Context: an optimization exercise on an open-source flow, tuned for a short achievable clock period and few clock cycles. The choices shown serve that exercise and are no tape-out recipe. The RTL was checked by simulation tests, not by an equivalence proof against the original design. Not every run is shown, and edits may drop behaviour that the tests do not exercise.

$ cat flow/design.v
`timescale 1ns / 1ps
module ADC32(input [31:0]A,input [31:0]B,input C0,output [32:0]S
    );
	assign B0=C0^1'b0;
	assign S={1'b0,A}+{B0,B}+C0;
endmodule
`timescale 1ns / 1ps
module SignalExt_32(input S,output [31:0]So
    );
assign So={32{S}};
endmodule
`timescale 1ns / 1ps
module Ext_32(input [15:0] imm_16,output[31:0] Imm_32);
    assign Imm_32={{16{imm_16[15]}},imm_16};
endmodule
`timescale 1ns / 1ps
module and32(input [31:0]A,input [31:0]B,output [31:0]res
    );
   assign res=A&B;
endmodule
`timescale 1ns / 1ps
module or32(input [31:0]A,input [31:0]B,output [31:0]res
    );
   assign res=A|B;
endmodule
`timescale 1ns / 1ps
module xor32(input [31:0]A,input [31:0]B,output [31:0]res
    );
   assign res=A^B;
endmodule
`timescale 1ns / 1ps
module srl32(input [31:0]A,input [31:0]B,output [31:0]res
    );
assign res=B>>A;
endmodule
`timescale 1ns / 1ps
module or_bit_32(
input[31:0] A,
output o
    );
assign o=~(|A[31:0]);
endmodule
`timescale 1ns / 1ps
module mux2to1_32(input  sel,input  [31:0]a, input  [31:0]b, output reg [31:0]o);
    always @(*) begin
       case (sel)
		    1'b0 : begin o <= a; end
			 1'b1 : begin o <= b; end
       endcase
    end
endmodule
`timescale 1ns / 1ps
module mux4to1_32(input  [1:0]sel,input  [31:0]a, input  [31:0]b,input  [31:0]c, input  [31:0]d, output reg [31:0]o);
always @(*) begin
       case (sel)
		    2'b00 : begin o = a; end
			 2'b01 : begin o = b; end
			 2'b10 : begin o = c; end
			 2'b11 : begin o = d; end
       endcase
    end
endmodule
`timescale 1ns / 1ps
module mux8to1_32(input  [2:0]sel,input  [31:0] x0, input  [31:0]x1,input  [31:0]x2 ,input  [31:0]x3, 
input  [31:0]x4 ,input  [31:0]x5,input  [31:0]x6,input  [31:0]x7,output reg [31:0]o);
    always @(*) begin
       case (sel[2:0])
		    3'b000 : begin o <= x0; end
			 3'b001 : begin o <= x1; end
			 3'b010 : begin o <= x2; end
			 3'b011 : begin o <= x3; end
			 3'b100 : begin o <= x4; end
			 3'b101 : begin o <= x5; end
			 3'b110 : begin o <= x6; end
			 3'b111 : begin o <= x7; end
       endcase
    end
endmodule
`timescale 1ns / 1ps
module ALU(
	input [2:0]ALU_operation, 
	input [31:0]A, 
	input [31:0]B,
	output [31:0]res,
	output zero,
	output overflow
    );
wire [31:0]X[7:0];
wire [32:0]S;
wire [31:0]So;
wire [31:0]B0;
assign X[0]=S[31:0];
assign X[1]=S[31:0];
assign X[6]={B[15:0],16'h0000};
assign X[7]={31'h00000000,S[31]};
assign X[4]=32'h00000000;  
and32 U1(.A(A[31:0]),
         .B(B[31:0]),
			.res(X[2]));
or32 U2(.A(A[31:0]),
        .B(B[31:0]),
		  .res(X[3]));
ADC32 U3(.C0(ALU_operation[0]),
         .A(A[31:0]),
         .B(B0[31:0]),
		   .S(S[32:0]));
srl32 U6(.A(A[31:0]),
         .B(B[31:0]),
		   .res(X[5]));
xor32 U7(.A(So[31:0]),
         .B(B[31:0]),
		   .res(B0[31:0]));
SignalExt_32 U8(.S(ALU_operation[0]),
             .So(So[31:0]));
mux8to1_32 U9(.sel(ALU_operation[2:0]),
           .x0(X[0]),
           .x1(X[1]),
           .x2(X[2]),
           .x3(X[3]),
           .x4(X[4]),
           .x5(X[5]),
           .x6(X[6]),
           .x7(X[7]),
			  .o(res[31:0]));
or_bit_32 U10(.A(res[31:0]),
              .o(zero));
endmodule
`timescale 1ns / 1ps
module REG32(input clk,input rst,input CE,input [31:0]D,output [31:0]Q
    );
reg [31:0]REG;
assign Q = REG;
always @(posedge clk or posedge rst) 
	 begin if(rst==1) REG<=0;
	       else if(CE==1) REG<=D;
	 end
endmodule
`timescale 1ns / 1ps
module Regs(input clk,rst,L_S,
                     input [4:0] R_addr_A,R_addr_B,Wt_addr,
							input [31:0] Wt_data,
							input [4:0] test_addr,
							output [31:0] test_data,
							output [31:0] rdata_A,rdata_B
    );
	 reg [31:0]register[1:31];
	 integer i;
	 assign rdata_A=(R_addr_A==0)?0:register[R_addr_A];
	 assign rdata_B=(R_addr_B==0)?0:register[R_addr_B];
	 assign test_data = (test_addr==0)?0:register[test_addr];
	 always @(posedge clk or posedge rst)
	 begin if(rst==1) for(i=1;i<32;i=i+1) register[i]<=0;
	       else if((Wt_addr!=0)&&(L_S==1)) register[Wt_addr]<=Wt_data;
	 end
endmodule
`timescale 1ns / 1ps
module control(input wire clk,
					input wire reset,
					input wire [5:0]opcode,
					input wire [5:0]func,
					output reg signOrZero,
					output reg regJal,
					output reg ALUSrc1,
					output reg RegWrite,
					output reg ALUSrc2,
					output reg MemWrite,
					output reg [2:0]ALUControl,
					output reg Mem2Reg,
					output reg MemRead,
					output reg BranchEq,
					output reg BranchNeq,
					output reg [1:0]PCSrc,  
					output reg RegDst
    );
always @ * begin
	if(reset==1) begin {signOrZero,regJal,ALUSrc1,ALUControl,RegWrite,ALUSrc2,MemWrite,Mem2Reg,MemRead,BranchEq,BranchNeq,PCSrc,RegDst} <= 16'h0000; end
	else begin
	{signOrZero,regJal,ALUSrc1,ALUControl,RegWrite,ALUSrc2,MemWrite,Mem2Reg,MemRead,BranchEq,BranchNeq,PCSrc,RegDst} <= 16'h0000;  
	case (opcode[5:0])
		6'h00:begin
			case(func[5:0])
				6'b100000: {signOrZero,regJal,ALUSrc1,ALUControl,RegWrite,ALUSrc2,MemWrite,Mem2Reg,MemRead,BranchEq,BranchNeq,PCSrc,RegDst} <= 16'b0000001000000001; 
				6'b100010: {signOrZero,regJal,ALUSrc1,ALUControl,RegWrite,ALUSrc2,MemWrite,Mem2Reg,MemRead,BranchEq,BranchNeq,PCSrc,RegDst} <= 16'b0000011000000001; 
				6'b100100: {signOrZero,regJal,ALUSrc1,ALUControl,RegWrite,ALUSrc2,MemWrite,Mem2Reg,MemRead,BranchEq,BranchNeq,PCSrc,RegDst} <= 16'b0000101000000001; 
				6'b100101: {signOrZero,regJal,ALUSrc1,ALUControl,RegWrite,ALUSrc2,MemWrite,Mem2Reg,MemRead,BranchEq,BranchNeq,PCSrc,RegDst} <= 16'b0000111000000001; 
				6'b101010: {signOrZero,regJal,ALUSrc1,ALUControl,RegWrite,ALUSrc2,MemWrite,Mem2Reg,MemRead,BranchEq,BranchNeq,PCSrc,RegDst} <= 16'b0001111000000001; 
				6'b000010: {signOrZero,regJal,ALUSrc1,ALUControl,RegWrite,ALUSrc2,MemWrite,Mem2Reg,MemRead,BranchEq,BranchNeq,PCSrc,RegDst} <= 16'b0011011000000001; 
				6'b001000: {signOrZero,regJal,ALUSrc1,ALUControl,RegWrite,ALUSrc2,MemWrite,Mem2Reg,MemRead,BranchEq,BranchNeq,PCSrc,RegDst} <= 16'b0000000000000110; 
			endcase
			end
		6'h08: {signOrZero,regJal,ALUSrc1,ALUControl,RegWrite,ALUSrc2,MemWrite,Mem2Reg,MemRead,BranchEq,BranchNeq,PCSrc,RegDst} <= 16'b0000001100000000;  
		6'h0c: {signOrZero,regJal,ALUSrc1,ALUControl,RegWrite,ALUSrc2,MemWrite,Mem2Reg,MemRead,BranchEq,BranchNeq,PCSrc,RegDst} <= 16'b1000101100000000;  
		6'h0d: {signOrZero,regJal,ALUSrc1,ALUControl,RegWrite,ALUSrc2,MemWrite,Mem2Reg,MemRead,BranchEq,BranchNeq,PCSrc,RegDst} <= 16'b1000111100000000;  
		6'h23: {signOrZero,regJal,ALUSrc1,ALUControl,RegWrite,ALUSrc2,MemWrite,Mem2Reg,MemRead,BranchEq,BranchNeq,PCSrc,RegDst} <= 16'b0000001101100000;  
		6'h0f: {signOrZero,regJal,ALUSrc1,ALUControl,RegWrite,ALUSrc2,MemWrite,Mem2Reg,MemRead,BranchEq,BranchNeq,PCSrc,RegDst} <= 16'b0001101100000000;  
		6'h2b: {signOrZero,regJal,ALUSrc1,ALUControl,RegWrite,ALUSrc2,MemWrite,Mem2Reg,MemRead,BranchEq,BranchNeq,PCSrc,RegDst} <= 16'b0000000110000000;  
		6'h0a: {signOrZero,regJal,ALUSrc1,ALUControl,RegWrite,ALUSrc2,MemWrite,Mem2Reg,MemRead,BranchEq,BranchNeq,PCSrc,RegDst} <= 16'b0001111100000000;  
		6'h04: {signOrZero,regJal,ALUSrc1,ALUControl,RegWrite,ALUSrc2,MemWrite,Mem2Reg,MemRead,BranchEq,BranchNeq,PCSrc,RegDst} <= 16'b0000010000010000;  
		6'h05: {signOrZero,regJal,ALUSrc1,ALUControl,RegWrite,ALUSrc2,MemWrite,Mem2Reg,MemRead,BranchEq,BranchNeq,PCSrc,RegDst} <= 16'b0000010000001000;  
		6'h02: {signOrZero,regJal,ALUSrc1,ALUControl,RegWrite,ALUSrc2,MemWrite,Mem2Reg,MemRead,BranchEq,BranchNeq,PCSrc,RegDst} <= 16'b0000000000000100;  
		6'h03: {signOrZero,regJal,ALUSrc1,ALUControl,RegWrite,ALUSrc2,MemWrite,Mem2Reg,MemRead,BranchEq,BranchNeq,PCSrc,RegDst} <= 16'b0100001000000100;  
	endcase
	end
end
endmodule
`timescale 1ns / 1ps
module Datapath(input wire cpu_clk,
					 input wire reset,
					 input wire signOrZero,
					 input wire regJal,
					 input wire ALUSrc1,
					 input wire RegWrite,
					 input wire ALUSrc2,
					 input wire MemWrite,
					 input wire [2:0]ALUControl,
					 input wire Mem2Reg,
					 input wire MemRead,
					 input wire BranchEq,
					 input wire BranchNeq,
					 input wire [1:0]PCSrc,
					 input wire RegDst,
					 input wire [31:0]mem_data_out,
					 input wire [31:0]inst_in,
					 input wire [4:0]reg_num,  
					 output [31:0]reg_data,    
					 output [31:0]mem_addr,
					 output [31:0]mem_data_in,
					 output [31:0]PC_Current,
					 output overflow,
					 output zero,
					 output [31:0]inst
    );
wire [31:0]immediate_sign_ext;	
wire [31:0]A;
wire [31:0]B;
wire [31:0]res;
wire [31:0]zeroExtImmediate;
wire [31:0]immediate_ext;
assign zeroExtImmediate = {16'h0000,inst[15:0]};
wire [31:0]pc_next;
wire [31:0]pc_plus4;
wire [31:0]pc_jump;
wire [31:0]pc_jr;
wire [31:0]pc_no_branch;
wire [31:0]pc_branch;
wire [27:0]pc_jump_tmp;
wire Branch;
assign pc_jump_tmp = {inst[25:0],2'b00};
assign pc_plus4 = PC_Current[31:0]+4;
assign pc_jump = {pc_plus4[31:28],pc_jump_tmp};
assign pc_jr = A[31:0]; 
assign pc_branch = (immediate_sign_ext<<2)+pc_plus4;
assign Branch = (BranchEq&zero)|(BranchNeq&~zero);
wire [4:0]rs;
wire [4:0]rt;
wire [4:0]rd;
wire [31:0]reg_data1;
wire [31:0]reg_data2;
wire [31:0]Wt_data;
wire [31:0]Wt_data_jal;
wire [4:0]rd_jal;
assign rs = inst[25:21];
assign rt = inst[20:16];
assign mem_addr = res[31:0];
assign mem_data_in = reg_data2[31:0]; 
REG32 PC(.clk(cpu_clk),
			.rst(reset),
			.CE(1'b1),
			.D(pc_next),
			.Q(PC_Current));
Regs U1(.clk(cpu_clk),
		  .rst(reset),
		  .L_S(RegWrite),
		  .R_addr_A(rs[4:0]),
		  .R_addr_B(rt[4:0]),
		  .Wt_addr(rd_jal[4:0]),
		  .Wt_data(Wt_data_jal[31:0]),
		  .test_addr(reg_num[4:0]),
		  .test_data(reg_data[31:0]),
		  .rdata_A(reg_data1[31:0]),
		  .rdata_B(reg_data2[31:0]));
ALU U2(.ALU_operation(ALUControl[2:0]),
		 .A(A[31:0]),
		 .B(B[31:0]),
		 .res(res[31:0]),
		 .zero(zero),
		 .overflow(overflow));
mux4to1_32 U3(.sel(PCSrc[1:0]),
				  .a(pc_plus4[31:0]),
				  .b(pc_plus4[31:0]),
				  .c(pc_jump[31:0]),
				  .d(pc_jr[31:0]),
				  .o(pc_no_branch[31:0])
					);
mux2to1_32 U4(.sel(Branch),
				  .a(pc_no_branch[31:0]),
				  .b(pc_branch[31:0]),
				  .o(pc_next[31:0]));
mux2to1_32 U6(.sel(regJal),
				  .a(Wt_data[31:0]),
				  .b(pc_plus4[31:0]),
				  .o(Wt_data_jal[31:0]));
mux2to1_32 U7(.sel(signOrZero),
				  .a(immediate_sign_ext[31:0]),
				  .b(zeroExtImmediate[31:0]),
				  .o(immediate_ext));
Ext_32 U5(.imm_16(inst[15:0]),
			 .Imm_32(immediate_sign_ext[31:0]));
mux2to1_32 RD_IN(.sel(RegDst),
					  .a(inst[20:16]),
					  .b(inst[15:11]),
					  .o(rd[4:0]));
mux2to1_32 WriteData(.sel(regJal),
							.a(rd[4:0]),
							.b(5'b11111),
							.o(rd_jal[4:0]));
mux2to1_32 ALUS1(.sel(ALUSrc1),
					  .a(reg_data1[31:0]),
					  .b({27'h0000000,inst[10:6]}),
					  .o(A[31:0]));
mux2to1_32 ALUS2(.sel(ALUSrc2),
					  .a(reg_data2[31:0]),
					  .b(immediate_ext[31:0]),
					  .o(B[31:0]));
mux2to1_32 Reg_Write(.sel(Mem2Reg),
							.a(res[31:0]),
							.b(mem_data_out[31:0]),
							.o(Wt_data[31:0]));
assign inst = inst_in;
endmodule
`timescale 1ns / 1ps
module singal_cpu(input wire clk_cpu,
						input wire reset,
						input wire [4:0] reg_num,		 
						input wire [31:0] inst_in,		 
						input wire [31:0] mem_data_out,	 
						output [31:0] pc_out,			 
						output [31:0] register,			 
						output mem_w,					 
						output [31:0] Addr_out,			 
						output [31:0] Data_out			 
    );
wire signOrZero,regJal,ALUSrc1,RegWrite,ALUSrc2,MemWrite,Mem2Reg,MemRead,BranchEq,BranchNeq,RegDst;
wire [1:0] PCSrc;
wire [2:0] ALUControl;
wire [31:0]mem_data_in;
wire [31:0]mem_addr; 
wire [31:0]inst_out;
wire overflow, zero;
control U1(.clk(clk_cpu),
			  .reset(reset),
			  .opcode(inst_out[31:26]),
			  .func(inst_out[5:0]),
			  .signOrZero(signOrZero),
			  .regJal(regJal),
			  .ALUSrc1(ALUSrc1),
			  .RegWrite(RegWrite),
			  .ALUSrc2(ALUSrc2),
			  .MemWrite(MemWrite),
			  .ALUControl(ALUControl[2:0]),
			  .Mem2Reg(Mem2Reg),
			  .MemRead(MemRead),
			  .BranchEq(BranchEq),
			  .BranchNeq(BranchNeq),
			  .PCSrc(PCSrc[1:0]),
			  .RegDst(RegDst));
Datapath Datapath(.cpu_clk(clk_cpu),
			.reset(reset),
			.signOrZero(signOrZero),
			.regJal(regJal),
			.ALUSrc1(ALUSrc1),
			.RegWrite(RegWrite),
			.ALUSrc2(ALUSrc2),
			.MemWrite(MemWrite),
			.ALUControl(ALUControl[2:0]),
			.Mem2Reg(Mem2Reg),
			.MemRead(MemRead),
			.BranchEq(BranchEq),
			.BranchNeq(BranchNeq),
			.PCSrc(PCSrc[1:0]),
			.RegDst(RegDst),
			.reg_num(reg_num[4:0]), 
			.reg_data(register[31:0]), 
			.mem_data_out(mem_data_out[31:0]),
			.inst_in(inst_in[31:0]),
			.mem_addr(mem_addr[31:0]),
			.mem_data_in(mem_data_in[31:0]),
			.PC_Current(pc_out[31:0]),
			.overflow(overflow),
			.zero(zero),
			.inst(inst_out[31:0])
			);
assign mem_w = MemWrite;
assign Addr_out = mem_addr;
assign Data_out = mem_data_in;
endmodule
$ cat flow/run.sh
#!/bin/bash
# synth_recipe.tcl (not shown) runs the flow's synth.tcl, then flattens the netlist and writes it again
# the make line also repeats each setting of config.mk as NAME=value (left out here)
make -C /OpenROAD-flow-scripts/flow DESIGN_CONFIG=/design/flow/config.mk WORK_HOME=/design/flow/orfs CLKGATE_MAP_FILE= SYNTH_SCRIPT=/design/flow/synth_recipe.tcl finish
$ cat flow/config.mk
export PLATFORM = sky130hd
export DESIGN_NAME = singal_cpu
export DESIGN_NICKNAME = singal_cpu
export VERILOG_FILES = /design/flow/design.v
export SDC_FILE = /design/flow/constraint.sdc
export NUM_CORES = 8
export LEC_CHECK = 0
export ABC_CLOCK_PERIOD_IN_PS = 4000
export CAP_MARGIN = 30
export CORE_MARGIN = 2
export CORE_UTILIZATION = 35
export PLACE_DENSITY = 0.45
export SETUP_SLACK_MARGIN = 1.0
export SLEW_MARGIN = 20
$ cat flow/constraint.sdc
create_clock -name core_clock -period 14.0 [get_ports {clk_cpu}]
set_input_delay 2.8000 -clock core_clock [delete_from_list [all_inputs] [get_ports {clk_cpu}]]
set_output_delay 2.8000 -clock core_clock [all_outputs]
set_load 0.01 [all_outputs]
**Run 1: routed metal, one color a layer**

Scale: 1 px per um. Two of the layers only.
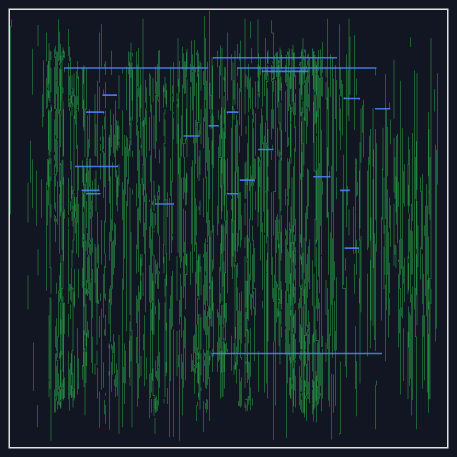
[green] metal 4 | wire length: 54.6 mm
[blue] metal 5 | wire length: 871 um
average wire length per cell after detail routing: 49.9 um
aggregate routed wire length: 532000 um
aggregate global-route resource usage: 53.8%
routed via count: 81100

**Run 1: clock nets**

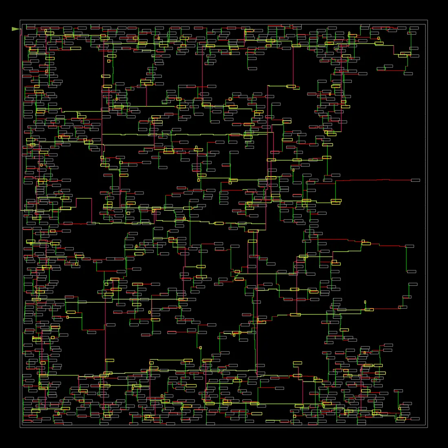
FF+latch count: 1024
number of clock sinks: 1024
CTS buffer count: 119
clk latency of the worst-skew pair: 0.85 ns
clock skew: 0.0287 ns

**Run 1: signal metal coverage by tile**

22 x 22 tiles, from dark blue (low) to red (high), scaled to the fullest tile. Values are wire area over tile area, all layers added.
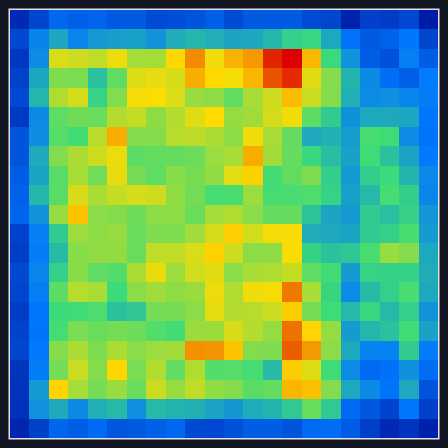
mean over tiles: 0.53
tiles over half the peak: 53%
fullest tile: 1.1

**Run 1: routed clock nets over the placement**

Scale: 1 px per um.
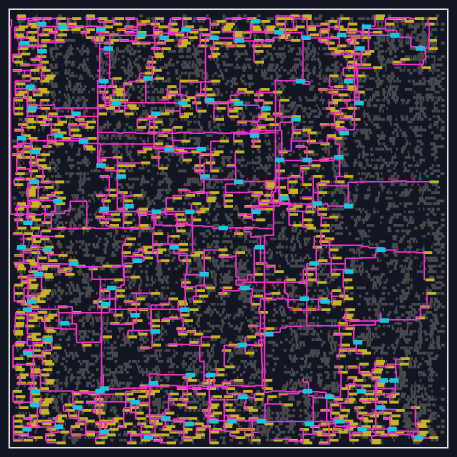
[yellow] flip-flops | count: 1024
[magenta] clock wires | length: 16600 um
[cyan] clock drivers | count: 119
flops lie: all over the die

==> impl_summary.txt, run 1 <==
----------------------------------------------------
[Setup path]
  Depth of the critical timing path with buffers and inverters included ... 25
  Data required time at the worst endpoint ... ~11 ns
  Worst EP arrival ... a little over 10 ns
  Total buffers and inverters traversed by the critical path ... 5
  Slowest cell on the critical path ... and3b_4

[Placement]
  Placed wire-length estimate ... approximately 360000 um
  GPL Wtd Cong ... 1.11

[Logic synthesis]
  Combinational family with the most area after synthesis ... compound AO/OA/AOI/OAI gates
  Yosys warnings ... 14
  Count of state elements after synthesis ... 1024
  Fraction of the yosys area taken by sequential cells ... between 30% and 40%
  Dominant register cell in the synthesized netlist ... dfrtp_1
  Post-synthesis share of cell area spent on xor and xnor gates ... 1.39%
  Multiplexer area fraction after synthesis ... approximately 2.3%

[Min path]
  Hold worst-path end ... Datapath.U1.register[4][2]
  Type of the tightest min-delay check ... flop to flop
  Hold depth ... 2

[Route]
  Detail-routed via count per cell ... 7.61
  Iteration-0 DRC count of the detailed router ... 16100
  DRC violations left ... 0

[Timing]
  Highest attainable clock frequency ... 77.2 MHz
  Final Hold Viols ... 0
  Final Hold Slack ... 0.538 ns
  Period minus WS final ... between 10 and 15 ns
  Max-slew violation total from the final report ... 0

[Die]
  Initial cell density of the core ... 35.3%
  Top-level port count ... 200
  Area of the placeable core ... 0.186 mm^2
  Height of the chip ... around 440 um

[Layout]
  Most frequent standard cell in the layout excluding fill and tap cells ... nand2_1
  Number of inserted filler cells in the final layout ... 18700
  Area occupied by registers ... approximately 0.026 mm^2
  Highest-count cells in the layout ignoring fill and taps ... nand2_1 (1207), o21ai_0 (1025), dfrtp_1 (1024), and3_1 (597), a22oi_1 (481)
  Fin cells ... between 10000 and 15000
  Final core occ ... between 40% and 50%

[Clock tree]
  Number of H-tree levels ... 3
  Cells resized by post-CTS repair ... 4
  CTS root buffer ... clkbuf_16
  Buffers from clock root to sink, at most ... 3
  Post-CTS setup buffer count ... 0

[Global routing]
  Global-route wire length before repair ... 697000 um

[Run status]
  Run status ... timing/DRC/antenna clean

----------------------------------------------------
Testbench counts for the RTL of run 1, summed over its fixed seeds: cycles 170,680.
run 1: worst register-to-register path: cells and delay by family, from the launching register on:
kind            cells  cell delay, ns
compound gates     13            3.75
simple gates        8            2.06
mux                 2            0.75
flops               1            0.50
buf+inv             2            0.47
fa+ha+maj           1            0.38
xor+xnor            2            0.37
run 1: layout make-up:
type,count,area share [%]
clock buffer,167,4.47
multi-input combinational,6141,49.1
clock inverter,55,1.08
inverter,61,0.302
tap,2480,4.01
antenna,87,0.281
sequential,1024,33.1
timing repair buffer,644,7.64
run 1: per-stage QoR:
stage	setup slack, ns	area [um^2]
after floorplan	-6.71	65600
after global placement	0.673	72000
after detailed placement	0.630	72500
after CTS	1.06	76800
after global routing	1.02	77200
final	1.05	77400
run 1: layer usage:
| metal | global-route usage [%] | part of all wire [%] |
|---|---|---|
| met1 | 63.1 | 35 |
| met2 | 72.4 | 39 |
| met3 | 27.0 | 15 |
| met4 | 44.4 | 10 |
| met5 | 2.12 | 0.16 |
run 1: state kept, by name, summed over array words and instances, names as in the netlist:
| signal | cells |
|---|---|
| Datapath.PC.REG | 32 |
| Datapath.U1.register | 992 |
==> inputs of run 2 (changes only) <==
--- a/flow/design.v
+++ b/flow/design.v
@@ -330,67 +330,245 @@
 endmodule
 `timescale 1ns / 1ps
 module singal_cpu(input wire clk_cpu,
-						input wire reset,
-						input wire [4:0] reg_num,		 
-						input wire [31:0] inst_in,		 
-						input wire [31:0] mem_data_out,	 
-						output [31:0] pc_out,			 
-						output [31:0] register,			 
-						output mem_w,					 
-						output [31:0] Addr_out,			 
-						output [31:0] Data_out			 
+                  input wire reset,
+                  input wire [4:0] reg_num,
+                  input wire [31:0] inst_in,
+                  input wire [31:0] mem_data_out,
+                  output [31:0] pc_out,
+                  output [31:0] register,
+                  output mem_w,
+                  output [31:0] Addr_out,
+                  output [31:0] Data_out
     );
-wire signOrZero,regJal,ALUSrc1,RegWrite,ALUSrc2,MemWrite,Mem2Reg,MemRead,BranchEq,BranchNeq,RegDst;
-wire [1:0] PCSrc;
-wire [2:0] ALUControl;
-wire [31:0]mem_data_in;
-wire [31:0]mem_addr; 
-wire [31:0]inst_out;
-wire overflow, zero;
-control U1(.clk(clk_cpu),
-			  .reset(reset),
-			  .opcode(inst_out[31:26]),
-			  .func(inst_out[5:0]),
-			  .signOrZero(signOrZero),
-			  .regJal(regJal),
-			  .ALUSrc1(ALUSrc1),
-			  .RegWrite(RegWrite),
-			  .ALUSrc2(ALUSrc2),
-			  .MemWrite(MemWrite),
-			  .ALUControl(ALUControl[2:0]),
-			  .Mem2Reg(Mem2Reg),
-			  .MemRead(MemRead),
-			  .BranchEq(BranchEq),
-			  .BranchNeq(BranchNeq),
-			  .PCSrc(PCSrc[1:0]),
-			  .RegDst(RegDst));
-Datapath Datapath(.cpu_clk(clk_cpu),
-			.reset(reset),
-			.signOrZero(signOrZero),
-			.regJal(regJal),
-			.ALUSrc1(ALUSrc1),
-			.RegWrite(RegWrite),
-			.ALUSrc2(ALUSrc2),
-			.MemWrite(MemWrite),
-			.ALUControl(ALUControl[2:0]),
-			.Mem2Reg(Mem2Reg),
-			.MemRead(MemRead),
-			.BranchEq(BranchEq),
-			.BranchNeq(BranchNeq),
-			.PCSrc(PCSrc[1:0]),
-			.RegDst(RegDst),
-			.reg_num(reg_num[4:0]), 
-			.reg_data(register[31:0]), 
-			.mem_data_out(mem_data_out[31:0]),
-			.inst_in(inst_in[31:0]),
-			.mem_addr(mem_addr[31:0]),
-			.mem_data_in(mem_data_in[31:0]),
-			.PC_Current(pc_out[31:0]),
-			.overflow(overflow),
-			.zero(zero),
-			.inst(inst_out[31:0])
-			);
-assign mem_w = MemWrite;
-assign Addr_out = mem_addr;
-assign Data_out = mem_data_in;
+reg  [9:0]  PC_lo;
+reg  [1:0]  PC_b;
+reg  [19:0] HREG, R_hi, R31h;
+reg  [15:0] KI;
+reg         Hv;                    
+reg         K_red, K_lu, K_j, K_br, K_jr, Kc_inc, Kc_br;
+reg  [31:0] rf [1:31];
+reg  [31:1] rv;                    
+reg         E_kill;                
+reg  [4:0]  E_rd;
+reg         E_load, E_store, E_br, E_jr;
+reg  [31:0] E_ca0, E_ca1, E_ca2, E_ca3, E_cb0, E_cb1, E_cb2, E_cb3;
+reg         E_sa_M, E_sa_W, E_sb_M, E_sb_W, E_s2_M, E_s2_W, E_s2_i, E_sr_M, E_sr_W;
+reg  [3:0]  E_sa_c, E_sb_c, E_s2_c, E_sr_c;
+reg  [31:0] E_imm, E_const, E_pc4, E_jrp;
+reg  [4:0]  E_sh;
+reg         E_sub;
+reg         E_s_sum, E_s_and, E_s_or, E_s_slt, E_s_srl, E_s_const;
+reg         E_bne, E_predT;
+reg  [4:0]  M_rd;
+reg  [31:0] M_res, M_sd, M_addr;
+reg         M_load, M_we;
+reg  [31:0] W_val;
+reg  [4:0]  rn_q;
+reg  [31:0] reg_q;
+assign pc_out   = {HREG, PC_lo, PC_b};
+assign Addr_out = M_addr;
+assign Data_out = M_sd;
+assign mem_w    = M_we;
+assign register = reg_q;
+wire [5:0]  op = inst_in[31:26];
+wire [5:0]  fn = inst_in[5:0];
+wire [4:0]  rs = inst_in[25:21];
+wire [4:0]  rt = inst_in[20:16];
+wire [4:0]  rd = inst_in[15:11];
+wire [15:0] imm = inst_in[15:0];
+wire isR    = (op == 6'h00);
+wire d_add  = isR & (fn == 6'h20);
+wire d_sub  = isR & (fn == 6'h22);
+wire d_and  = isR & (fn == 6'h24);
+wire d_or   = isR & (fn == 6'h25);
+wire d_slt  = isR & (fn == 6'h2a);
+wire d_srl  = isR & (fn == 6'h02);
+wire d_jr   = isR & (fn == 6'h08);
+wire d_j    = (op == 6'h02);
+wire d_jal  = (op == 6'h03);
+wire d_beq  = (op == 6'h04);
+wire d_bne  = (op == 6'h05);
+wire d_addi = (op == 6'h08);
+wire d_slti = (op == 6'h0a);
+wire d_andi = (op == 6'h0c);
+wire d_ori  = (op == 6'h0d);
+wire d_lui  = (op == 6'h0f);
+wire d_lw   = (op == 6'h23);
+wire d_sw   = (op == 6'h2b);
+wire d_rtype = d_add | d_sub | d_and | d_or | d_slt | d_srl;
+wire d_itype = d_addi | d_slti | d_andi | d_ori | d_lui | d_lw;
+wire [4:0] d_rd = d_rtype ? rd : d_itype ? rt : d_jal ? 5'd31 : 5'd0;
+wire use_rs = ~(d_lui | d_j | d_jal | d_srl);
+wire use_rt = isR | d_beq | d_bne | d_sw;
+wire imm_nz = |imm;
+wire d_br   = (d_beq | d_bne) & imm_nz;    
+wire rs_eq_rt = (rs == rt);
+wire d_predT = op[0] ? ~rs_eq_rt : (rs_eq_rt | imm[15]);    
+wire d_bcc   = (op[5:1] == 5'b00010);
+wire d_useimm = d_addi | d_slti | d_andi | d_ori | d_lw | d_sw;
+wire d_subx   = d_sub | d_slt | d_slti;         
+wire [31:0] d_imm = (d_andi | d_ori) ? {16'h0000, imm} : {{16{imm[15]}}, imm};
+wire [31:0] rfz [0:31];
+assign rfz[0] = 32'd0;
+genvar gi;
+generate for (gi = 1; gi < 32; gi = gi + 1) begin : rfz_g
+    assign rfz[gi] = rf[gi];
+end endgenerate
+wire [31:0] rvz = {rv, 1'b0};       
+wire [19:0] h_inc = HREG + {19'd0, Kc_inc};
+wire [19:0] h_br  = HREG + {{14{KI[5]}}, KI[5:0]} + {19'd0, Kc_br};
+wire [19:0] hi    = ~Hv  ? 20'd0 :
+                    K_red ? R_hi :
+                    K_lu  ? HREG :
+                    K_j   ? {h_inc[19:16], KI} :
+                    K_br  ? h_br :
+                    K_jr  ? R31h : h_inc;          
+wire        c_inc = &PC_lo;
+wire [9:0]  lo_inc = PC_lo + 10'd1;
+wire [10:0] lo_br  = {1'b0, PC_lo} + {1'b0, imm[9:0]} + 11'd1;
+wire [19:0] hi4   = hi + {19'd0, c_inc};
+wire [31:0] PC4   = {hi4, lo_inc, PC_b};
+wire [4:0]  E_rdv = E_kill ? 5'd0 : E_rd;
+wire [31:0] A = ({32{E_sa_M}} & M_res) | ({32{E_sa_W}} & W_val) |
+                ({32{E_sa_c[0]}} & E_ca0) | ({32{E_sa_c[1]}} & E_ca1) |
+                ({32{E_sa_c[2]}} & E_ca2) | ({32{E_sa_c[3]}} & E_ca3);
+wire [31:0] B = ({32{E_sb_M}} & M_res) | ({32{E_sb_W}} & W_val) |
+                ({32{E_sb_c[0]}} & E_cb0) | ({32{E_sb_c[1]}} & E_cb1) |
+                ({32{E_sb_c[2]}} & E_cb2) | ({32{E_sb_c[3]}} & E_cb3);
+wire [31:0] Bs = ({32{E_sr_M}} & M_res) | ({32{E_sr_W}} & W_val) |
+                 ({32{E_sr_c[0]}} & E_cb0) | ({32{E_sr_c[1]}} & E_cb1) |
+                 ({32{E_sr_c[2]}} & E_cb2) | ({32{E_sr_c[3]}} & E_cb3);
+wire [31:0] B2 = ({32{E_s2_M}} & M_res) | ({32{E_s2_W}} & W_val) |
+                 ({32{E_s2_c[0]}} & E_cb0) | ({32{E_s2_c[1]}} & E_cb1) |
+                 ({32{E_s2_c[2]}} & E_cb2) | ({32{E_s2_c[3]}} & E_cb3) |
+                 ({32{E_s2_i}} & E_imm);
+wire [31:0] B2x = B2 ^ {32{E_sub}};
+wire [32:0] sum33 = {A, 1'b1} + {B2x, E_sub};
+wire [31:0] sum = sum33[32:1];
+wire [31:0] ex_oth = ({32{E_s_and}}   & (A & B2)) |
+                     ({32{E_s_or}}    & (A | B2)) |
+                     ({32{E_s_slt}}   & {31'd0, sum[31]}) |
+                     ({32{E_s_srl}}   & (Bs >> E_sh)) |
+                     ({32{E_s_const}} & E_const);
+wire [31:0] ex_res = E_s_sum ? sum : ex_oth;
+wire eq     = (A == B);
+wire taken  = E_bne ? ~eq : eq;
+wire mis_br = E_br & (taken != E_predT);
+wire mis_jr = E_jr & (A != E_jrp);
+wire redirect = ~E_kill & (mis_br | mis_jr);
+wire [31:0] E_tgt = E_pc4 + {E_imm[29:0], 2'b00};
+wire [31:0] redirect_pc = E_jr ? A : E_predT ? E_pc4 : E_tgt;
+wire [31:0] r31 = (E_rdv == 5'd31) ? E_const :
+                  (M_rd == 5'd31) ? M_res : (rf[31] & {32{rv[31]}});
+wire fa_M = (rs == E_rdv) & (E_rdv != 5'd0);
+wire fb_M = (rt == E_rdv) & (E_rdv != 5'd0);
+wire fa_W = (rs == M_rd) & (M_rd != 5'd0) & ~fa_M;
+wire fb_W = (rt == M_rd) & (M_rd != 5'd0) & ~fb_M;
+wire fa_R = ~fa_M & ~fa_W & rvz[rs];
+wire fb_R = ~fb_M & ~fb_W & rvz[rt];
+wire [3:0] ca_hot = 4'b0001 << rs[4:3];
+wire [3:0] cb_hot = 4'b0001 << rt[4:3];
+wire lu   = E_load & ~E_kill & (((rs == E_rd) & use_rs) | ((rt == E_rd) & use_rt));    
+wire [31:0] wval = M_load ? mem_data_out : M_res;
+reg  [9:0]  n_lo;
+reg  [1:0]  n_b;
+always @* begin
+    n_b  = PC_b;
+    if (lu) begin
+        n_lo = PC_lo;
+    end else if (d_j | d_jal) begin
+        n_lo = inst_in[9:0]; n_b = 2'd0;
+    end else if (d_bcc & d_predT) begin
+        n_lo = lo_br[9:0];
+    end else if (d_jr) begin
+        n_lo = r31[11:2]; n_b = r31[1:0];
+    end else begin
+        n_lo = lo_inc;
+    end
+end
+integer i;
+always @(posedge clk_cpu or posedge reset) begin
+    if (reset) begin
+        PC_lo <= 10'd0; PC_b <= 2'd0; Hv <= 1'b0;
+        E_kill <= 1'b1;
+        M_rd <= 5'd0; M_load <= 1'b0; M_we <= 1'b0;
+        rv <= 31'd0;
+    end else begin
+        M_rd   <= E_rdv;
+        M_load <= E_load & ~E_kill;
+        M_we   <= E_store & ~E_kill;
+        for (i = 1; i < 32; i = i + 1)
+            if (M_rd == i) rv[i] <= 1'b1;
+        E_kill <= redirect | lu;
+        Hv     <= 1'b1;
+        if (redirect) begin
+            PC_lo <= redirect_pc[11:2]; PC_b <= redirect_pc[1:0];
+        end else begin
+            PC_lo <= n_lo; PC_b <= n_b;
+        end
+    end
+end
+always @(posedge clk_cpu) begin
+    HREG <= hi;
+    K_red <= redirect;
+    K_lu  <= lu;
+    K_j   <= d_j | d_jal;
+    K_br  <= d_bcc & d_predT;
+    K_jr  <= d_jr;
+    Kc_inc <= c_inc;
+    Kc_br  <= lo_br[10];
+    KI    <= inst_in[25:10];
+    R31h  <= r31[31:12];
+    R_hi  <= redirect_pc[31:12];
+    M_res  <= ex_res;
+    M_addr <= sum;
+    M_sd   <= B;
+    W_val  <= wval;
+    rn_q  <= reg_num;
+    reg_q <= rfz[rn_q] & {32{rvz[rn_q]}};
+    E_rd    <= d_rd;
+    E_load  <= d_lw & (rt != 5'd0);
+    E_store <= d_sw;
+    E_br    <= d_br;
+    E_jr    <= d_jr;
+    E_ca0 <= rfz[{2'd0, rs[2:0]}];
+    E_ca1 <= rfz[{2'd1, rs[2:0]}];
+    E_ca2 <= rfz[{2'd2, rs[2:0]}];
+    E_ca3 <= rfz[{2'd3, rs[2:0]}];
+    E_cb0 <= rfz[{2'd0, rt[2:0]}];
+    E_cb1 <= rfz[{2'd1, rt[2:0]}];
+    E_cb2 <= rfz[{2'd2, rt[2:0]}];
+    E_cb3 <= rfz[{2'd3, rt[2:0]}];
+    E_sa_M <= fa_M;
+    E_sa_W <= fa_W;
+    E_sa_c <= {4{fa_R}} & ca_hot;
+    E_sb_M <= fb_M;
+    E_sb_W <= fb_W;
+    E_sb_c <= {4{fb_R}} & cb_hot;
+    E_sr_M <= fb_M & d_srl;
+    E_sr_W <= fb_W & d_srl;
+    E_sr_c <= {4{fb_R & d_srl}} & cb_hot;
+    E_s2_M <= fb_M & ~d_useimm;
+    E_s2_W <= fb_W & ~d_useimm;
+    E_s2_c <= {4{fb_R & ~d_useimm}} & cb_hot;
+    E_s2_i <= d_useimm;
+    E_imm   <= d_imm;
+    E_sub   <= d_subx;
+    E_s_sum <= d_add | d_sub | d_addi | d_lw | d_sw;
+    E_s_and <= d_and | d_andi;
+    E_s_or  <= d_or | d_ori;
+    E_s_slt <= d_slt | d_slti;
+    E_s_srl <= d_srl;
+    E_s_const <= d_lui | d_jal;
+    E_const <= d_jal ? PC4 : {imm, 16'h0000};
+    E_sh    <= inst_in[10:6];
+    E_bne   <= d_bne;
+    E_predT <= d_predT;
+    E_pc4   <= PC4;
+    E_jrp   <= r31;
+end
+always @(posedge clk_cpu) begin
+    for (i = 1; i < 32; i = i + 1)
+        if (M_rd == i) rf[i] <= wval;
+end
 endmodule
==> flow/flow/run.sh (new file) <==
#!/bin/bash
set -o pipefail
bash standard.sh SETUP_SLACK_MARGIN=10 finish > flow_standard.log 2>&1
==> flow/standard.sh (new file) <==
#!/bin/bash
# synth_recipe.tcl (not shown) runs the flow's synth.tcl, then flattens the netlist and writes it again
# the make line also repeats each setting of config.mk as NAME=value (left out here)
make -C /OpenROAD-flow-scripts/flow DESIGN_CONFIG=/design/flow/config.mk WORK_HOME=/design/flow/orfs CLKGATE_MAP_FILE= SYNTH_SCRIPT=/design/flow/synth_recipe.tcl "${@:-finish}"
==> flow/config.mk (replaced) <==
export PLATFORM = sky130hd
export DESIGN_NAME = singal_cpu
export DESIGN_NICKNAME = singal_cpu
export VERILOG_FILES = /design/flow/design.v
export SDC_FILE = /design/flow/constraint.sdc
export NUM_CORES = 8
export LEC_CHECK = 0
export ABC_CLOCK_PERIOD_IN_PS = 1000
export CAP_MARGIN = 30
export CORE_MARGIN = 2
export CORE_UTILIZATION = 45
export PLACE_DENSITY = 0.6
export SETUP_SLACK_MARGIN = 5
export SLEW_MARGIN = 20
removed: flow/run.sh
==> run 2 against run 1 <==
Against the previous run: still clean; worst hold slack lost 0.10 ns; first-iteration DRC count grew 21%; register-to-register slack gained 4.2 ns; non-clock buffer count grew 52; clock skew grew 0.039 ns; synthesized cell count shrank 6.6%; sequential cell count grew 653; setup slack gained 8.7 ns; sequential share of layout area grew 11 points; fmax grew to 3.0 times the previous value; clock-buffer cell count grew 81.
==> impl_summary.txt, run 2 <==
----------------------------------------------------
[Layout]
  Final design area excluding fillers ... 0.101 mm^2
  Max FFs per register ... 992
  Most frequent standard cell in the layout excluding fill and tap cells ... edfxtp_1
  Area occupied by registers ... roughly 0.044 mm^2
  Final core occ ... around 55%
  Multi-input gate area ... 0.0390 mm^2
  Number of inserted filler cells in the final layout ... 15400
  Fin cells ... around 10000
  Post-layout nets ... 7948
  Layout-stage area growth over the synthesis result ... 21.6%
  Register bank with the most flops ... rf
  Highest-count cells in the layout ignoring fill and taps ... edfxtp_1 (992), a22oi_1 (707), dfxtp_1 (540), nor2_1 (520), nand2_1 (366)

[Clock tree]
  Clk latency of the worst-skew pair ... a little over 0.9 ns
  Buffers from clock root to sink, at most ... 3
  CTS root buffer ... clkbuf_16
  Number of clock sinks ... 1677
  CTS buffer count ... 180
  Cells resized by post-CTS repair ... 1092
  Post-CTS setup buffer count ... 148
  Number of H-tree levels ... 4

[Die]
  Top-level port count ... 200
  Initial cell density of the core ... between 40 and 50%
  Height of the chip ... 433 um
  Area of the placeable core ... 0.183 mm^2

[Logic synthesis]
  Dominant register cell in the synthesized netlist ... edfxtp_1
  Combinational family with the most area after synthesis ... compound AO/OA/AOI/OAI gates
  Top area cells in the synthesized netlist ... edfxtp_1 (36%), dfxtp_1 (15%), a22oi_1 (6.5%)
  Number of flops mapped to enable cells by yosys ... 992
  Yosys warnings ... 2
  Fraction of the yosys area taken by sequential cells ... 52.9%
  Multiplexer area fraction after synthesis ... about a tenth
  Count of state elements after synthesis ... 1677
  Post-synthesis share of cell area spent on xor and xnor gates ... 2.39%
  Avg Cell Area, Syn ... approximately 11 um^2

[Timing]
  Clock skew ... 0.0682 ns
  Max-slew violation total from the final report ... 0
  Aggregate negative setup slack ... 0 ns
  Final Hold Viols ... 0
  Final critical-path setup slack ... 9.75 ns
  Highest attainable clock frequency ... 235 MHz
  Period minus WS final ... 4.25 ns

[Setup path]
  Total buffers and inverters traversed by the critical path ... 2
  Critical path, cell by cell ... buf_8, nand2b_1, nor2_4, buf_6, a22o_1, a221oi_1, nand3_1, nor3_1, a21oi_2
  Launching element type of the critical path ... flop
  Worst Path Class, Setup ... flop to flop
  Worst EP arrival ... 4.96 ns
  Slowest cell on the critical path ... nor2_4
  Data required time at the worst endpoint ... between 10 and 15 ns
  Dominant delay contributor by cell family on the critical path ... simple AND/OR/NAND/NOR gates

[Global routing]
  Global-route wire length before repair ... about 660000 um
  Most Used Layer, Global Route ... met2
  Met3 Resource Use GR ... 30.5%
  Aggregate global-route resource usage ... 51.8%
  Fraction of met2 tracks used by global routing ... 67.6%
  Met1 track demand over resource in global routing ... 59.2%

[Placement]
  Post-place setup slack ... 7.39 ns
  GPL Wtd Cong ... 1.07
  Port Buffer Count ... roughly 200
  Placed wire-length estimate ... 313000 um
  Placed standard-cell area ... 0.0894 mm^2

[Route]
  Detail-routed via count per cell ... 7.83
  Metal1 wirelength ... 163000 um
  Iteration-0 DRC count of the detailed router ... 19400
  Aggregate routed wire length ... 504000 um
  Average wire length per cell after detail routing ... 48.2 um
  Routed wire length on met2 ... 189000 um
  Detailed-routed wire length on met3 ... 93000 um
  Uppermost routed layer ... met5
  DRC violations left ... 0
  Routed via count ... 81800

[Min path]
  Hold depth ... 1
  Type of the tightest min-delay check ... flop to flop
  Hold worst-path end ... M_we

[Run status]
  Run status ... timing/DRC/antenna clean

----------------------------------------------------
Testbench counts for the RTL of run 2, summed over its fixed seeds: cycles 179,481.
run 2: area by class of cell:
| type | instances | area share, % |
|---|---|---|
| sequential | 1677 | 43.6 |
| multi-input combinational | 5087 | 38.7 |
| timing repair buffer | 696 | 7.65 |
| clock buffer | 248 | 5.03 |
| tap | 2464 | 3.06 |
| clock inverter | 92 | 1.16 |
| inverter | 136 | 0.591 |
| antenna | 47 | 0.117 |
| timing repair inverter | 2 | 0.0137 |
run 2: metrics by stage:
stage	hold WS (ns)
floorplan	0.382
global placement	0.434
detailed placement	0.431
CTS	0.439
global route	0.463
finish	0.438
run 2: how the worst max path moves through the flow:
stage,end,slack [ns],depth (start not counted),from
2_1_floorplan,PC_lo[9],9.21,11,inst_in[1]
3_3_place_gp,PC_lo[9],7.32,12,inst_in[21]
3_5_place_dp,PC_lo[9],7.39,12,inst_in[21]
4_1_cts,pc_out[11],9.73,1,PC_lo[9]
5_1_grt,PC_lo[8],9.71,12,inst_in[4]
6_report,reg_q[1],9.75,9,rn_q[4]
**Run 2: routed clock nets over the placement**

Scale: 1 px per um.
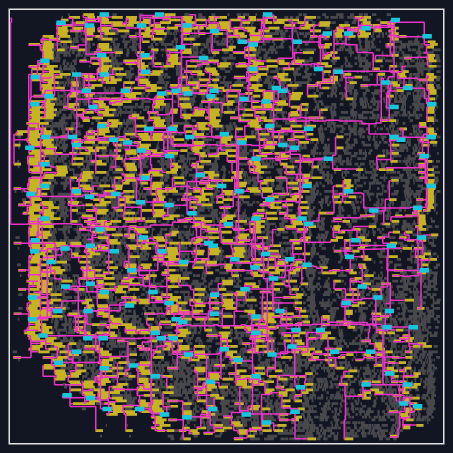
[magenta] clock wires | length: 21.7 mm
[yellow] flip-flops | count: 1677
[cyan] clock drivers | count: 180
flops lie: all over the die
routed clock nets: 181

**Run 2: routed metal, one color a layer**

Scale: 1 px per um. Two of the layers only.
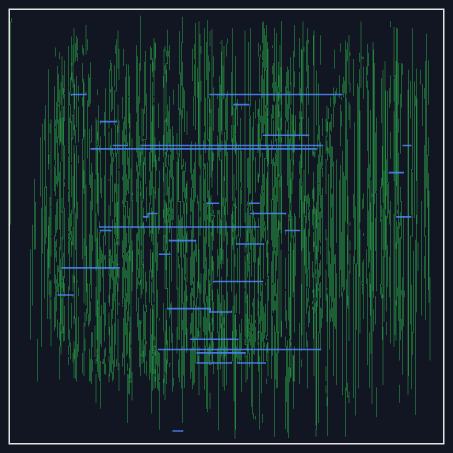
[blue] metal 5 | wire length: 1510 um
[green] metal 4 | wire length: 57.4 mm

**Run 2: cells colored by class**

Scale: 1 px per um.
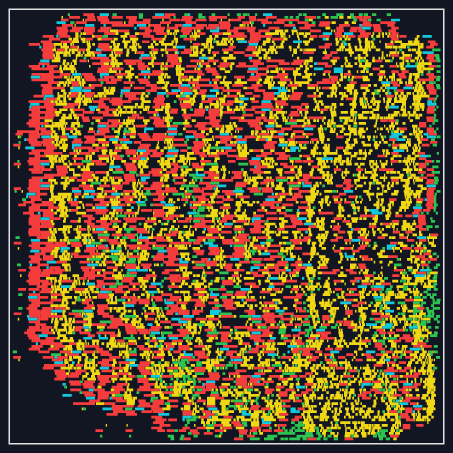
[cyan] clock drivers and dummy loads | cells: 340 | share of their area: 6.4%
[green] other buffers and delay cells | cells: 696 | share of their area: 7.9%
[yellow] combinational and other logic | cells: 5225 | share of their area: 41%
[red] flops | cells: 1677 | share of their area: 45%

--- run 3 (changed files replaced; the others as in run 2) ---
==> flow/design.v <==
`timescale 1ns / 1ps
module ADC32(input [31:0]A,input [31:0]B,input C0,output [32:0]S
    );
	assign B0=C0^1'b0;
	assign S={1'b0,A}+{B0,B}+C0;
endmodule
`timescale 1ns / 1ps
module SignalExt_32(input S,output [31:0]So
    );
assign So={32{S}};
endmodule
`timescale 1ns / 1ps
module Ext_32(input [15:0] imm_16,output[31:0] Imm_32);
    assign Imm_32={{16{imm_16[15]}},imm_16};
endmodule
`timescale 1ns / 1ps
module and32(input [31:0]A,input [31:0]B,output [31:0]res
    );
   assign res=A&B;
endmodule
`timescale 1ns / 1ps
module or32(input [31:0]A,input [31:0]B,output [31:0]res
    );
   assign res=A|B;
endmodule
`timescale 1ns / 1ps
module xor32(input [31:0]A,input [31:0]B,output [31:0]res
    );
   assign res=A^B;
endmodule
`timescale 1ns / 1ps
module srl32(input [31:0]A,input [31:0]B,output [31:0]res
    );
assign res=B>>A;
endmodule
`timescale 1ns / 1ps
module or_bit_32(
input[31:0] A,
output o
    );
assign o=~(|A[31:0]);
endmodule
`timescale 1ns / 1ps
module mux2to1_32(input  sel,input  [31:0]a, input  [31:0]b, output reg [31:0]o);
    always @(*) begin
       case (sel)
		    1'b0 : begin o <= a; end
			 1'b1 : begin o <= b; end
       endcase
    end
endmodule
`timescale 1ns / 1ps
module mux4to1_32(input  [1:0]sel,input  [31:0]a, input  [31:0]b,input  [31:0]c, input  [31:0]d, output reg [31:0]o);
always @(*) begin
       case (sel)
		    2'b00 : begin o = a; end
			 2'b01 : begin o = b; end
			 2'b10 : begin o = c; end
			 2'b11 : begin o = d; end
       endcase
    end
endmodule
`timescale 1ns / 1ps
module mux8to1_32(input  [2:0]sel,input  [31:0] x0, input  [31:0]x1,input  [31:0]x2 ,input  [31:0]x3, 
input  [31:0]x4 ,input  [31:0]x5,input  [31:0]x6,input  [31:0]x7,output reg [31:0]o);
    always @(*) begin
       case (sel[2:0])
		    3'b000 : begin o <= x0; end
			 3'b001 : begin o <= x1; end
			 3'b010 : begin o <= x2; end
			 3'b011 : begin o <= x3; end
			 3'b100 : begin o <= x4; end
			 3'b101 : begin o <= x5; end
			 3'b110 : begin o <= x6; end
			 3'b111 : begin o <= x7; end
       endcase
    end
endmodule
`timescale 1ns / 1ps
module ALU(
	input [2:0]ALU_operation, 
	input [31:0]A, 
	input [31:0]B,
	output [31:0]res,
	output zero,
	output overflow
    );
wire [31:0]X[7:0];
wire [32:0]S;
wire [31:0]So;
wire [31:0]B0;
assign X[0]=S[31:0];
assign X[1]=S[31:0];
assign X[6]={B[15:0],16'h0000};
assign X[7]={31'h00000000,S[31]};
assign X[4]=32'h00000000;  
and32 U1(.A(A[31:0]),
         .B(B[31:0]),
			.res(X[2]));
or32 U2(.A(A[31:0]),
        .B(B[31:0]),
		  .res(X[3]));
ADC32 U3(.C0(ALU_operation[0]),
         .A(A[31:0]),
         .B(B0[31:0]),
		   .S(S[32:0]));
srl32 U6(.A(A[31:0]),
         .B(B[31:0]),
		   .res(X[5]));
xor32 U7(.A(So[31:0]),
         .B(B[31:0]),
		   .res(B0[31:0]));
SignalExt_32 U8(.S(ALU_operation[0]),
             .So(So[31:0]));
mux8to1_32 U9(.sel(ALU_operation[2:0]),
           .x0(X[0]),
           .x1(X[1]),
           .x2(X[2]),
           .x3(X[3]),
           .x4(X[4]),
           .x5(X[5]),
           .x6(X[6]),
           .x7(X[7]),
			  .o(res[31:0]));
or_bit_32 U10(.A(res[31:0]),
              .o(zero));
endmodule
`timescale 1ns / 1ps
module REG32(input clk,input rst,input CE,input [31:0]D,output [31:0]Q
    );
reg [31:0]REG;
assign Q = REG;
always @(posedge clk or posedge rst) 
	 begin if(rst==1) REG<=0;
	       else if(CE==1) REG<=D;
	 end
endmodule
`timescale 1ns / 1ps
module Regs(input clk,rst,L_S,
                     input [4:0] R_addr_A,R_addr_B,Wt_addr,
							input [31:0] Wt_data,
							input [4:0] test_addr,
							output [31:0] test_data,
							output [31:0] rdata_A,rdata_B
    );
	 reg [31:0]register[1:31];
	 integer i;
	 assign rdata_A=(R_addr_A==0)?0:register[R_addr_A];
	 assign rdata_B=(R_addr_B==0)?0:register[R_addr_B];
	 assign test_data = (test_addr==0)?0:register[test_addr];
	 always @(posedge clk or posedge rst)
	 begin if(rst==1) for(i=1;i<32;i=i+1) register[i]<=0;
	       else if((Wt_addr!=0)&&(L_S==1)) register[Wt_addr]<=Wt_data;
	 end
endmodule
`timescale 1ns / 1ps
module control(input wire clk,
					input wire reset,
					input wire [5:0]opcode,
					input wire [5:0]func,
					output reg signOrZero,
					output reg regJal,
					output reg ALUSrc1,
					output reg RegWrite,
					output reg ALUSrc2,
					output reg MemWrite,
					output reg [2:0]ALUControl,
					output reg Mem2Reg,
					output reg MemRead,
					output reg BranchEq,
					output reg BranchNeq,
					output reg [1:0]PCSrc,  
					output reg RegDst
    );
always @ * begin
	if(reset==1) begin {signOrZero,regJal,ALUSrc1,ALUControl,RegWrite,ALUSrc2,MemWrite,Mem2Reg,MemRead,BranchEq,BranchNeq,PCSrc,RegDst} <= 16'h0000; end
	else begin
	{signOrZero,regJal,ALUSrc1,ALUControl,RegWrite,ALUSrc2,MemWrite,Mem2Reg,MemRead,BranchEq,BranchNeq,PCSrc,RegDst} <= 16'h0000;  
	case (opcode[5:0])
		6'h00:begin
			case(func[5:0])
				6'b100000: {signOrZero,regJal,ALUSrc1,ALUControl,RegWrite,ALUSrc2,MemWrite,Mem2Reg,MemRead,BranchEq,BranchNeq,PCSrc,RegDst} <= 16'b0000001000000001; 
				6'b100010: {signOrZero,regJal,ALUSrc1,ALUControl,RegWrite,ALUSrc2,MemWrite,Mem2Reg,MemRead,BranchEq,BranchNeq,PCSrc,RegDst} <= 16'b0000011000000001; 
				6'b100100: {signOrZero,regJal,ALUSrc1,ALUControl,RegWrite,ALUSrc2,MemWrite,Mem2Reg,MemRead,BranchEq,BranchNeq,PCSrc,RegDst} <= 16'b0000101000000001; 
				6'b100101: {signOrZero,regJal,ALUSrc1,ALUControl,RegWrite,ALUSrc2,MemWrite,Mem2Reg,MemRead,BranchEq,BranchNeq,PCSrc,RegDst} <= 16'b0000111000000001; 
				6'b101010: {signOrZero,regJal,ALUSrc1,ALUControl,RegWrite,ALUSrc2,MemWrite,Mem2Reg,MemRead,BranchEq,BranchNeq,PCSrc,RegDst} <= 16'b0001111000000001; 
				6'b000010: {signOrZero,regJal,ALUSrc1,ALUControl,RegWrite,ALUSrc2,MemWrite,Mem2Reg,MemRead,BranchEq,BranchNeq,PCSrc,RegDst} <= 16'b0011011000000001; 
				6'b001000: {signOrZero,regJal,ALUSrc1,ALUControl,RegWrite,ALUSrc2,MemWrite,Mem2Reg,MemRead,BranchEq,BranchNeq,PCSrc,RegDst} <= 16'b0000000000000110; 
			endcase
			end
		6'h08: {signOrZero,regJal,ALUSrc1,ALUControl,RegWrite,ALUSrc2,MemWrite,Mem2Reg,MemRead,BranchEq,BranchNeq,PCSrc,RegDst} <= 16'b0000001100000000;  
		6'h0c: {signOrZero,regJal,ALUSrc1,ALUControl,RegWrite,ALUSrc2,MemWrite,Mem2Reg,MemRead,BranchEq,BranchNeq,PCSrc,RegDst} <= 16'b1000101100000000;  
		6'h0d: {signOrZero,regJal,ALUSrc1,ALUControl,RegWrite,ALUSrc2,MemWrite,Mem2Reg,MemRead,BranchEq,BranchNeq,PCSrc,RegDst} <= 16'b1000111100000000;  
		6'h23: {signOrZero,regJal,ALUSrc1,ALUControl,RegWrite,ALUSrc2,MemWrite,Mem2Reg,MemRead,BranchEq,BranchNeq,PCSrc,RegDst} <= 16'b0000001101100000;  
		6'h0f: {signOrZero,regJal,ALUSrc1,ALUControl,RegWrite,ALUSrc2,MemWrite,Mem2Reg,MemRead,BranchEq,BranchNeq,PCSrc,RegDst} <= 16'b0001101100000000;  
		6'h2b: {signOrZero,regJal,ALUSrc1,ALUControl,RegWrite,ALUSrc2,MemWrite,Mem2Reg,MemRead,BranchEq,BranchNeq,PCSrc,RegDst} <= 16'b0000000110000000;  
		6'h0a: {signOrZero,regJal,ALUSrc1,ALUControl,RegWrite,ALUSrc2,MemWrite,Mem2Reg,MemRead,BranchEq,BranchNeq,PCSrc,RegDst} <= 16'b0001111100000000;  
		6'h04: {signOrZero,regJal,ALUSrc1,ALUControl,RegWrite,ALUSrc2,MemWrite,Mem2Reg,MemRead,BranchEq,BranchNeq,PCSrc,RegDst} <= 16'b0000010000010000;  
		6'h05: {signOrZero,regJal,ALUSrc1,ALUControl,RegWrite,ALUSrc2,MemWrite,Mem2Reg,MemRead,BranchEq,BranchNeq,PCSrc,RegDst} <= 16'b0000010000001000;  
		6'h02: {signOrZero,regJal,ALUSrc1,ALUControl,RegWrite,ALUSrc2,MemWrite,Mem2Reg,MemRead,BranchEq,BranchNeq,PCSrc,RegDst} <= 16'b0000000000000100;  
		6'h03: {signOrZero,regJal,ALUSrc1,ALUControl,RegWrite,ALUSrc2,MemWrite,Mem2Reg,MemRead,BranchEq,BranchNeq,PCSrc,RegDst} <= 16'b0100001000000100;  
	endcase
	end
end
endmodule
`timescale 1ns / 1ps
module Datapath(input wire cpu_clk,
					 input wire reset,
					 input wire signOrZero,
					 input wire regJal,
					 input wire ALUSrc1,
					 input wire RegWrite,
					 input wire ALUSrc2,
					 input wire MemWrite,
					 input wire [2:0]ALUControl,
					 input wire Mem2Reg,
					 input wire MemRead,
					 input wire BranchEq,
					 input wire BranchNeq,
					 input wire [1:0]PCSrc,
					 input wire RegDst,
					 input wire [31:0]mem_data_out,
					 input wire [31:0]inst_in,
					 input wire [4:0]reg_num,  
					 output [31:0]reg_data,    
					 output [31:0]mem_addr,
					 output [31:0]mem_data_in,
					 output [31:0]PC_Current,
					 output overflow,
					 output zero,
					 output [31:0]inst
    );
wire [31:0]immediate_sign_ext;	
wire [31:0]A;
wire [31:0]B;
wire [31:0]res;
wire [31:0]zeroExtImmediate;
wire [31:0]immediate_ext;
assign zeroExtImmediate = {16'h0000,inst[15:0]};
wire [31:0]pc_next;
wire [31:0]pc_plus4;
wire [31:0]pc_jump;
wire [31:0]pc_jr;
wire [31:0]pc_no_branch;
wire [31:0]pc_branch;
wire [27:0]pc_jump_tmp;
wire Branch;
assign pc_jump_tmp = {inst[25:0],2'b00};
assign pc_plus4 = PC_Current[31:0]+4;
assign pc_jump = {pc_plus4[31:28],pc_jump_tmp};
assign pc_jr = A[31:0]; 
assign pc_branch = (immediate_sign_ext<<2)+pc_plus4;
assign Branch = (BranchEq&zero)|(BranchNeq&~zero);
wire [4:0]rs;
wire [4:0]rt;
wire [4:0]rd;
wire [31:0]reg_data1;
wire [31:0]reg_data2;
wire [31:0]Wt_data;
wire [31:0]Wt_data_jal;
wire [4:0]rd_jal;
assign rs = inst[25:21];
assign rt = inst[20:16];
assign mem_addr = res[31:0];
assign mem_data_in = reg_data2[31:0]; 
REG32 PC(.clk(cpu_clk),
			.rst(reset),
			.CE(1'b1),
			.D(pc_next),
			.Q(PC_Current));
Regs U1(.clk(cpu_clk),
		  .rst(reset),
		  .L_S(RegWrite),
		  .R_addr_A(rs[4:0]),
		  .R_addr_B(rt[4:0]),
		  .Wt_addr(rd_jal[4:0]),
		  .Wt_data(Wt_data_jal[31:0]),
		  .test_addr(reg_num[4:0]),
		  .test_data(reg_data[31:0]),
		  .rdata_A(reg_data1[31:0]),
		  .rdata_B(reg_data2[31:0]));
ALU U2(.ALU_operation(ALUControl[2:0]),
		 .A(A[31:0]),
		 .B(B[31:0]),
		 .res(res[31:0]),
		 .zero(zero),
		 .overflow(overflow));
mux4to1_32 U3(.sel(PCSrc[1:0]),
				  .a(pc_plus4[31:0]),
				  .b(pc_plus4[31:0]),
				  .c(pc_jump[31:0]),
				  .d(pc_jr[31:0]),
				  .o(pc_no_branch[31:0])
					);
mux2to1_32 U4(.sel(Branch),
				  .a(pc_no_branch[31:0]),
				  .b(pc_branch[31:0]),
				  .o(pc_next[31:0]));
mux2to1_32 U6(.sel(regJal),
				  .a(Wt_data[31:0]),
				  .b(pc_plus4[31:0]),
				  .o(Wt_data_jal[31:0]));
mux2to1_32 U7(.sel(signOrZero),
				  .a(immediate_sign_ext[31:0]),
				  .b(zeroExtImmediate[31:0]),
				  .o(immediate_ext));
Ext_32 U5(.imm_16(inst[15:0]),
			 .Imm_32(immediate_sign_ext[31:0]));
mux2to1_32 RD_IN(.sel(RegDst),
					  .a(inst[20:16]),
					  .b(inst[15:11]),
					  .o(rd[4:0]));
mux2to1_32 WriteData(.sel(regJal),
							.a(rd[4:0]),
							.b(5'b11111),
							.o(rd_jal[4:0]));
mux2to1_32 ALUS1(.sel(ALUSrc1),
					  .a(reg_data1[31:0]),
					  .b({27'h0000000,inst[10:6]}),
					  .o(A[31:0]));
mux2to1_32 ALUS2(.sel(ALUSrc2),
					  .a(reg_data2[31:0]),
					  .b(immediate_ext[31:0]),
					  .o(B[31:0]));
mux2to1_32 Reg_Write(.sel(Mem2Reg),
							.a(res[31:0]),
							.b(mem_data_out[31:0]),
							.o(Wt_data[31:0]));
assign inst = inst_in;
endmodule
`timescale 1ns / 1ps
module singal_cpu(input wire clk_cpu,
                  input wire reset,
                  input wire [4:0] reg_num,
                  input wire [31:0] inst_in,
                  input wire [31:0] mem_data_out,
                  output [31:0] pc_out,
                  output [31:0] register,
                  output mem_w,
                  output [31:0] Addr_out,
                  output [31:0] Data_out
    );
reg  [9:0]  PC_lo;
reg  [1:0]  PC_b;
reg  [19:0] HREG, R_hi, R31h;
reg  [15:0] KI;
reg         Hv;                    
reg         K_red, K_lu, K_j, K_br, K_jr, Kc_inc, Kc_br;
reg  [9:0]  PCo_lo;                
reg  [1:0]  PCo_b;
reg  [19:0] PCo_hi;
reg  [31:0] rf [1:31];
reg  [31:1] rv;                    
reg         E_kill;                
reg  [4:0]  E_rd;
reg         E_load, E_store, E_br, E_jr;
reg  [31:0] E_ca0, E_ca1, E_ca2, E_ca3, E_cb0, E_cb1, E_cb2, E_cb3;
reg         E_sa_M, E_sa_W, E_sb_M, E_sb_W, E_s2_M, E_s2_W, E_s2_i, E_sr_M, E_sr_W;
reg  [3:0]  E_sa_c, E_sb_c, E_s2_c, E_sr_c;
reg  [31:0] E_imm, E_luiv, E_jrp;
reg  [9:0]  E_loinc;
reg  [1:0]  E_b;
reg         E_cinc, E_jal;
reg  [4:0]  E_sh;
reg         E_sub;
reg         E_s_sum, E_s_and, E_s_or, E_s_slt, E_s_srl, E_s_lui;
reg         E_bne, E_predT;
reg  [4:0]  M_rd;
reg  [31:0] M_res, M_sd, M_addr;
reg         M_load, M_we;
reg  [31:0] W_val;
reg  [4:0]  rn_q;
reg  [31:0] reg_q;
assign pc_out   = {PCo_hi, PCo_lo, PCo_b};
assign Addr_out = M_addr;
assign Data_out = M_sd;
assign mem_w    = M_we;
assign register = reg_q;
wire [991:0] rfbus;
genvar gi;
generate for (gi = 1; gi < 32; gi = gi + 1) begin : rfb_g
    assign rfbus[32*gi-1 -: 32] = rf[gi];
end endgenerate
wire [19:0] h_inc = HREG + {19'd0, Kc_inc};
wire [19:0] h_br  = HREG + {{14{KI[5]}}, KI[5:0]} + {19'd0, Kc_br};
wire [19:0] hi    = ~Hv  ? 20'd0 :
                    K_red ? R_hi :
                    K_lu  ? HREG :
                    K_j   ? {h_inc[19:16], KI} :
                    K_br  ? h_br :
                    K_jr  ? R31h : h_inc;          
wire [4:0]  E_rdv = E_kill ? 5'd0 : E_rd;
wire [31:0] ex_res, sum, B, redirect_pc, E_const;
wire        redirect;
sc_ex u_ex(.kill(E_kill), .br(E_br), .jr(E_jr), .bne(E_bne), .predT(E_predT),
           .ca0(E_ca0), .ca1(E_ca1), .ca2(E_ca2), .ca3(E_ca3),
           .cb0(E_cb0), .cb1(E_cb1), .cb2(E_cb2), .cb3(E_cb3),
           .sa_M(E_sa_M), .sa_W(E_sa_W), .sa_c(E_sa_c),
           .sb_M(E_sb_M), .sb_W(E_sb_W), .sb_c(E_sb_c),
           .sr_M(E_sr_M), .sr_W(E_sr_W), .sr_c(E_sr_c),
           .s2_M(E_s2_M), .s2_W(E_s2_W), .s2_c(E_s2_c), .s2_i(E_s2_i),
           .imm(E_imm), .luiv(E_luiv), .jrp(E_jrp), .sh(E_sh), .sub(E_sub),
           .s_sum(E_s_sum), .s_and(E_s_and), .s_or(E_s_or), .s_slt(E_s_slt),
           .s_srl(E_s_srl), .s_lui(E_s_lui), .jal(E_jal),
           .hreg(HREG), .cinc(E_cinc), .loinc(E_loinc), .pcb(E_b),
           .M_res(M_res), .W_val(W_val),
           .ex_res(ex_res), .sum(sum), .B(B), .redirect(redirect),
           .redirect_pc(redirect_pc), .e_const(E_const));
wire [31:0] r31 = (E_rdv == 5'd31) ? E_const :
                  (M_rd == 5'd31) ? M_res : (rf[31] & {32{rv[31]}});
wire [9:0]  n_lo, o_lo, lo_inc;
wire [1:0]  n_b, o_b;
wire        lu, f_j, f_br, f_jr, c_br, c_inc;
sc_fnext u_fn(.inst(inst_in), .pc_lo(PC_lo), .pc_b(PC_b), .r31(r31[11:0]),
              .e_rd(E_rd), .e_ld(E_load & ~E_kill),
              .redirect(redirect), .rpc(redirect_pc[11:0]), .reset(reset),
              .n_lo(n_lo), .n_b(n_b), .o_lo(o_lo), .o_b(o_b),
              .lu(lu), .k_j(f_j), .k_br(f_br), .k_jr(f_jr),
              .c_br(c_br), .c_inc(c_inc), .lo_inc(lo_inc));
wire [4:0]  d_rd, d_sh;
wire        d_load, d_store, d_br, d_jr, d_bne, d_predT, d_sub, d_jal;
wire        d_sa_M, d_sa_W, d_sb_M, d_sb_W, d_sr_M, d_sr_W, d_s2_M, d_s2_W, d_s2_i;
wire [3:0]  d_sa_c, d_sb_c, d_sr_c, d_s2_c;
wire [31:0] d_imm, d_luiv;
wire        d_s_sum, d_s_and, d_s_or, d_s_slt, d_s_srl, d_s_lui;
sc_dec u_dec(.inst(inst_in), .e_rdv(E_rdv), .m_rd(M_rd), .rv(rv),
             .rd(d_rd), .load(d_load), .store(d_store), .br(d_br), .jr(d_jr),
             .bne(d_bne), .predT(d_predT), .sub(d_sub), .jal(d_jal), .sh(d_sh),
             .sa_M(d_sa_M), .sa_W(d_sa_W), .sa_c(d_sa_c),
             .sb_M(d_sb_M), .sb_W(d_sb_W), .sb_c(d_sb_c),
             .sr_M(d_sr_M), .sr_W(d_sr_W), .sr_c(d_sr_c),
             .s2_M(d_s2_M), .s2_W(d_s2_W), .s2_c(d_s2_c), .s2_i(d_s2_i),
             .imm32(d_imm), .luiv(d_luiv),
             .s_sum(d_s_sum), .s_and(d_s_and), .s_or(d_s_or), .s_slt(d_s_slt),
             .s_srl(d_s_srl), .s_lui(d_s_lui));
wire [31:0] c_a0, c_a1, c_a2, c_a3, c_b0, c_b1, c_b2, c_b3;
sc_rfrd u_rf(.rf(rfbus), .ra(inst_in[23:21]), .rb(inst_in[18:16]),
             .a0(c_a0), .a1(c_a1), .a2(c_a2), .a3(c_a3),
             .b0(c_b0), .b1(c_b1), .b2(c_b2), .b3(c_b3));
wire [31:0] dbg;
sc_dbg u_dbg(.rf(rfbus), .rv(rv), .n(rn_q), .q(dbg));
wire [31:0] wval = M_load ? mem_data_out : M_res;
integer i;
always @(posedge clk_cpu or posedge reset) begin
    if (reset) begin
        PC_lo <= 10'd0; PC_b <= 2'd0; Hv <= 1'b0;
        E_kill <= 1'b1;
        M_rd <= 5'd0; M_load <= 1'b0;
        rv <= 31'd0;
    end else begin
        M_rd   <= E_rdv;
        M_load <= E_load & ~E_kill;
        for (i = 1; i < 32; i = i + 1)
            if (M_rd == i) rv[i] <= 1'b1;
        E_kill <= redirect | lu;
        Hv     <= 1'b1;
        PC_lo  <= n_lo;
        PC_b   <= n_b;
    end
end
always @(posedge clk_cpu) begin
    PCo_lo <= o_lo;         
    PCo_b  <= o_b;
    if (reset) begin
        PCo_hi <= 20'd0;
        M_we <= 1'b0;
    end else begin
        PCo_hi <= hi;
        M_we   <= E_store & ~E_kill;
    end
end
always @(posedge clk_cpu) begin
    HREG <= hi;
    K_red <= redirect;
    K_lu  <= lu;
    K_j   <= f_j;
    K_br  <= f_br;
    K_jr  <= f_jr;
    Kc_inc <= c_inc;
    Kc_br  <= c_br;
    KI    <= inst_in[25:10];
    R31h  <= r31[31:12];
    R_hi  <= redirect_pc[31:12];
    M_res  <= ex_res;
    M_addr <= sum;
    M_sd   <= B;
    W_val  <= wval;
    rn_q  <= reg_num;
    reg_q <= dbg;
    E_rd    <= d_rd;
    E_load  <= d_load;
    E_store <= d_store;
    E_br    <= d_br;
    E_jr    <= d_jr;
    E_ca0 <= c_a0; E_ca1 <= c_a1; E_ca2 <= c_a2; E_ca3 <= c_a3;
    E_cb0 <= c_b0; E_cb1 <= c_b1; E_cb2 <= c_b2; E_cb3 <= c_b3;
    E_sa_M <= d_sa_M; E_sa_W <= d_sa_W; E_sa_c <= d_sa_c;
    E_sb_M <= d_sb_M; E_sb_W <= d_sb_W; E_sb_c <= d_sb_c;
    E_sr_M <= d_sr_M; E_sr_W <= d_sr_W; E_sr_c <= d_sr_c;
    E_s2_M <= d_s2_M; E_s2_W <= d_s2_W; E_s2_c <= d_s2_c; E_s2_i <= d_s2_i;
    E_imm   <= d_imm;
    E_sub   <= d_sub;
    E_s_sum <= d_s_sum;
    E_s_and <= d_s_and;
    E_s_or  <= d_s_or;
    E_s_slt <= d_s_slt;
    E_s_srl <= d_s_srl;
    E_s_lui <= d_s_lui;
    E_jal   <= d_jal;
    E_luiv  <= d_luiv;
    E_sh    <= d_sh;
    E_bne   <= d_bne;
    E_predT <= d_predT;
    E_loinc <= lo_inc;
    E_cinc  <= c_inc;
    E_b     <= PC_b;
    E_jrp   <= r31;
end
always @(posedge clk_cpu) begin
    for (i = 1; i < 32; i = i + 1)
        if (M_rd == i) rf[i] <= wval;
end
endmodule
module sc_fnext(input [31:0] inst, input [9:0] pc_lo, input [1:0] pc_b,
                input [11:0] r31, input [4:0] e_rd, input e_ld,
                input redirect, input [11:0] rpc, input reset,
                output [9:0] n_lo, output [1:0] n_b,
                output [9:0] o_lo, output [1:0] o_b,
                output lu, output k_j, output k_br, output k_jr,
                output c_br, output c_inc, output [9:0] lo_inc);
wire [5:0] op = inst[31:26];
wire [5:0] fn = inst[5:0];
wire [4:0] rs = inst[25:21];
wire [4:0] rt = inst[20:16];
wire isR   = ~op[3] & ~op[2] & ~op[1];
wire d_J   = ~op[5] & ~op[3] & ~op[2] & op[1];           
wire d_bcc = ~op[3] & op[2];                             
wire d_lui = op[2] & op[1];
wire d_sw  = op[5] & op[3];
wire d_jr  = isR & ~fn[5] & fn[3];
wire rs_eq_rt = (rs == rt);
wire predT = op[0] ? ~rs_eq_rt : (rs_eq_rt | inst[15]);   
wire use_rs = ~d_J & ~d_lui;
wire use_rt = isR | d_bcc | d_sw;
assign lu = e_ld & (((rs == e_rd) & use_rs) | ((rt == e_rd) & use_rt));
assign k_j  = d_J;
assign k_br = d_bcc & predT;
assign k_jr = d_jr;
assign c_inc  = &pc_lo;
assign lo_inc = pc_lo + 10'd1;
wire [10:0] lo_br = {1'b0, pc_lo} + {1'b0, inst[9:0]} + 11'd1;
assign c_br = lo_br[10];
reg [9:0] f_lo;
reg [1:0] f_b;
always @* begin
    f_b = pc_b;
    if (lu) begin
        f_lo = pc_lo;
    end else if (d_J) begin
        f_lo = inst[9:0]; f_b = 2'd0;
    end else if (d_bcc & predT) begin
        f_lo = lo_br[9:0];
    end else if (d_jr) begin
        f_lo = r31[11:2]; f_b = r31[1:0];
    end else begin
        f_lo = lo_inc;
    end
end
assign n_lo = redirect ? rpc[11:2] : f_lo;
assign n_b  = redirect ? rpc[1:0]  : f_b;
assign o_lo = reset ? 10'd0 : n_lo;
assign o_b  = reset ? 2'd0  : n_b;
endmodule
module sc_dec(input [31:0] inst, input [4:0] e_rdv, input [4:0] m_rd, input [31:1] rv,
              output [4:0] rd, output load, output store, output br, output jr,
              output bne, output predT, output sub, output jal, output [4:0] sh,
              output sa_M, output sa_W, output [3:0] sa_c,
              output sb_M, output sb_W, output [3:0] sb_c,
              output sr_M, output sr_W, output [3:0] sr_c,
              output s2_M, output s2_W, output [3:0] s2_c, output s2_i,
              output [31:0] imm32, output [31:0] luiv,
              output s_sum, output s_and, output s_or, output s_slt,
              output s_srl, output s_lui);
wire [5:0]  op = inst[31:26];
wire [5:0]  fn = inst[5:0];
wire [4:0]  rs = inst[25:21];
wire [4:0]  rt = inst[20:16];
wire [15:0] imm = inst[15:0];
wire isR    = ~op[3] & ~op[2] & ~op[1];
wire d_J    = ~op[5] & ~op[3] & ~op[2] & op[1];       
wire d_jal  = d_J & op[0];
wire d_bcc  = ~op[3] & op[2];                         
wire d_addi = op[3] & ~op[2] & ~op[1] & ~op[5];
wire d_slti = op[3] & ~op[2] & op[1] & ~op[0];
wire d_andi = op[3] & op[2] & ~op[1] & ~op[0];
wire d_ori  = op[3] & op[2] & ~op[1] & op[0];
wire d_lui  = op[2] & op[1];
wire d_lw   = op[5] & ~op[3];
wire d_sw   = op[5] & op[3];
wire d_jr   = isR & ~fn[5] & fn[3];
wire d_srl  = isR & ~fn[5] & fn[1];
wire d_slt  = isR & fn[5] & fn[3];
wire d_add  = isR & fn[5] & ~fn[3] & ~fn[2] & ~fn[1];
wire d_sub  = isR & fn[5] & ~fn[3] & ~fn[2] & fn[1];
wire d_and  = isR & fn[5] & fn[2] & ~fn[0];
wire d_or   = isR & fn[5] & fn[2] & fn[0];
wire d_itype = op[5] ^ op[3];                         
wire useimm  = op[3] | op[5];                         
wire rs_eq_rt = (rs == rt);
wire [31:0] rvz = {rv, 1'b0};                         
assign rd    = isR ? (d_jr ? 5'd0 : inst[15:11]) : d_itype ? rt : d_jal ? 5'd31 : 5'd0;
assign load  = d_lw & (rt != 5'd0);
assign store = d_sw;
assign br    = d_bcc & (|imm);                        
assign jr    = d_jr;
assign bne   = op[0];
assign predT = op[0] ? ~rs_eq_rt : (rs_eq_rt | imm[15]);
assign sub   = d_sub | d_slt | d_slti;
assign jal   = d_jal;
assign sh    = inst[10:6];
wire fa_M = (rs == e_rdv) & (e_rdv != 5'd0);
wire fb_M = (rt == e_rdv) & (e_rdv != 5'd0);
wire fa_W = (rs == m_rd) & (m_rd != 5'd0) & ~fa_M;
wire fb_W = (rt == m_rd) & (m_rd != 5'd0) & ~fb_M;
wire fa_R = ~fa_M & ~fa_W & rvz[rs];
wire fb_R = ~fb_M & ~fb_W & rvz[rt];
wire [3:0] ca_hot = 4'b0001 << rs[4:3];
wire [3:0] cb_hot = 4'b0001 << rt[4:3];
assign sa_M = fa_M;
assign sa_W = fa_W;
assign sa_c = {4{fa_R}} & ca_hot;
assign sb_M = fb_M;
assign sb_W = fb_W;
assign sb_c = {4{fb_R}} & cb_hot;
assign sr_M = fb_M & d_srl;
assign sr_W = fb_W & d_srl;
assign sr_c = {4{fb_R & d_srl}} & cb_hot;
assign s2_M = fb_M & ~useimm;
assign s2_W = fb_W & ~useimm;
assign s2_c = {4{fb_R & ~useimm}} & cb_hot;
assign s2_i = useimm;
assign imm32 = (d_andi | d_ori) ? {16'h0000, imm} : {{16{imm[15]}}, imm};
assign luiv  = {imm, 16'h0000};
assign s_sum = d_add | d_sub | d_addi | d_lw | d_sw;
assign s_and = d_and | d_andi;
assign s_or  = d_or | d_ori;
assign s_slt = d_slt | d_slti;
assign s_srl = d_srl;
assign s_lui = d_lui;
endmodule
module sc_rfrd(input [991:0] rf, input [2:0] ra, input [2:0] rb,
               output [31:0] a0, output [31:0] a1, output [31:0] a2, output [31:0] a3,
               output [31:0] b0, output [31:0] b1, output [31:0] b2, output [31:0] b3);
wire [1023:0] r = {rf, 32'd0};
assign a0 = r[{2'd0, ra}*32 +: 32];
assign a1 = r[{2'd1, ra}*32 +: 32];
assign a2 = r[{2'd2, ra}*32 +: 32];
assign a3 = r[{2'd3, ra}*32 +: 32];
assign b0 = r[{2'd0, rb}*32 +: 32];
assign b1 = r[{2'd1, rb}*32 +: 32];
assign b2 = r[{2'd2, rb}*32 +: 32];
assign b3 = r[{2'd3, rb}*32 +: 32];
endmodule
module sc_dbg(input [991:0] rf, input [31:1] rv, input [4:0] n, output [31:0] q);
wire [1023:0] r = {rf, 32'd0};
wire [31:0] v = {rv, 1'b0};
assign q = r[n*32 +: 32] & {32{v[n]}};
endmodule
module sc_ex(input kill, input br, input jr, input bne, input predT,
             input [31:0] ca0, input [31:0] ca1, input [31:0] ca2, input [31:0] ca3,
             input [31:0] cb0, input [31:0] cb1, input [31:0] cb2, input [31:0] cb3,
             input sa_M, input sa_W, input [3:0] sa_c,
             input sb_M, input sb_W, input [3:0] sb_c,
             input sr_M, input sr_W, input [3:0] sr_c,
             input s2_M, input s2_W, input [3:0] s2_c, input s2_i,
             input [31:0] imm, input [31:0] luiv, input [31:0] jrp, input [4:0] sh, input sub,
             input s_sum, input s_and, input s_or, input s_slt, input s_srl, input s_lui,
             input jal, input [19:0] hreg, input cinc, input [9:0] loinc, input [1:0] pcb,
             input [31:0] M_res, input [31:0] W_val,
             output [31:0] ex_res, output [31:0] sum, output [31:0] B,
             output redirect, output [31:0] redirect_pc, output [31:0] e_const);
wire [31:0] pc4 = {hreg + {19'd0, cinc}, loinc, pcb};
assign e_const = jal ? pc4 : luiv;
wire [31:0] A = ({32{sa_M}} & M_res) | ({32{sa_W}} & W_val) |
                ({32{sa_c[0]}} & ca0) | ({32{sa_c[1]}} & ca1) |
                ({32{sa_c[2]}} & ca2) | ({32{sa_c[3]}} & ca3);
assign B = ({32{sb_M}} & M_res) | ({32{sb_W}} & W_val) |
           ({32{sb_c[0]}} & cb0) | ({32{sb_c[1]}} & cb1) |
           ({32{sb_c[2]}} & cb2) | ({32{sb_c[3]}} & cb3);
wire [31:0] Bs = ({32{sr_M}} & M_res) | ({32{sr_W}} & W_val) |
                 ({32{sr_c[0]}} & cb0) | ({32{sr_c[1]}} & cb1) |
                 ({32{sr_c[2]}} & cb2) | ({32{sr_c[3]}} & cb3);
wire [31:0] B2 = ({32{s2_M}} & M_res) | ({32{s2_W}} & W_val) |
                 ({32{s2_c[0]}} & cb0) | ({32{s2_c[1]}} & cb1) |
                 ({32{s2_c[2]}} & cb2) | ({32{s2_c[3]}} & cb3) |
                 ({32{s2_i}} & imm);
wire [31:0] B2x = B2 ^ {32{sub}};
wire [32:0] sum33 = {A, 1'b1} + {B2x, sub};
assign sum = sum33[32:1];
wire [31:0] oth = ({32{s_and}} & (A & B2)) |
                  ({32{s_or}}  & (A | B2)) |
                  ({32{s_slt}} & {31'd0, sum[31]}) |
                  ({32{s_srl}} & (Bs >> sh)) |
                  ({32{s_lui}} & luiv) |
                  ({32{jal}}   & pc4);
assign ex_res = s_sum ? sum : oth;
wire eq     = (A == B);
wire taken  = bne ? ~eq : eq;
wire mis_br = br & (taken != predT);
wire mis_jr = jr & (A != jrp);
assign redirect = ~kill & (mis_br | mis_jr);
wire [31:0] tgt = pc4 + {imm[29:0], 2'b00};
assign redirect_pc = jr ? A : predT ? pc4 : tgt;
endmodule
==> flow/config.mk <==
export PLATFORM = sky130hd
export DESIGN_NAME = singal_cpu
export DESIGN_NICKNAME = singal_cpu
export VERILOG_FILES = /design/flow/design.v
export SDC_FILE = /design/flow/constraint.sdc
export NUM_CORES = 8
export LEC_CHECK = 0
export ABC_CLOCK_PERIOD_IN_PS = 1000
export CAP_MARGIN = 30
export CORE_MARGIN = 2
export CORE_UTILIZATION = 55
export PLACE_DENSITY = 0.68
export SETUP_SLACK_MARGIN = 5
export SLEW_MARGIN = 20
export SYNTH_HIERARCHICAL = 1
==> run 3 against run 2 <==
Against the previous run: still clean on timing, DRC and antenna; cell count decreased by 15%; worst hold slack got worse by 0.021 ns; global-route usage decreased by 8.3 points; routed wire length decreased by 28%; via count decreased by 16%; non-clock buffer count decreased by 232; fmax increased by 1.6%; final area increased by 0.53%; critical path depth decreased by 3; critical path type unchanged; critical endpoint is now reg_q[3].
==> impl_summary.txt, run 3 <==
----------------------------------------------------
[Run status]
  Run status ... timing/DRC/antenna clean

[Placement]
  Cells after DPL ... 8426
  GPL Wtd Cong ... about 1.0
  Port Buffer Count ... 198
  Placed wire-length estimate ... ~220000 um

[Min path]
  Hold worst-path end ... E_b[1]
  Hold depth ... 0
  Launch instance of the worst min-delay path ... PC_b[1]
  Type of the tightest min-delay check ... flop to flop

[Setup path]
  R2R setup slack ... roughly 9.8 ns
  Worst setup EP type ... flop
  Depth of the critical timing path with buffers and inverters included ... 6
  Data required time at the worst endpoint ... between 10 and 15 ns
  Critical path endpoint ... reg_q[3]
  Dominant delay contributor by cell family on the critical path ... compound AO/OA/AOI/OAI gates
  Worst Path Class, Setup ... flop to flop
  Critical path, cell by cell ... buf_12, nor2b_4, buf_4, a221oi_1, nor4_1, a2bb2oi_1
  Worst EP arrival ... around 4.8 ns
  Worst setup path startpoint ... rn_q[1]
  Launching element type of the critical path ... flop
  Worst-path maximum fanout ... 92
  Slowest cell on the critical path ... a2bb2oi_1
  Total buffers and inverters traversed by the critical path ... 2

[Die]
  Std-Cell Rows ... between 100 and 150
  Height of the chip ... 405 um
  Initial cell density of the core ... 55.2%
  Top-level port count ... 200
  Area of the placeable core ... approximately 0.16 mm^2

[Global routing]
  Fraction of met2 tracks used by global routing ... 60.7%
  Aggregate global-route resource usage ... 43.5%
  Most Used Layer, Global Route ... met2
  Met3 Resource Use GR ... 19.4%
  Met1 track demand over resource in global routing ... 53.5%
  Largest net degree at the start of global routing ... approximately 120
  Global-route wire length before repair ... ~500000 um

[Layout]
  Max FFs per register ... 992
  Post-layout nets ... 6713
  Fin cells ... 8915
  Number of inserted filler cells in the final layout ... 11700
  Highest-count cells in the layout ignoring fill and taps ... edfxtp_1 (992), dfxtp_1 (581), mux4_2 (481), a22oi_1 (417), mux2_2 (358)
  Register bank with the most flops ... rf
  Multi-input gate area ... approximately 0.042 mm^2
  Most frequent standard cell in the layout excluding fill and tap cells ... edfxtp_1
  Layout-stage area growth over the synthesis result ... 14.4%
  Area occupied by registers ... 0.0447 mm^2
  Final core occ ... 63.2%

[Route]
  Aggregate routed wire length ... between 300000 and 400000 um
  Detailed-routed wire length on met3 ... 59200 um
  Metal1 wirelength ... 121000 um
  DRC violations left ... 0
  Iteration-0 DRC count of the detailed router ... 12600
  Count of antenna-violating nets left after detailed routing ... 0
  Routed via count ... 68400
  Routed wire length on met2 ... 152000 um
  Uppermost routed layer ... met5
  Detail-routed via count per cell ... about 7.7
  Average wire length per cell after detail routing ... 40.8 um

[Clock tree]
  Buffers from clock root to sink, at most ... 3
  Number of H-tree levels ... 4
  CTS buffer count ... 181
  CTS root buffer ... clkbuf_16
  Post-cts hold buffer count ... 0
  Post-CTS setup buffer count ... 39
  Cells resized by post-CTS repair ... 915

[Logic synthesis]
  Cell variety after synth ... 117
  Avg Cell Area, Syn ... between 10 and 15 um^2
  Library cell with the highest instance count after synthesis ... edfxtp_1
  Count of state elements after synthesis ... 1717
  Top area cells in the synthesized netlist ... edfxtp_1 (34%), dfxtp_1 (15%), mux4_2 (12%)
  Number of flops mapped to enable cells by yosys ... 992
  Async S/R FF share, synth ... 2.97%
  Area share of the largest cell type after synthesis ... roughly 34%
  Fraction of the yosys area taken by sequential cells ... 50.3%
  Dominant register cell in the synthesized netlist ... edfxtp_1
  Yosys warnings ... 9

[Timing]
  Share of the cycle needed by the critical path after routing ... 29.9%
  Max-slew violation total from the final report ... 0
  Aggregate negative setup slack ... 0 ns
  Period minus WS final ... 4.18 ns
  Final Hold Viols ... 0
  Highest attainable clock frequency ... 239 MHz

[Job]
  Max-capacitance violation count ... 0

----------------------------------------------------
Testbench counts for the RTL of run 3, summed over its fixed seeds: cycles 179,482.
run 3: cells by family (layout without fill, tap and decap cells):
group / count (synthesis) / count (layout) / share of synthesized area (%)
other: 2 / 70 / 0.00849
AO/OA/AOI/OAI: 1387 / 1388 / 11.5
buffers and inverters: 619 / 880 / 3.76
AND/OR/NAND/NOR: 1136 / 1137 / 6.51
XOR/XNOR: 240 / 240 / 2.37
adder cells (fa/ha/maj): 100 / 100 / 1.45
flip-flops: 1717 / 1717 / 50.3
multiplexers: 1223 / 1223 / 24.1
run 3: stage by stage:
stage          hold slack (ns)  setup slack [ns]  cell area, um^2
2_1_floorplan            0.367              9.63            88900
3_3_place_gp             0.392              7.58            92100
3_5_place_dp             0.394              7.53            92200
4_1_cts                  0.413              9.85            99900
5_1_grt                  0.421              9.86           101000
6_report                 0.417              9.82           101000
run 3: final cells by class:
type                            instances  share of cell area [%]
Multi-Input combinational cell       4105                    42.0
Clock inverter                         91                   0.933
Inverter                               73                   0.287
Clock buffer                          252                    5.09
Sequential cell                      1717                    44.1
Antenna cell                           53                   0.131
Timing Repair Buffer                  464                    4.79
Tap cell                             2160                    2.67
**Run 3: clock nets**

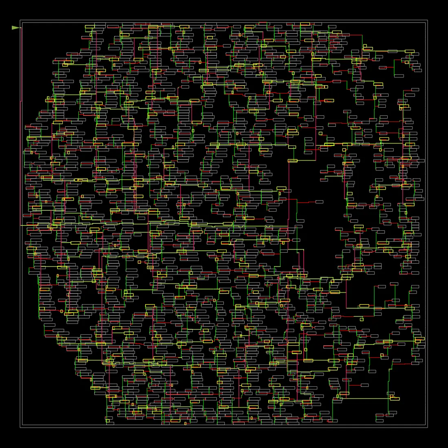
clock skew: 0.0335 ns
number of clock buffers in the layout: 252
number of clock sinks: 1717

**Run 3: cells colored by class**

Scale: 1 px per um.
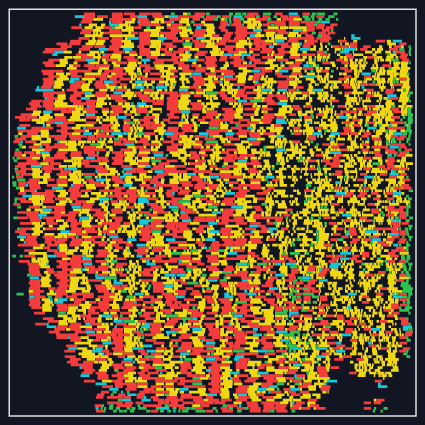
[cyan] clock drivers and dummy loads | cells: 343 | share of their area: 6.2%
[red] flops | cells: 1717 | share of their area: 45%
[green] other buffers and delay cells | cells: 464 | share of their area: 4.9%
[yellow] combinational and other logic | cells: 4178 | share of their area: 43%

**Run 3: routed clock nets over the placement**

Scale: 1 px per um.
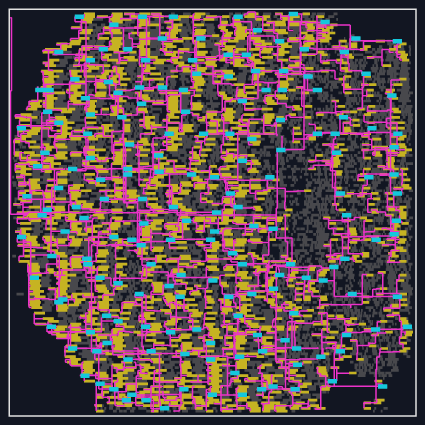
[magenta] clock wires | length: 20.6 mm
[yellow] flip-flops | count: 1717
[cyan] clock drivers | count: 181
routed clock nets: 182
flops lie: all over the die
clk latency of the worst-skew pair: 0.86 ns

==> inputs of run 4 (changes only) <==
--- a/flow/design.v
+++ b/flow/design.v
@@ -369,7 +369,7 @@
 reg  [31:0] M_res, M_sd, M_addr;
 reg         M_load, M_we;
 reg  [31:0] W_val;
-reg  [4:0]  rn_q;
+reg  [31:1] rn_oh;
 reg  [31:0] reg_q;
 assign pc_out   = {PCo_hi, PCo_lo, PCo_b};
 assign Addr_out = M_addr;
@@ -392,20 +392,25 @@
 wire [4:0]  E_rdv = E_kill ? 5'd0 : E_rd;
 wire [31:0] ex_res, sum, B, redirect_pc, E_const;
 wire        redirect;
-sc_ex u_ex(.kill(E_kill), .br(E_br), .jr(E_jr), .bne(E_bne), .predT(E_predT),
-           .ca0(E_ca0), .ca1(E_ca1), .ca2(E_ca2), .ca3(E_ca3),
-           .cb0(E_cb0), .cb1(E_cb1), .cb2(E_cb2), .cb3(E_cb3),
-           .sa_M(E_sa_M), .sa_W(E_sa_W), .sa_c(E_sa_c),
-           .sb_M(E_sb_M), .sb_W(E_sb_W), .sb_c(E_sb_c),
-           .sr_M(E_sr_M), .sr_W(E_sr_W), .sr_c(E_sr_c),
-           .s2_M(E_s2_M), .s2_W(E_s2_W), .s2_c(E_s2_c), .s2_i(E_s2_i),
-           .imm(E_imm), .luiv(E_luiv), .jrp(E_jrp), .sh(E_sh), .sub(E_sub),
-           .s_sum(E_s_sum), .s_and(E_s_and), .s_or(E_s_or), .s_slt(E_s_slt),
-           .s_srl(E_s_srl), .s_lui(E_s_lui), .jal(E_jal),
-           .hreg(HREG), .cinc(E_cinc), .loinc(E_loinc), .pcb(E_b),
-           .M_res(M_res), .W_val(W_val),
-           .ex_res(ex_res), .sum(sum), .B(B), .redirect(redirect),
-           .redirect_pc(redirect_pc), .e_const(E_const));
+wire [31:0] A, pc4;
+sc_tgt u_tgt(.hreg(HREG), .cinc(E_cinc), .loinc(E_loinc), .pcb(E_b), .imm(E_imm),
+             .jal(E_jal), .luiv(E_luiv), .A(A), .jr(E_jr), .predT(E_predT),
+             .pc4(pc4), .e_const(E_const), .redirect_pc(redirect_pc));
+sc_alu u_alu(.ca0(E_ca0), .ca1(E_ca1), .ca2(E_ca2), .ca3(E_ca3),
+             .cb0(E_cb0), .cb1(E_cb1), .cb2(E_cb2), .cb3(E_cb3),
+             .sa_M(E_sa_M), .sa_W(E_sa_W), .sa_c(E_sa_c),
+             .sr_M(E_sr_M), .sr_W(E_sr_W), .sr_c(E_sr_c),
+             .s2_M(E_s2_M), .s2_W(E_s2_W), .s2_c(E_s2_c), .s2_i(E_s2_i),
+             .imm(E_imm), .luiv(E_luiv), .sh(E_sh), .sub(E_sub),
+             .s_sum(E_s_sum), .s_and(E_s_and), .s_or(E_s_or), .s_slt(E_s_slt),
+             .s_srl(E_s_srl), .s_lui(E_s_lui), .jal(E_jal), .pc4(pc4),
+             .M_res(M_res), .W_val(W_val),
+             .A(A), .ex_res(ex_res), .sum(sum));
+sc_brc u_brc(.kill(E_kill), .br(E_br), .jr(E_jr), .bne(E_bne), .predT(E_predT),
+             .cb0(E_cb0), .cb1(E_cb1), .cb2(E_cb2), .cb3(E_cb3),
+             .sb_M(E_sb_M), .sb_W(E_sb_W), .sb_c(E_sb_c), .jrp(E_jrp),
+             .M_res(M_res), .W_val(W_val), .A(A),
+             .B(B), .redirect(redirect));
 wire [31:0] r31 = (E_rdv == 5'd31) ? E_const :
                   (M_rd == 5'd31) ? M_res : (rf[31] & {32{rv[31]}});
 wire [9:0]  n_lo, o_lo, lo_inc;
@@ -438,7 +443,8 @@
              .a0(c_a0), .a1(c_a1), .a2(c_a2), .a3(c_a3),
              .b0(c_b0), .b1(c_b1), .b2(c_b2), .b3(c_b3));
 wire [31:0] dbg;
-sc_dbg u_dbg(.rf(rfbus), .rv(rv), .n(rn_q), .q(dbg));
+sc_dbg u_dbg(.rf(rfbus), .sel(rn_oh), .q(dbg));
+wire [31:0] rn_dec = 32'd1 << reg_num;
 wire [31:0] wval = M_load ? mem_data_out : M_res;
 integer i;
 always @(posedge clk_cpu or posedge reset) begin
@@ -485,7 +491,7 @@
     M_addr <= sum;
     M_sd   <= B;
     W_val  <= wval;
-    rn_q  <= reg_num;
+    rn_oh <= rn_dec[31:1] & rv;
     reg_q <= dbg;
     E_rd    <= d_rd;
     E_load  <= d_load;
@@ -661,32 +667,36 @@
 assign b2 = r[{2'd2, rb}*32 +: 32];
 assign b3 = r[{2'd3, rb}*32 +: 32];
 endmodule
-module sc_dbg(input [991:0] rf, input [31:1] rv, input [4:0] n, output [31:0] q);
-wire [1023:0] r = {rf, 32'd0};
-wire [31:0] v = {rv, 1'b0};
-assign q = r[n*32 +: 32] & {32{v[n]}};
+module sc_dbg(input [991:0] rf, input [31:1] sel, output reg [31:0] q);
+integer k;
+always @* begin
+    q = 32'd0;
+    for (k = 1; k < 32; k = k + 1)
+        q = q | (rf[32*k-1 -: 32] & {32{sel[k]}});
+end
 endmodule
-module sc_ex(input kill, input br, input jr, input bne, input predT,
-             input [31:0] ca0, input [31:0] ca1, input [31:0] ca2, input [31:0] ca3,
-             input [31:0] cb0, input [31:0] cb1, input [31:0] cb2, input [31:0] cb3,
-             input sa_M, input sa_W, input [3:0] sa_c,
-             input sb_M, input sb_W, input [3:0] sb_c,
-             input sr_M, input sr_W, input [3:0] sr_c,
-             input s2_M, input s2_W, input [3:0] s2_c, input s2_i,
-             input [31:0] imm, input [31:0] luiv, input [31:0] jrp, input [4:0] sh, input sub,
-             input s_sum, input s_and, input s_or, input s_slt, input s_srl, input s_lui,
-             input jal, input [19:0] hreg, input cinc, input [9:0] loinc, input [1:0] pcb,
-             input [31:0] M_res, input [31:0] W_val,
-             output [31:0] ex_res, output [31:0] sum, output [31:0] B,
-             output redirect, output [31:0] redirect_pc, output [31:0] e_const);
-wire [31:0] pc4 = {hreg + {19'd0, cinc}, loinc, pcb};
+module sc_tgt(input [19:0] hreg, input cinc, input [9:0] loinc, input [1:0] pcb,
+              input [31:0] imm, input jal, input [31:0] luiv, input [31:0] A,
+              input jr, input predT,
+              output [31:0] pc4, output [31:0] e_const, output [31:0] redirect_pc);
+assign pc4 = {hreg + {19'd0, cinc}, loinc, pcb};
 assign e_const = jal ? pc4 : luiv;
-wire [31:0] A = ({32{sa_M}} & M_res) | ({32{sa_W}} & W_val) |
-                ({32{sa_c[0]}} & ca0) | ({32{sa_c[1]}} & ca1) |
-                ({32{sa_c[2]}} & ca2) | ({32{sa_c[3]}} & ca3);
-assign B = ({32{sb_M}} & M_res) | ({32{sb_W}} & W_val) |
-           ({32{sb_c[0]}} & cb0) | ({32{sb_c[1]}} & cb1) |
-           ({32{sb_c[2]}} & cb2) | ({32{sb_c[3]}} & cb3);
+wire [31:0] tgt = pc4 + {imm[29:0], 2'b00};
+assign redirect_pc = jr ? A : predT ? pc4 : tgt;
+endmodule
+module sc_alu(input [31:0] ca0, input [31:0] ca1, input [31:0] ca2, input [31:0] ca3,
+              input [31:0] cb0, input [31:0] cb1, input [31:0] cb2, input [31:0] cb3,
+              input sa_M, input sa_W, input [3:0] sa_c,
+              input sr_M, input sr_W, input [3:0] sr_c,
+              input s2_M, input s2_W, input [3:0] s2_c, input s2_i,
+              input [31:0] imm, input [31:0] luiv, input [4:0] sh, input sub,
+              input s_sum, input s_and, input s_or, input s_slt, input s_srl, input s_lui,
+              input jal, input [31:0] pc4,
+              input [31:0] M_res, input [31:0] W_val,
+              output [31:0] A, output [31:0] ex_res, output [31:0] sum);
+assign A = ({32{sa_M}} & M_res) | ({32{sa_W}} & W_val) |
+           ({32{sa_c[0]}} & ca0) | ({32{sa_c[1]}} & ca1) |
+           ({32{sa_c[2]}} & ca2) | ({32{sa_c[3]}} & ca3);
 wire [31:0] Bs = ({32{sr_M}} & M_res) | ({32{sr_W}} & W_val) |
                  ({32{sr_c[0]}} & cb0) | ({32{sr_c[1]}} & cb1) |
                  ({32{sr_c[2]}} & cb2) | ({32{sr_c[3]}} & cb3);
@@ -704,11 +714,18 @@
                   ({32{s_lui}} & luiv) |
                   ({32{jal}}   & pc4);
 assign ex_res = s_sum ? sum : oth;
+endmodule
+module sc_brc(input kill, input br, input jr, input bne, input predT,
+              input [31:0] cb0, input [31:0] cb1, input [31:0] cb2, input [31:0] cb3,
+              input sb_M, input sb_W, input [3:0] sb_c, input [31:0] jrp,
+              input [31:0] M_res, input [31:0] W_val, input [31:0] A,
+              output [31:0] B, output redirect);
+assign B = ({32{sb_M}} & M_res) | ({32{sb_W}} & W_val) |
+           ({32{sb_c[0]}} & cb0) | ({32{sb_c[1]}} & cb1) |
+           ({32{sb_c[2]}} & cb2) | ({32{sb_c[3]}} & cb3);
 wire eq     = (A == B);
 wire taken  = bne ? ~eq : eq;
 wire mis_br = br & (taken != predT);
 wire mis_jr = jr & (A != jrp);
 assign redirect = ~kill & (mis_br | mis_jr);
-wire [31:0] tgt = pc4 + {imm[29:0], 2'b00};
-assign redirect_pc = jr ? A : predT ? pc4 : tgt;
 endmodule
==> flow/flow/run.sh (replaced) <==
#!/bin/bash
set -o pipefail
bash standard.sh SETUP_SLACK_MARGIN=10 PRE_GLOBAL_ROUTE_TCL="$PWD/flow/rc13.tcl" finish > flow_standard.log 2>&1
==> flow/flow/rc13.tcl (new file) <==
# timing repair against wire parasitics 30% above the platform's estimate
set f 1.3
set_layer_rc -layer li1 -capacitance [expr {1.499e-04*$f}] -resistance [expr {7.176e-02*$f}]
set_layer_rc -layer met1 -capacitance [expr {1.72375E-04*$f}] -resistance [expr {8.929e-04*$f}]
set_layer_rc -layer met2 -capacitance [expr {1.36233E-04*$f}] -resistance [expr {8.929e-04*$f}]
set_layer_rc -layer met3 -capacitance [expr {2.14962E-04*$f}] -resistance [expr {1.567e-04*$f}]
set_layer_rc -layer met4 -capacitance [expr {1.48128E-04*$f}] -resistance [expr {1.567e-04*$f}]
set_layer_rc -layer met5 -capacitance [expr {1.54087E-04*$f}] -resistance [expr {1.781e-05*$f}]
set_wire_rc -signal -layer met1
set_wire_rc -clock -layer met3
==> run 4 against run 3 <==
Against the previous run: die area decreased by 1.8%; worst hold slack improved by 0.0096 ns; first-iteration DRC count increased by 23%; synthesized cell count increased by 2.4%; fmax increased by 1.0%; sequential cell count increased by 26.
==> impl_summary.txt, run 4 <==
----------------------------------------------------
[Logic synthesis]
  Fraction of the yosys area taken by sequential cells ... about half
  Top area cells in the synthesized netlist ... edfxtp_1 (34%), dfxtp_1 (16%), mux4_2 (6.6%)
  Count of state elements after synthesis ... around 1700
  Async S/R FF share, synth ... under 10%
  Cell variety after synth ... 117
  Number of flops mapped to enable cells by yosys ... 992
  Dominant register cell in the synthesized netlist ... edfxtp_1
  Yosys warnings ... 10
  Library cell with the highest instance count after synthesis ... edfxtp_1
  Area share of the largest cell type after synthesis ... 34.3%
  Avg Cell Area, Syn ... 13.2 um^2

[Timing]
  Aggregate negative setup slack ... 0 ns
  Final critical-path setup slack ... slightly below 10 ns
  Clock skew ... 0.0987 ns
  Period minus WS final ... around 4.1 ns
  Highest attainable clock frequency ... 242 MHz
  Final count of negative-setup-slack endpoints ... 0
  Share of the cycle needed by the critical path after routing ... 29.6%
  Final Hold Slack ... 0.427 ns
  Max-slew violation total from the final report ... 0
  Final Hold Viols ... 0

[Layout]
  Number of inserted filler cells in the final layout ... between 10000 and 15000
  Layout-stage area growth over the synthesis result ... 18.2%
  Register bank with the most flops ... rf
  Multi-input combinational area share ... 40.1%
  Area occupied by registers ... 0.0454 mm^2
  Area-dominant cell class after layout ... registers
  Count of non-CTS inverters in the layout ... 81
  Fin cells ... 9032
  Signal buffers share of area ... 6.63%
  Max FFs per register ... 992
  Number of signal-net buffers in the layout ... 565
  Post-layout nets ... 6968
  Clock network share of area ... under 10%
  Most frequent standard cell in the layout excluding fill and tap cells ... edfxtp_1
  Number of antenna repair diodes ... 23
  Multi-input gate area ... 0.0412 mm^2
  Number of multi-input logic gates ... around 4200
  FF+latch count ... 1743

[Route]
  Detailed-routed wire length on met3 ... slightly above 70000 um
  Metal1 wirelength ... 137000 um
  Iteration-0 DRC count of the detailed router ... around 16000
  DRC violations left ... 0
  Routed wire length on met2 ... between 150000 and 200000 um
  Uppermost routed layer ... met5
  Count of antenna-violating nets left after detailed routing ... 0
  Detail-routed via count per cell ... roughly 8

[Clock tree]
  Number of clock sinks ... 1743
  Post-cts hold buffer count ... 0
  CTS buffer count ... 180
  Number of H-tree levels ... 4
  Clock transition at the registers of the reported paths ... 0.06 ns
  Clk latency of the worst-skew pair ... 0.90 ns
  Buffers from clock root to sink, at most ... 3
  CTS root buffer ... clkbuf_16
  Cells resized by post-CTS repair ... 884

[Min path]
  Hold worst-path end ... E_b[0]
  Launch instance of the worst min-delay path ... PC_b[0]
  Type of the tightest min-delay check ... flop to flop
  Hold depth ... 0

[Setup path]
  Depth of the critical timing path with buffers and inverters included ... 1
  Data required time at the worst endpoint ... 11.20 ns
  Critical path endpoint ... Data_out[16]
  Worst EP arrival ... ~1.3 ns
  Worst-path maximum fanout ... 1
  Critical path, cell by cell ... buf_6
  Slowest cell on the critical path ... dfxtp_4
  Crit-path max cell delay ... roughly 0.36 ns
  Dominant delay contributor by cell family on the critical path ... flip-flops
  R2R setup slack ... 10.02 ns
  Total buffers and inverters traversed by the critical path ... 1
  Worst Path Class, Setup ... flop to output pin
  Worst setup path startpoint ... M_sd[16]
  Worst setup EP type ... output pin

[Die]
  Top-level port count ... 200
  Number of well taps ... 2058
  Initial cell density of the core ... 55.5%

[Placement]
  Placed wire-length estimate ... 254000 um
  Placed standard-cell area ... 0.0906 mm^2
  Post-place setup slack ... 7.80 ns
  Cells after DPL ... 8461
  Port Buffer Count ... 198
  GPL Wtd Cong ... 1.07

[Run status]
  Run status ... timing/DRC/antenna clean

[Global routing]
  Vias in the first global route ... ~67000
  Global-route wire length before repair ... 545000 um
  Largest net degree at the start of global routing ... 85

[Job]
  Max-capacitance violation count ... 0

----------------------------------------------------
Testbench counts for the RTL of run 4, summed over its fixed seeds: cycles 179,482.
## run 4: cell count changes after synthesis, moves of 53 or more
cell and delta:
nor2_1 -56, xor2_1 -97, mux4_2 -223, nand4_1 +71
nand3_1 +83, a22oi_1 +303, xnor2_1 +103, a21oi_1 -53
## run 4: kinds of logic (layout without fill, tap and decap cells)
family | count (synthesis) | after routing | share of synthesized area (%)
compound gates | 1657 | 1657 | 14.5
xor+xnor | 246 | 246 | 2.48
fa+ha+maj | 105 | 105 | 1.55
simple gates | 1225 | 1227 | 7.41
buf+inv | 629 | 987 | 3.86
other cells | 2 | 40 | 0.00864
mux | 969 | 969 | 18.3
flops | 1743 | 1743 | 51.9
## run 4: through the flow
stage / util (%)
after global placement: 57.7
after CTS: 62.8
final: 65.6
after floorplan: -
after global routing: 65.6
after detailed placement: 57.9
## run 4: per-layer routing
metal	vias to the layer above	GRT usage (%)
li1	27100	-
met1	35200	60.3
met2	7859	66.5
met3	2291	24.5
met4	53	35.1
met5	-	2.14
**Run 4: routed metal, one color a layer**

Scale: 1 px per um. Two of the layers only.
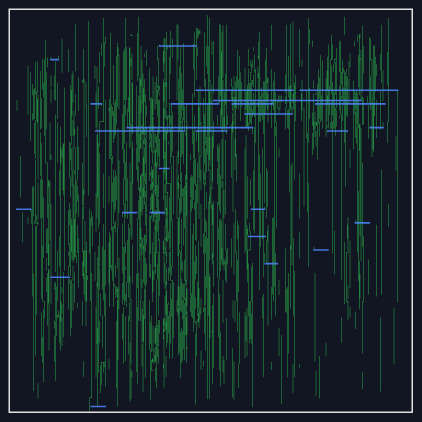
[blue] metal 5 | wire length: 1030 um
[green] metal 4 | wire length: 39.2 mm
routed via count: 72500
aggregate routed wire length: 413000 um
average wire length per cell after detail routing: 45.8 um
aggregate global-route resource usage: 49.1%

**Run 4: cells colored by class**

Scale: 1 px per um.
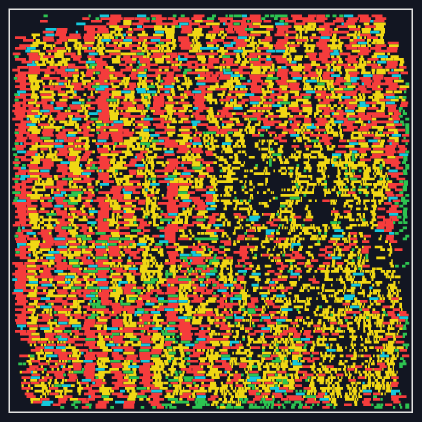
[green] other buffers and delay cells | cells: 565 | share of their area: 6.8%
[cyan] clock drivers and dummy loads | cells: 341 | share of their area: 6.4%
[yellow] combinational and other logic | cells: 4302 | share of their area: 41%
[red] flops | cells: 1743 | share of their area: 45%
final core occ: 65.6%
share of the final layout cell area in sequential cells: 44.2%
area of the placeable core: 0.157 mm^2
Std-Cell Rows: 145
final design area excluding fillers: 0.103 mm^2

**Run 4: signal metal coverage by tile**

Scale: 1 px per um. 20 x 20 tiles, from dark blue (low) to red (high), scaled to the fullest tile. Values are wire area over tile area, all layers added.
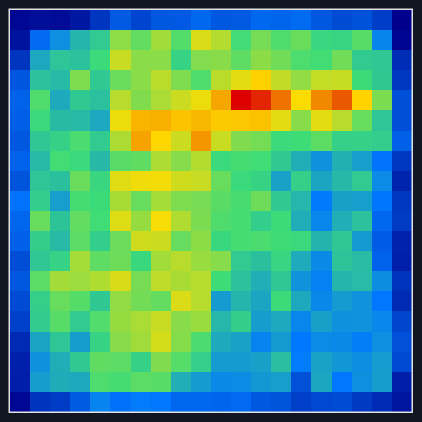
emptiest ninth of the die: lower right
fullest tile: 1.1
nearly empty tiles: 1.0%
mean over tiles: 0.49
tiles over half the peak: 40%

==> inputs of run 5 (changes only) <==
--- a/flow/design.v
+++ b/flow/design.v
@@ -357,7 +357,8 @@
 reg  [31:0] E_ca0, E_ca1, E_ca2, E_ca3, E_cb0, E_cb1, E_cb2, E_cb3;
 reg         E_sa_M, E_sa_W, E_sb_M, E_sb_W, E_s2_M, E_s2_W, E_s2_i, E_sr_M, E_sr_W;
 reg  [3:0]  E_sa_c, E_sb_c, E_s2_c, E_sr_c;
-reg  [31:0] E_imm, E_luiv, E_jrp;
+reg  [31:0] E_imm;
+reg         E_jrok;                 
 reg  [9:0]  E_loinc;
 reg  [1:0]  E_b;
 reg         E_cinc, E_jal;
@@ -394,25 +395,27 @@
 wire        redirect;
 wire [31:0] A, pc4;
 sc_tgt u_tgt(.hreg(HREG), .cinc(E_cinc), .loinc(E_loinc), .pcb(E_b), .imm(E_imm),
-             .jal(E_jal), .luiv(E_luiv), .A(A), .jr(E_jr), .predT(E_predT),
+             .jal(E_jal), .luiv({E_imm[15:0], 16'h0000}), .A(A), .jr(E_jr), .predT(E_predT),
              .pc4(pc4), .e_const(E_const), .redirect_pc(redirect_pc));
 sc_alu u_alu(.ca0(E_ca0), .ca1(E_ca1), .ca2(E_ca2), .ca3(E_ca3),
              .cb0(E_cb0), .cb1(E_cb1), .cb2(E_cb2), .cb3(E_cb3),
              .sa_M(E_sa_M), .sa_W(E_sa_W), .sa_c(E_sa_c),
              .sr_M(E_sr_M), .sr_W(E_sr_W), .sr_c(E_sr_c),
              .s2_M(E_s2_M), .s2_W(E_s2_W), .s2_c(E_s2_c), .s2_i(E_s2_i),
-             .imm(E_imm), .luiv(E_luiv), .sh(E_sh), .sub(E_sub),
+             .imm(E_imm), .luiv({E_imm[15:0], 16'h0000}), .sh(E_sh), .sub(E_sub),
              .s_sum(E_s_sum), .s_and(E_s_and), .s_or(E_s_or), .s_slt(E_s_slt),
              .s_srl(E_s_srl), .s_lui(E_s_lui), .jal(E_jal), .pc4(pc4),
              .M_res(M_res), .W_val(W_val),
              .A(A), .ex_res(ex_res), .sum(sum));
 sc_brc u_brc(.kill(E_kill), .br(E_br), .jr(E_jr), .bne(E_bne), .predT(E_predT),
              .cb0(E_cb0), .cb1(E_cb1), .cb2(E_cb2), .cb3(E_cb3),
-             .sb_M(E_sb_M), .sb_W(E_sb_W), .sb_c(E_sb_c), .jrp(E_jrp),
+             .sb_M(E_sb_M), .sb_W(E_sb_W), .sb_c(E_sb_c), .jrok(E_jrok),
              .M_res(M_res), .W_val(W_val), .A(A),
              .B(B), .redirect(redirect));
 wire [31:0] r31 = (E_rdv == 5'd31) ? E_const :
                   (M_rd == 5'd31) ? M_res : (rf[31] & {32{rv[31]}});
+wire r31_ok = (inst_in[25:21] == 5'd31) &
+              ((E_rdv == 5'd31) ? (E_jal | E_s_lui) : (M_rd == 5'd31) ? ~M_load : 1'b1);
 wire [9:0]  n_lo, o_lo, lo_inc;
 wire [1:0]  n_b, o_b;
 wire        lu, f_j, f_br, f_jr, c_br, c_inc;
@@ -426,7 +429,7 @@
 wire        d_load, d_store, d_br, d_jr, d_bne, d_predT, d_sub, d_jal;
 wire        d_sa_M, d_sa_W, d_sb_M, d_sb_W, d_sr_M, d_sr_W, d_s2_M, d_s2_W, d_s2_i;
 wire [3:0]  d_sa_c, d_sb_c, d_sr_c, d_s2_c;
-wire [31:0] d_imm, d_luiv;
+wire [31:0] d_imm;
 wire        d_s_sum, d_s_and, d_s_or, d_s_slt, d_s_srl, d_s_lui;
 sc_dec u_dec(.inst(inst_in), .e_rdv(E_rdv), .m_rd(M_rd), .rv(rv),
              .rd(d_rd), .load(d_load), .store(d_store), .br(d_br), .jr(d_jr),
@@ -435,7 +438,7 @@
              .sb_M(d_sb_M), .sb_W(d_sb_W), .sb_c(d_sb_c),
              .sr_M(d_sr_M), .sr_W(d_sr_W), .sr_c(d_sr_c),
              .s2_M(d_s2_M), .s2_W(d_s2_W), .s2_c(d_s2_c), .s2_i(d_s2_i),
-             .imm32(d_imm), .luiv(d_luiv),
+             .imm32(d_imm),
              .s_sum(d_s_sum), .s_and(d_s_and), .s_or(d_s_or), .s_slt(d_s_slt),
              .s_srl(d_s_srl), .s_lui(d_s_lui));
 wire [31:0] c_a0, c_a1, c_a2, c_a3, c_b0, c_b1, c_b2, c_b3;
@@ -513,14 +516,13 @@
     E_s_srl <= d_s_srl;
     E_s_lui <= d_s_lui;
     E_jal   <= d_jal;
-    E_luiv  <= d_luiv;
     E_sh    <= d_sh;
     E_bne   <= d_bne;
     E_predT <= d_predT;
     E_loinc <= lo_inc;
     E_cinc  <= c_inc;
     E_b     <= PC_b;
-    E_jrp   <= r31;
+    E_jrok  <= r31_ok;
 end
 always @(posedge clk_cpu) begin
     for (i = 1; i < 32; i = i + 1)
@@ -584,7 +586,7 @@
               output sb_M, output sb_W, output [3:0] sb_c,
               output sr_M, output sr_W, output [3:0] sr_c,
               output s2_M, output s2_W, output [3:0] s2_c, output s2_i,
-              output [31:0] imm32, output [31:0] luiv,
+              output [31:0] imm32,
               output s_sum, output s_and, output s_or, output s_slt,
               output s_srl, output s_lui);
 wire [5:0]  op = inst[31:26];
@@ -646,7 +648,6 @@
 assign s2_c = {4{fb_R & ~useimm}} & cb_hot;
 assign s2_i = useimm;
 assign imm32 = (d_andi | d_ori) ? {16'h0000, imm} : {{16{imm[15]}}, imm};
-assign luiv  = {imm, 16'h0000};
 assign s_sum = d_add | d_sub | d_addi | d_lw | d_sw;
 assign s_and = d_and | d_andi;
 assign s_or  = d_or | d_ori;
@@ -717,7 +718,7 @@
 endmodule
 module sc_brc(input kill, input br, input jr, input bne, input predT,
               input [31:0] cb0, input [31:0] cb1, input [31:0] cb2, input [31:0] cb3,
-              input sb_M, input sb_W, input [3:0] sb_c, input [31:0] jrp,
+              input sb_M, input sb_W, input [3:0] sb_c, input jrok,
               input [31:0] M_res, input [31:0] W_val, input [31:0] A,
               output [31:0] B, output redirect);
 assign B = ({32{sb_M}} & M_res) | ({32{sb_W}} & W_val) |
@@ -726,6 +727,6 @@
 wire eq     = (A == B);
 wire taken  = bne ? ~eq : eq;
 wire mis_br = br & (taken != predT);
-wire mis_jr = jr & (A != jrp);
+wire mis_jr = jr & ~jrok;
 assign redirect = ~kill & (mis_br | mis_jr);
 endmodule
--- a/flow/config.mk
+++ b/flow/config.mk
@@ -9,6 +9,8 @@
 export CAP_MARGIN = 30
 export CORE_MARGIN = 2
 export CORE_UTILIZATION = 55
+export CTS_CLUSTER_DIAMETER = 70
+export CTS_CLUSTER_SIZE = 25
 export PLACE_DENSITY = 0.68
 export SETUP_SLACK_MARGIN = 5
 export SLEW_MARGIN = 20
==> run 5 against run 4 <==
Against the previous run: clock-buffer cell count down 138; worst hold slack worse by 0.023 ns; routed wire length down 3.9%; global-route usage down 0.82 points; first-iteration DRC count up 4.9%; setup slack worse by 0.011 ns; fmax down 0.26%; synthesized cell count down 1.4%; sequential share of layout area up 0.38 points.
==> impl_summary.txt, run 5 <==
----------------------------------------------------
[Route]
  Length of the first detailed-routing pass in iterations ... 12
  Count of antenna-violating nets left after detailed routing ... 0
  Iteration-0 DRC count of the detailed router ... approximately 16000
  DRC violations left ... 0
  Detail-routed via count per cell ... 8.13

[Global routing]
  Largest net degree at the start of global routing ... 71
  Global-route wire length before repair ... roughly 530000 um
  Vias in the first global route ... 66200

[Setup path]
  Data required time at the worst endpoint ... ~11 ns
  Critical path, cell by cell ... buf_6
  Crit-path max cell delay ... 0.40 ns
  Total buffers and inverters traversed by the critical path ... 1
  Dominant delay contributor by cell family on the critical path ... flip-flops
  Worst EP arrival ... 1.35 ns
  R2R setup slack ... 9.89 ns
  Worst setup EP type ... output pin
  Launching element type of the critical path ... flop
  Worst Path Class, Setup ... flop to output pin
  Worst-path maximum fanout ... 1
  Slowest cell on the critical path ... dfxtp_4

[Logic synthesis]
  Library cell with the highest instance count after synthesis ... edfxtp_1
  Area share of the largest cell type after synthesis ... a little over a third
  Multiplexer area fraction after synthesis ... 18.5%
  Fraction of the yosys area taken by sequential cells ... approximately 52%
  Count of state elements after synthesis ... 1700
  Top area cells in the synthesized netlist ... edfxtp_1 (35%), dfxtp_1 (15%), mux4_2 (6.7%)
  Number of flops mapped to enable cells by yosys ... ~990
  Async S/R FF share, synth ... ~3%
  Adder-cell share of the synthesized area ... 1.57%
  Post-synthesis share of cell area spent on xor and xnor gates ... 2.05%
  Combinational family with the most area after synthesis ... multiplexers
  Share of the synthesized area in compound gates (AO/OA/AOI/OAI) ... 14.9%
  Dominant register cell in the synthesized netlist ... edfxtp_1
  Yosys warnings ... 10
  Area share of and/or/nand/nor cells after synthesis ... 7.59%
  Cell variety after synth ... 113

[Timing]
  Final critical-path setup slack ... 9.85 ns
  Max-slew violation total from the final report ... 0
  Final count of negative-setup-slack endpoints ... 0
  Final Hold Viols ... 0
  Aggregate negative setup slack ... 0 ns
  Share of the cycle needed by the critical path after routing ... 29.7%
  Highest attainable clock frequency ... 241 MHz
  Period minus WS final ... 4.15 ns
  Max-slew headroom ... about 29%

[Layout]
  Area-dominant cell class after layout ... registers
  Signal buffers share of area ... 7.30%
  Number of multi-input logic gates ... 4225
  Post-layout nets ... 6885
  Multi-input combinational area share ... 41.1%
  Share of the final layout cell area in sequential cells ... 44.5%
  Number of inserted filler cells in the final layout ... 11200
  Number of antenna repair diodes ... 42
  Highest-count cells in the layout ignoring fill and taps ... edfxtp_1 (992), a22oi_1 (730), dfxtp_1 (513), mux2_2 (329), mux4_2 (258)
  Most frequent standard cell in the layout excluding fill and tap cells ... edfxtp_1
  FF+latch count ... 1700
  Final core occ ... 64.8%
  Number of signal-net buffers in the layout ... 588
  Area occupied by registers ... ~0.044 mm^2
  Multi-input gate area ... 0.0410 mm^2
  Clock network share of area ... 4.06%
  Max FFs per register ... 992
  Register bank with the most flops ... rf
  Layout-stage area growth over the synthesis result ... 16.8%
  Count of non-CTS inverters in the layout ... 82

[Placement]
  GPL Wtd Cong ... about 1.1
  Port Buffer Count ... between 150 and 200
  Post-place setup slack ... 6.89 ns
  Placed wire-length estimate ... 236000 um

[Die]
  Initial cell density of the core ... between 50 and 60%
  Number of well taps ... 2044
  Area of the placeable core ... 0.154 mm^2
  Height of the chip ... 398 um
  Std-Cell Rows ... 144
  Top-level port count ... 200

[Clock tree]
  Post-cts hold buffer count ... 0
  CTS buffer count ... 112
  CTS root buffer ... clkbuf_16
  Clk latency of the worst-skew pair ... 0.85 ns
  Number of H-tree levels ... 3
  Clock transition at the registers of the reported paths ... around 0.08 ns

[Run status]
  Run status ... timing/DRC/antenna clean

[Job]
  Max-capacitance violation count ... 0

[Min path]
  Type of the tightest min-delay check ... flop to flop

----------------------------------------------------
Testbench counts for the RTL of run 5, summed over its fixed seeds: cycles 179,482.
run 5: through the flow:
| step | std cells | hold slack [ns] | cell area (um^2) |
|---|---|---|---|
| floorplan | 6518 | 0.347 | 86100 |
| CTS | 8673 | 0.402 | 94900 |
| finish | 8894 | 0.403 | 99900 |
| global route | 8864 | 0.425 | 99800 |
| detailed placement | 8399 | 0.368 | 89400 |
| global placement | 8390 | 0.360 | 89200 |
run 5: worst paths after layout:
check / startpoint / end / depth (start not counted)
setup / recovery: PCo_lo[0] / pc_out[2] / 1
hold / removal: PC_b[1] / E_b[1] / 0
setup reg to reg: E_s2_W / M_res[30] / 17
hold reg to reg: PC_b[1] / E_b[1] / 0
max in group asynchronous: reset / E_kill / 4
min in group asynchronous: reset / PC_lo[9] / 4
run 5: metal layers:
layer,share of wire (%),vias up,GRT usage [%]
met5,0.49,-,5.90
met4,10,61,37.3
met3,18,2407,26.4
met2,39,8100,63.9
met1,32,34800,57.6
li1,-,26900,-
run 5: timing repair:
action / CTS / global route
setup endpoints to repair: 463 / 264
setup buffers: 39 / 121
cloned: 22 / 9
pin swaps: 50 / 110
resized for setup: 835 / 486
**Run 5: clock nets**

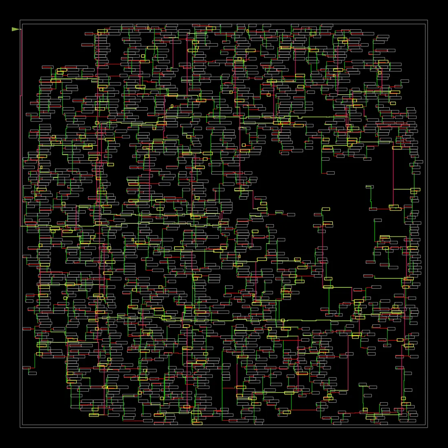
clock skew: 0.0512 ns
number of clock buffers in the layout: 129
number of clock sinks: 1700

**Run 5: routed metal, one color a layer**

Scale: 1 px per um. Two of the layers only.
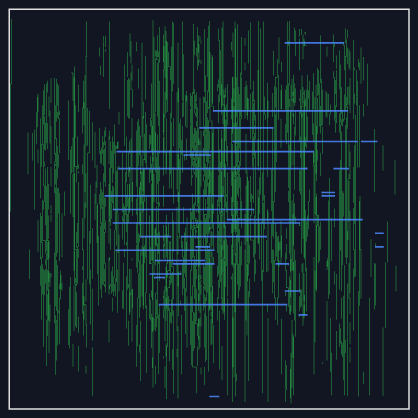
[green] metal 4 | wire length: 39.8 mm
[blue] metal 5 | wire length: 1960 um
aggregate routed wire length: 397000 um
average wire length per cell after detail routing: 44.6 um
routed via count: 72300
aggregate global-route resource usage: 48.3%

**Run 5: signal metal coverage by tile**

Scale: 1 px per um. 40 x 40 tiles, from dark blue (low) to red (high), scaled to the fullest tile. Values are wire area over tile area, all layers added.
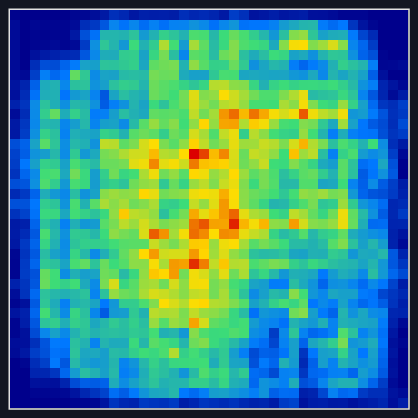
fullest tile: 1.3
tiles over half the peak: 31%
densest ninth of the die: center
mean over tiles: 0.50
nearly empty tiles: 5.4%

==> port drivers added, routing unchanged <==
Ports are ideal in the flow. The routed layouts listed here were re-timed in OpenROAD.
Step 1 (the two cells are an assumption about what drives the block):
set clk [get_ports {clk_cpu}]
set_driving_cell -lib_cell sky130_fd_sc_hd__clkbuf_16 $clk
set_driving_cell -lib_cell sky130_fd_sc_hd__buf_2 [delete_from_list [all_inputs] $clk]
Step 2, shift: input delay + t, output delay - t, t = (earliest + latest rising clock arrival at the registers) / 2. This alone moves slack from input paths to output paths.
Three values: ideal, step 1, step 2; two values: the first two.
run | shift t [ns] | setup slack, ns | worst setup path at the end | latest minus earliest clock arrival (ns)
run 1 | 0.936 | 1.053 / 0.908 / 0.908 | input to output | 0.029 / 0.029
run 2 | 0.965 | 9.751 / 9.557 / 8.593 | input to register | 0.068 / 0.069
run 3 | 0.934 | 9.816 / 9.744 / 8.809 | input to register | 0.040 / 0.041
run 4 | 0.940 | 9.860 / 9.765 / 8.957 | input to register | 0.098 / 0.098
run 5 | 0.905 | 9.849 / 9.765 / 8.882 | input to register | 0.052 / 0.051
After both steps setup and hold are still met in every run listed. For run 2, which loses most, drivers alone change the setup slack by -0.194 ns; drivers and shift together by -1.158 ns.
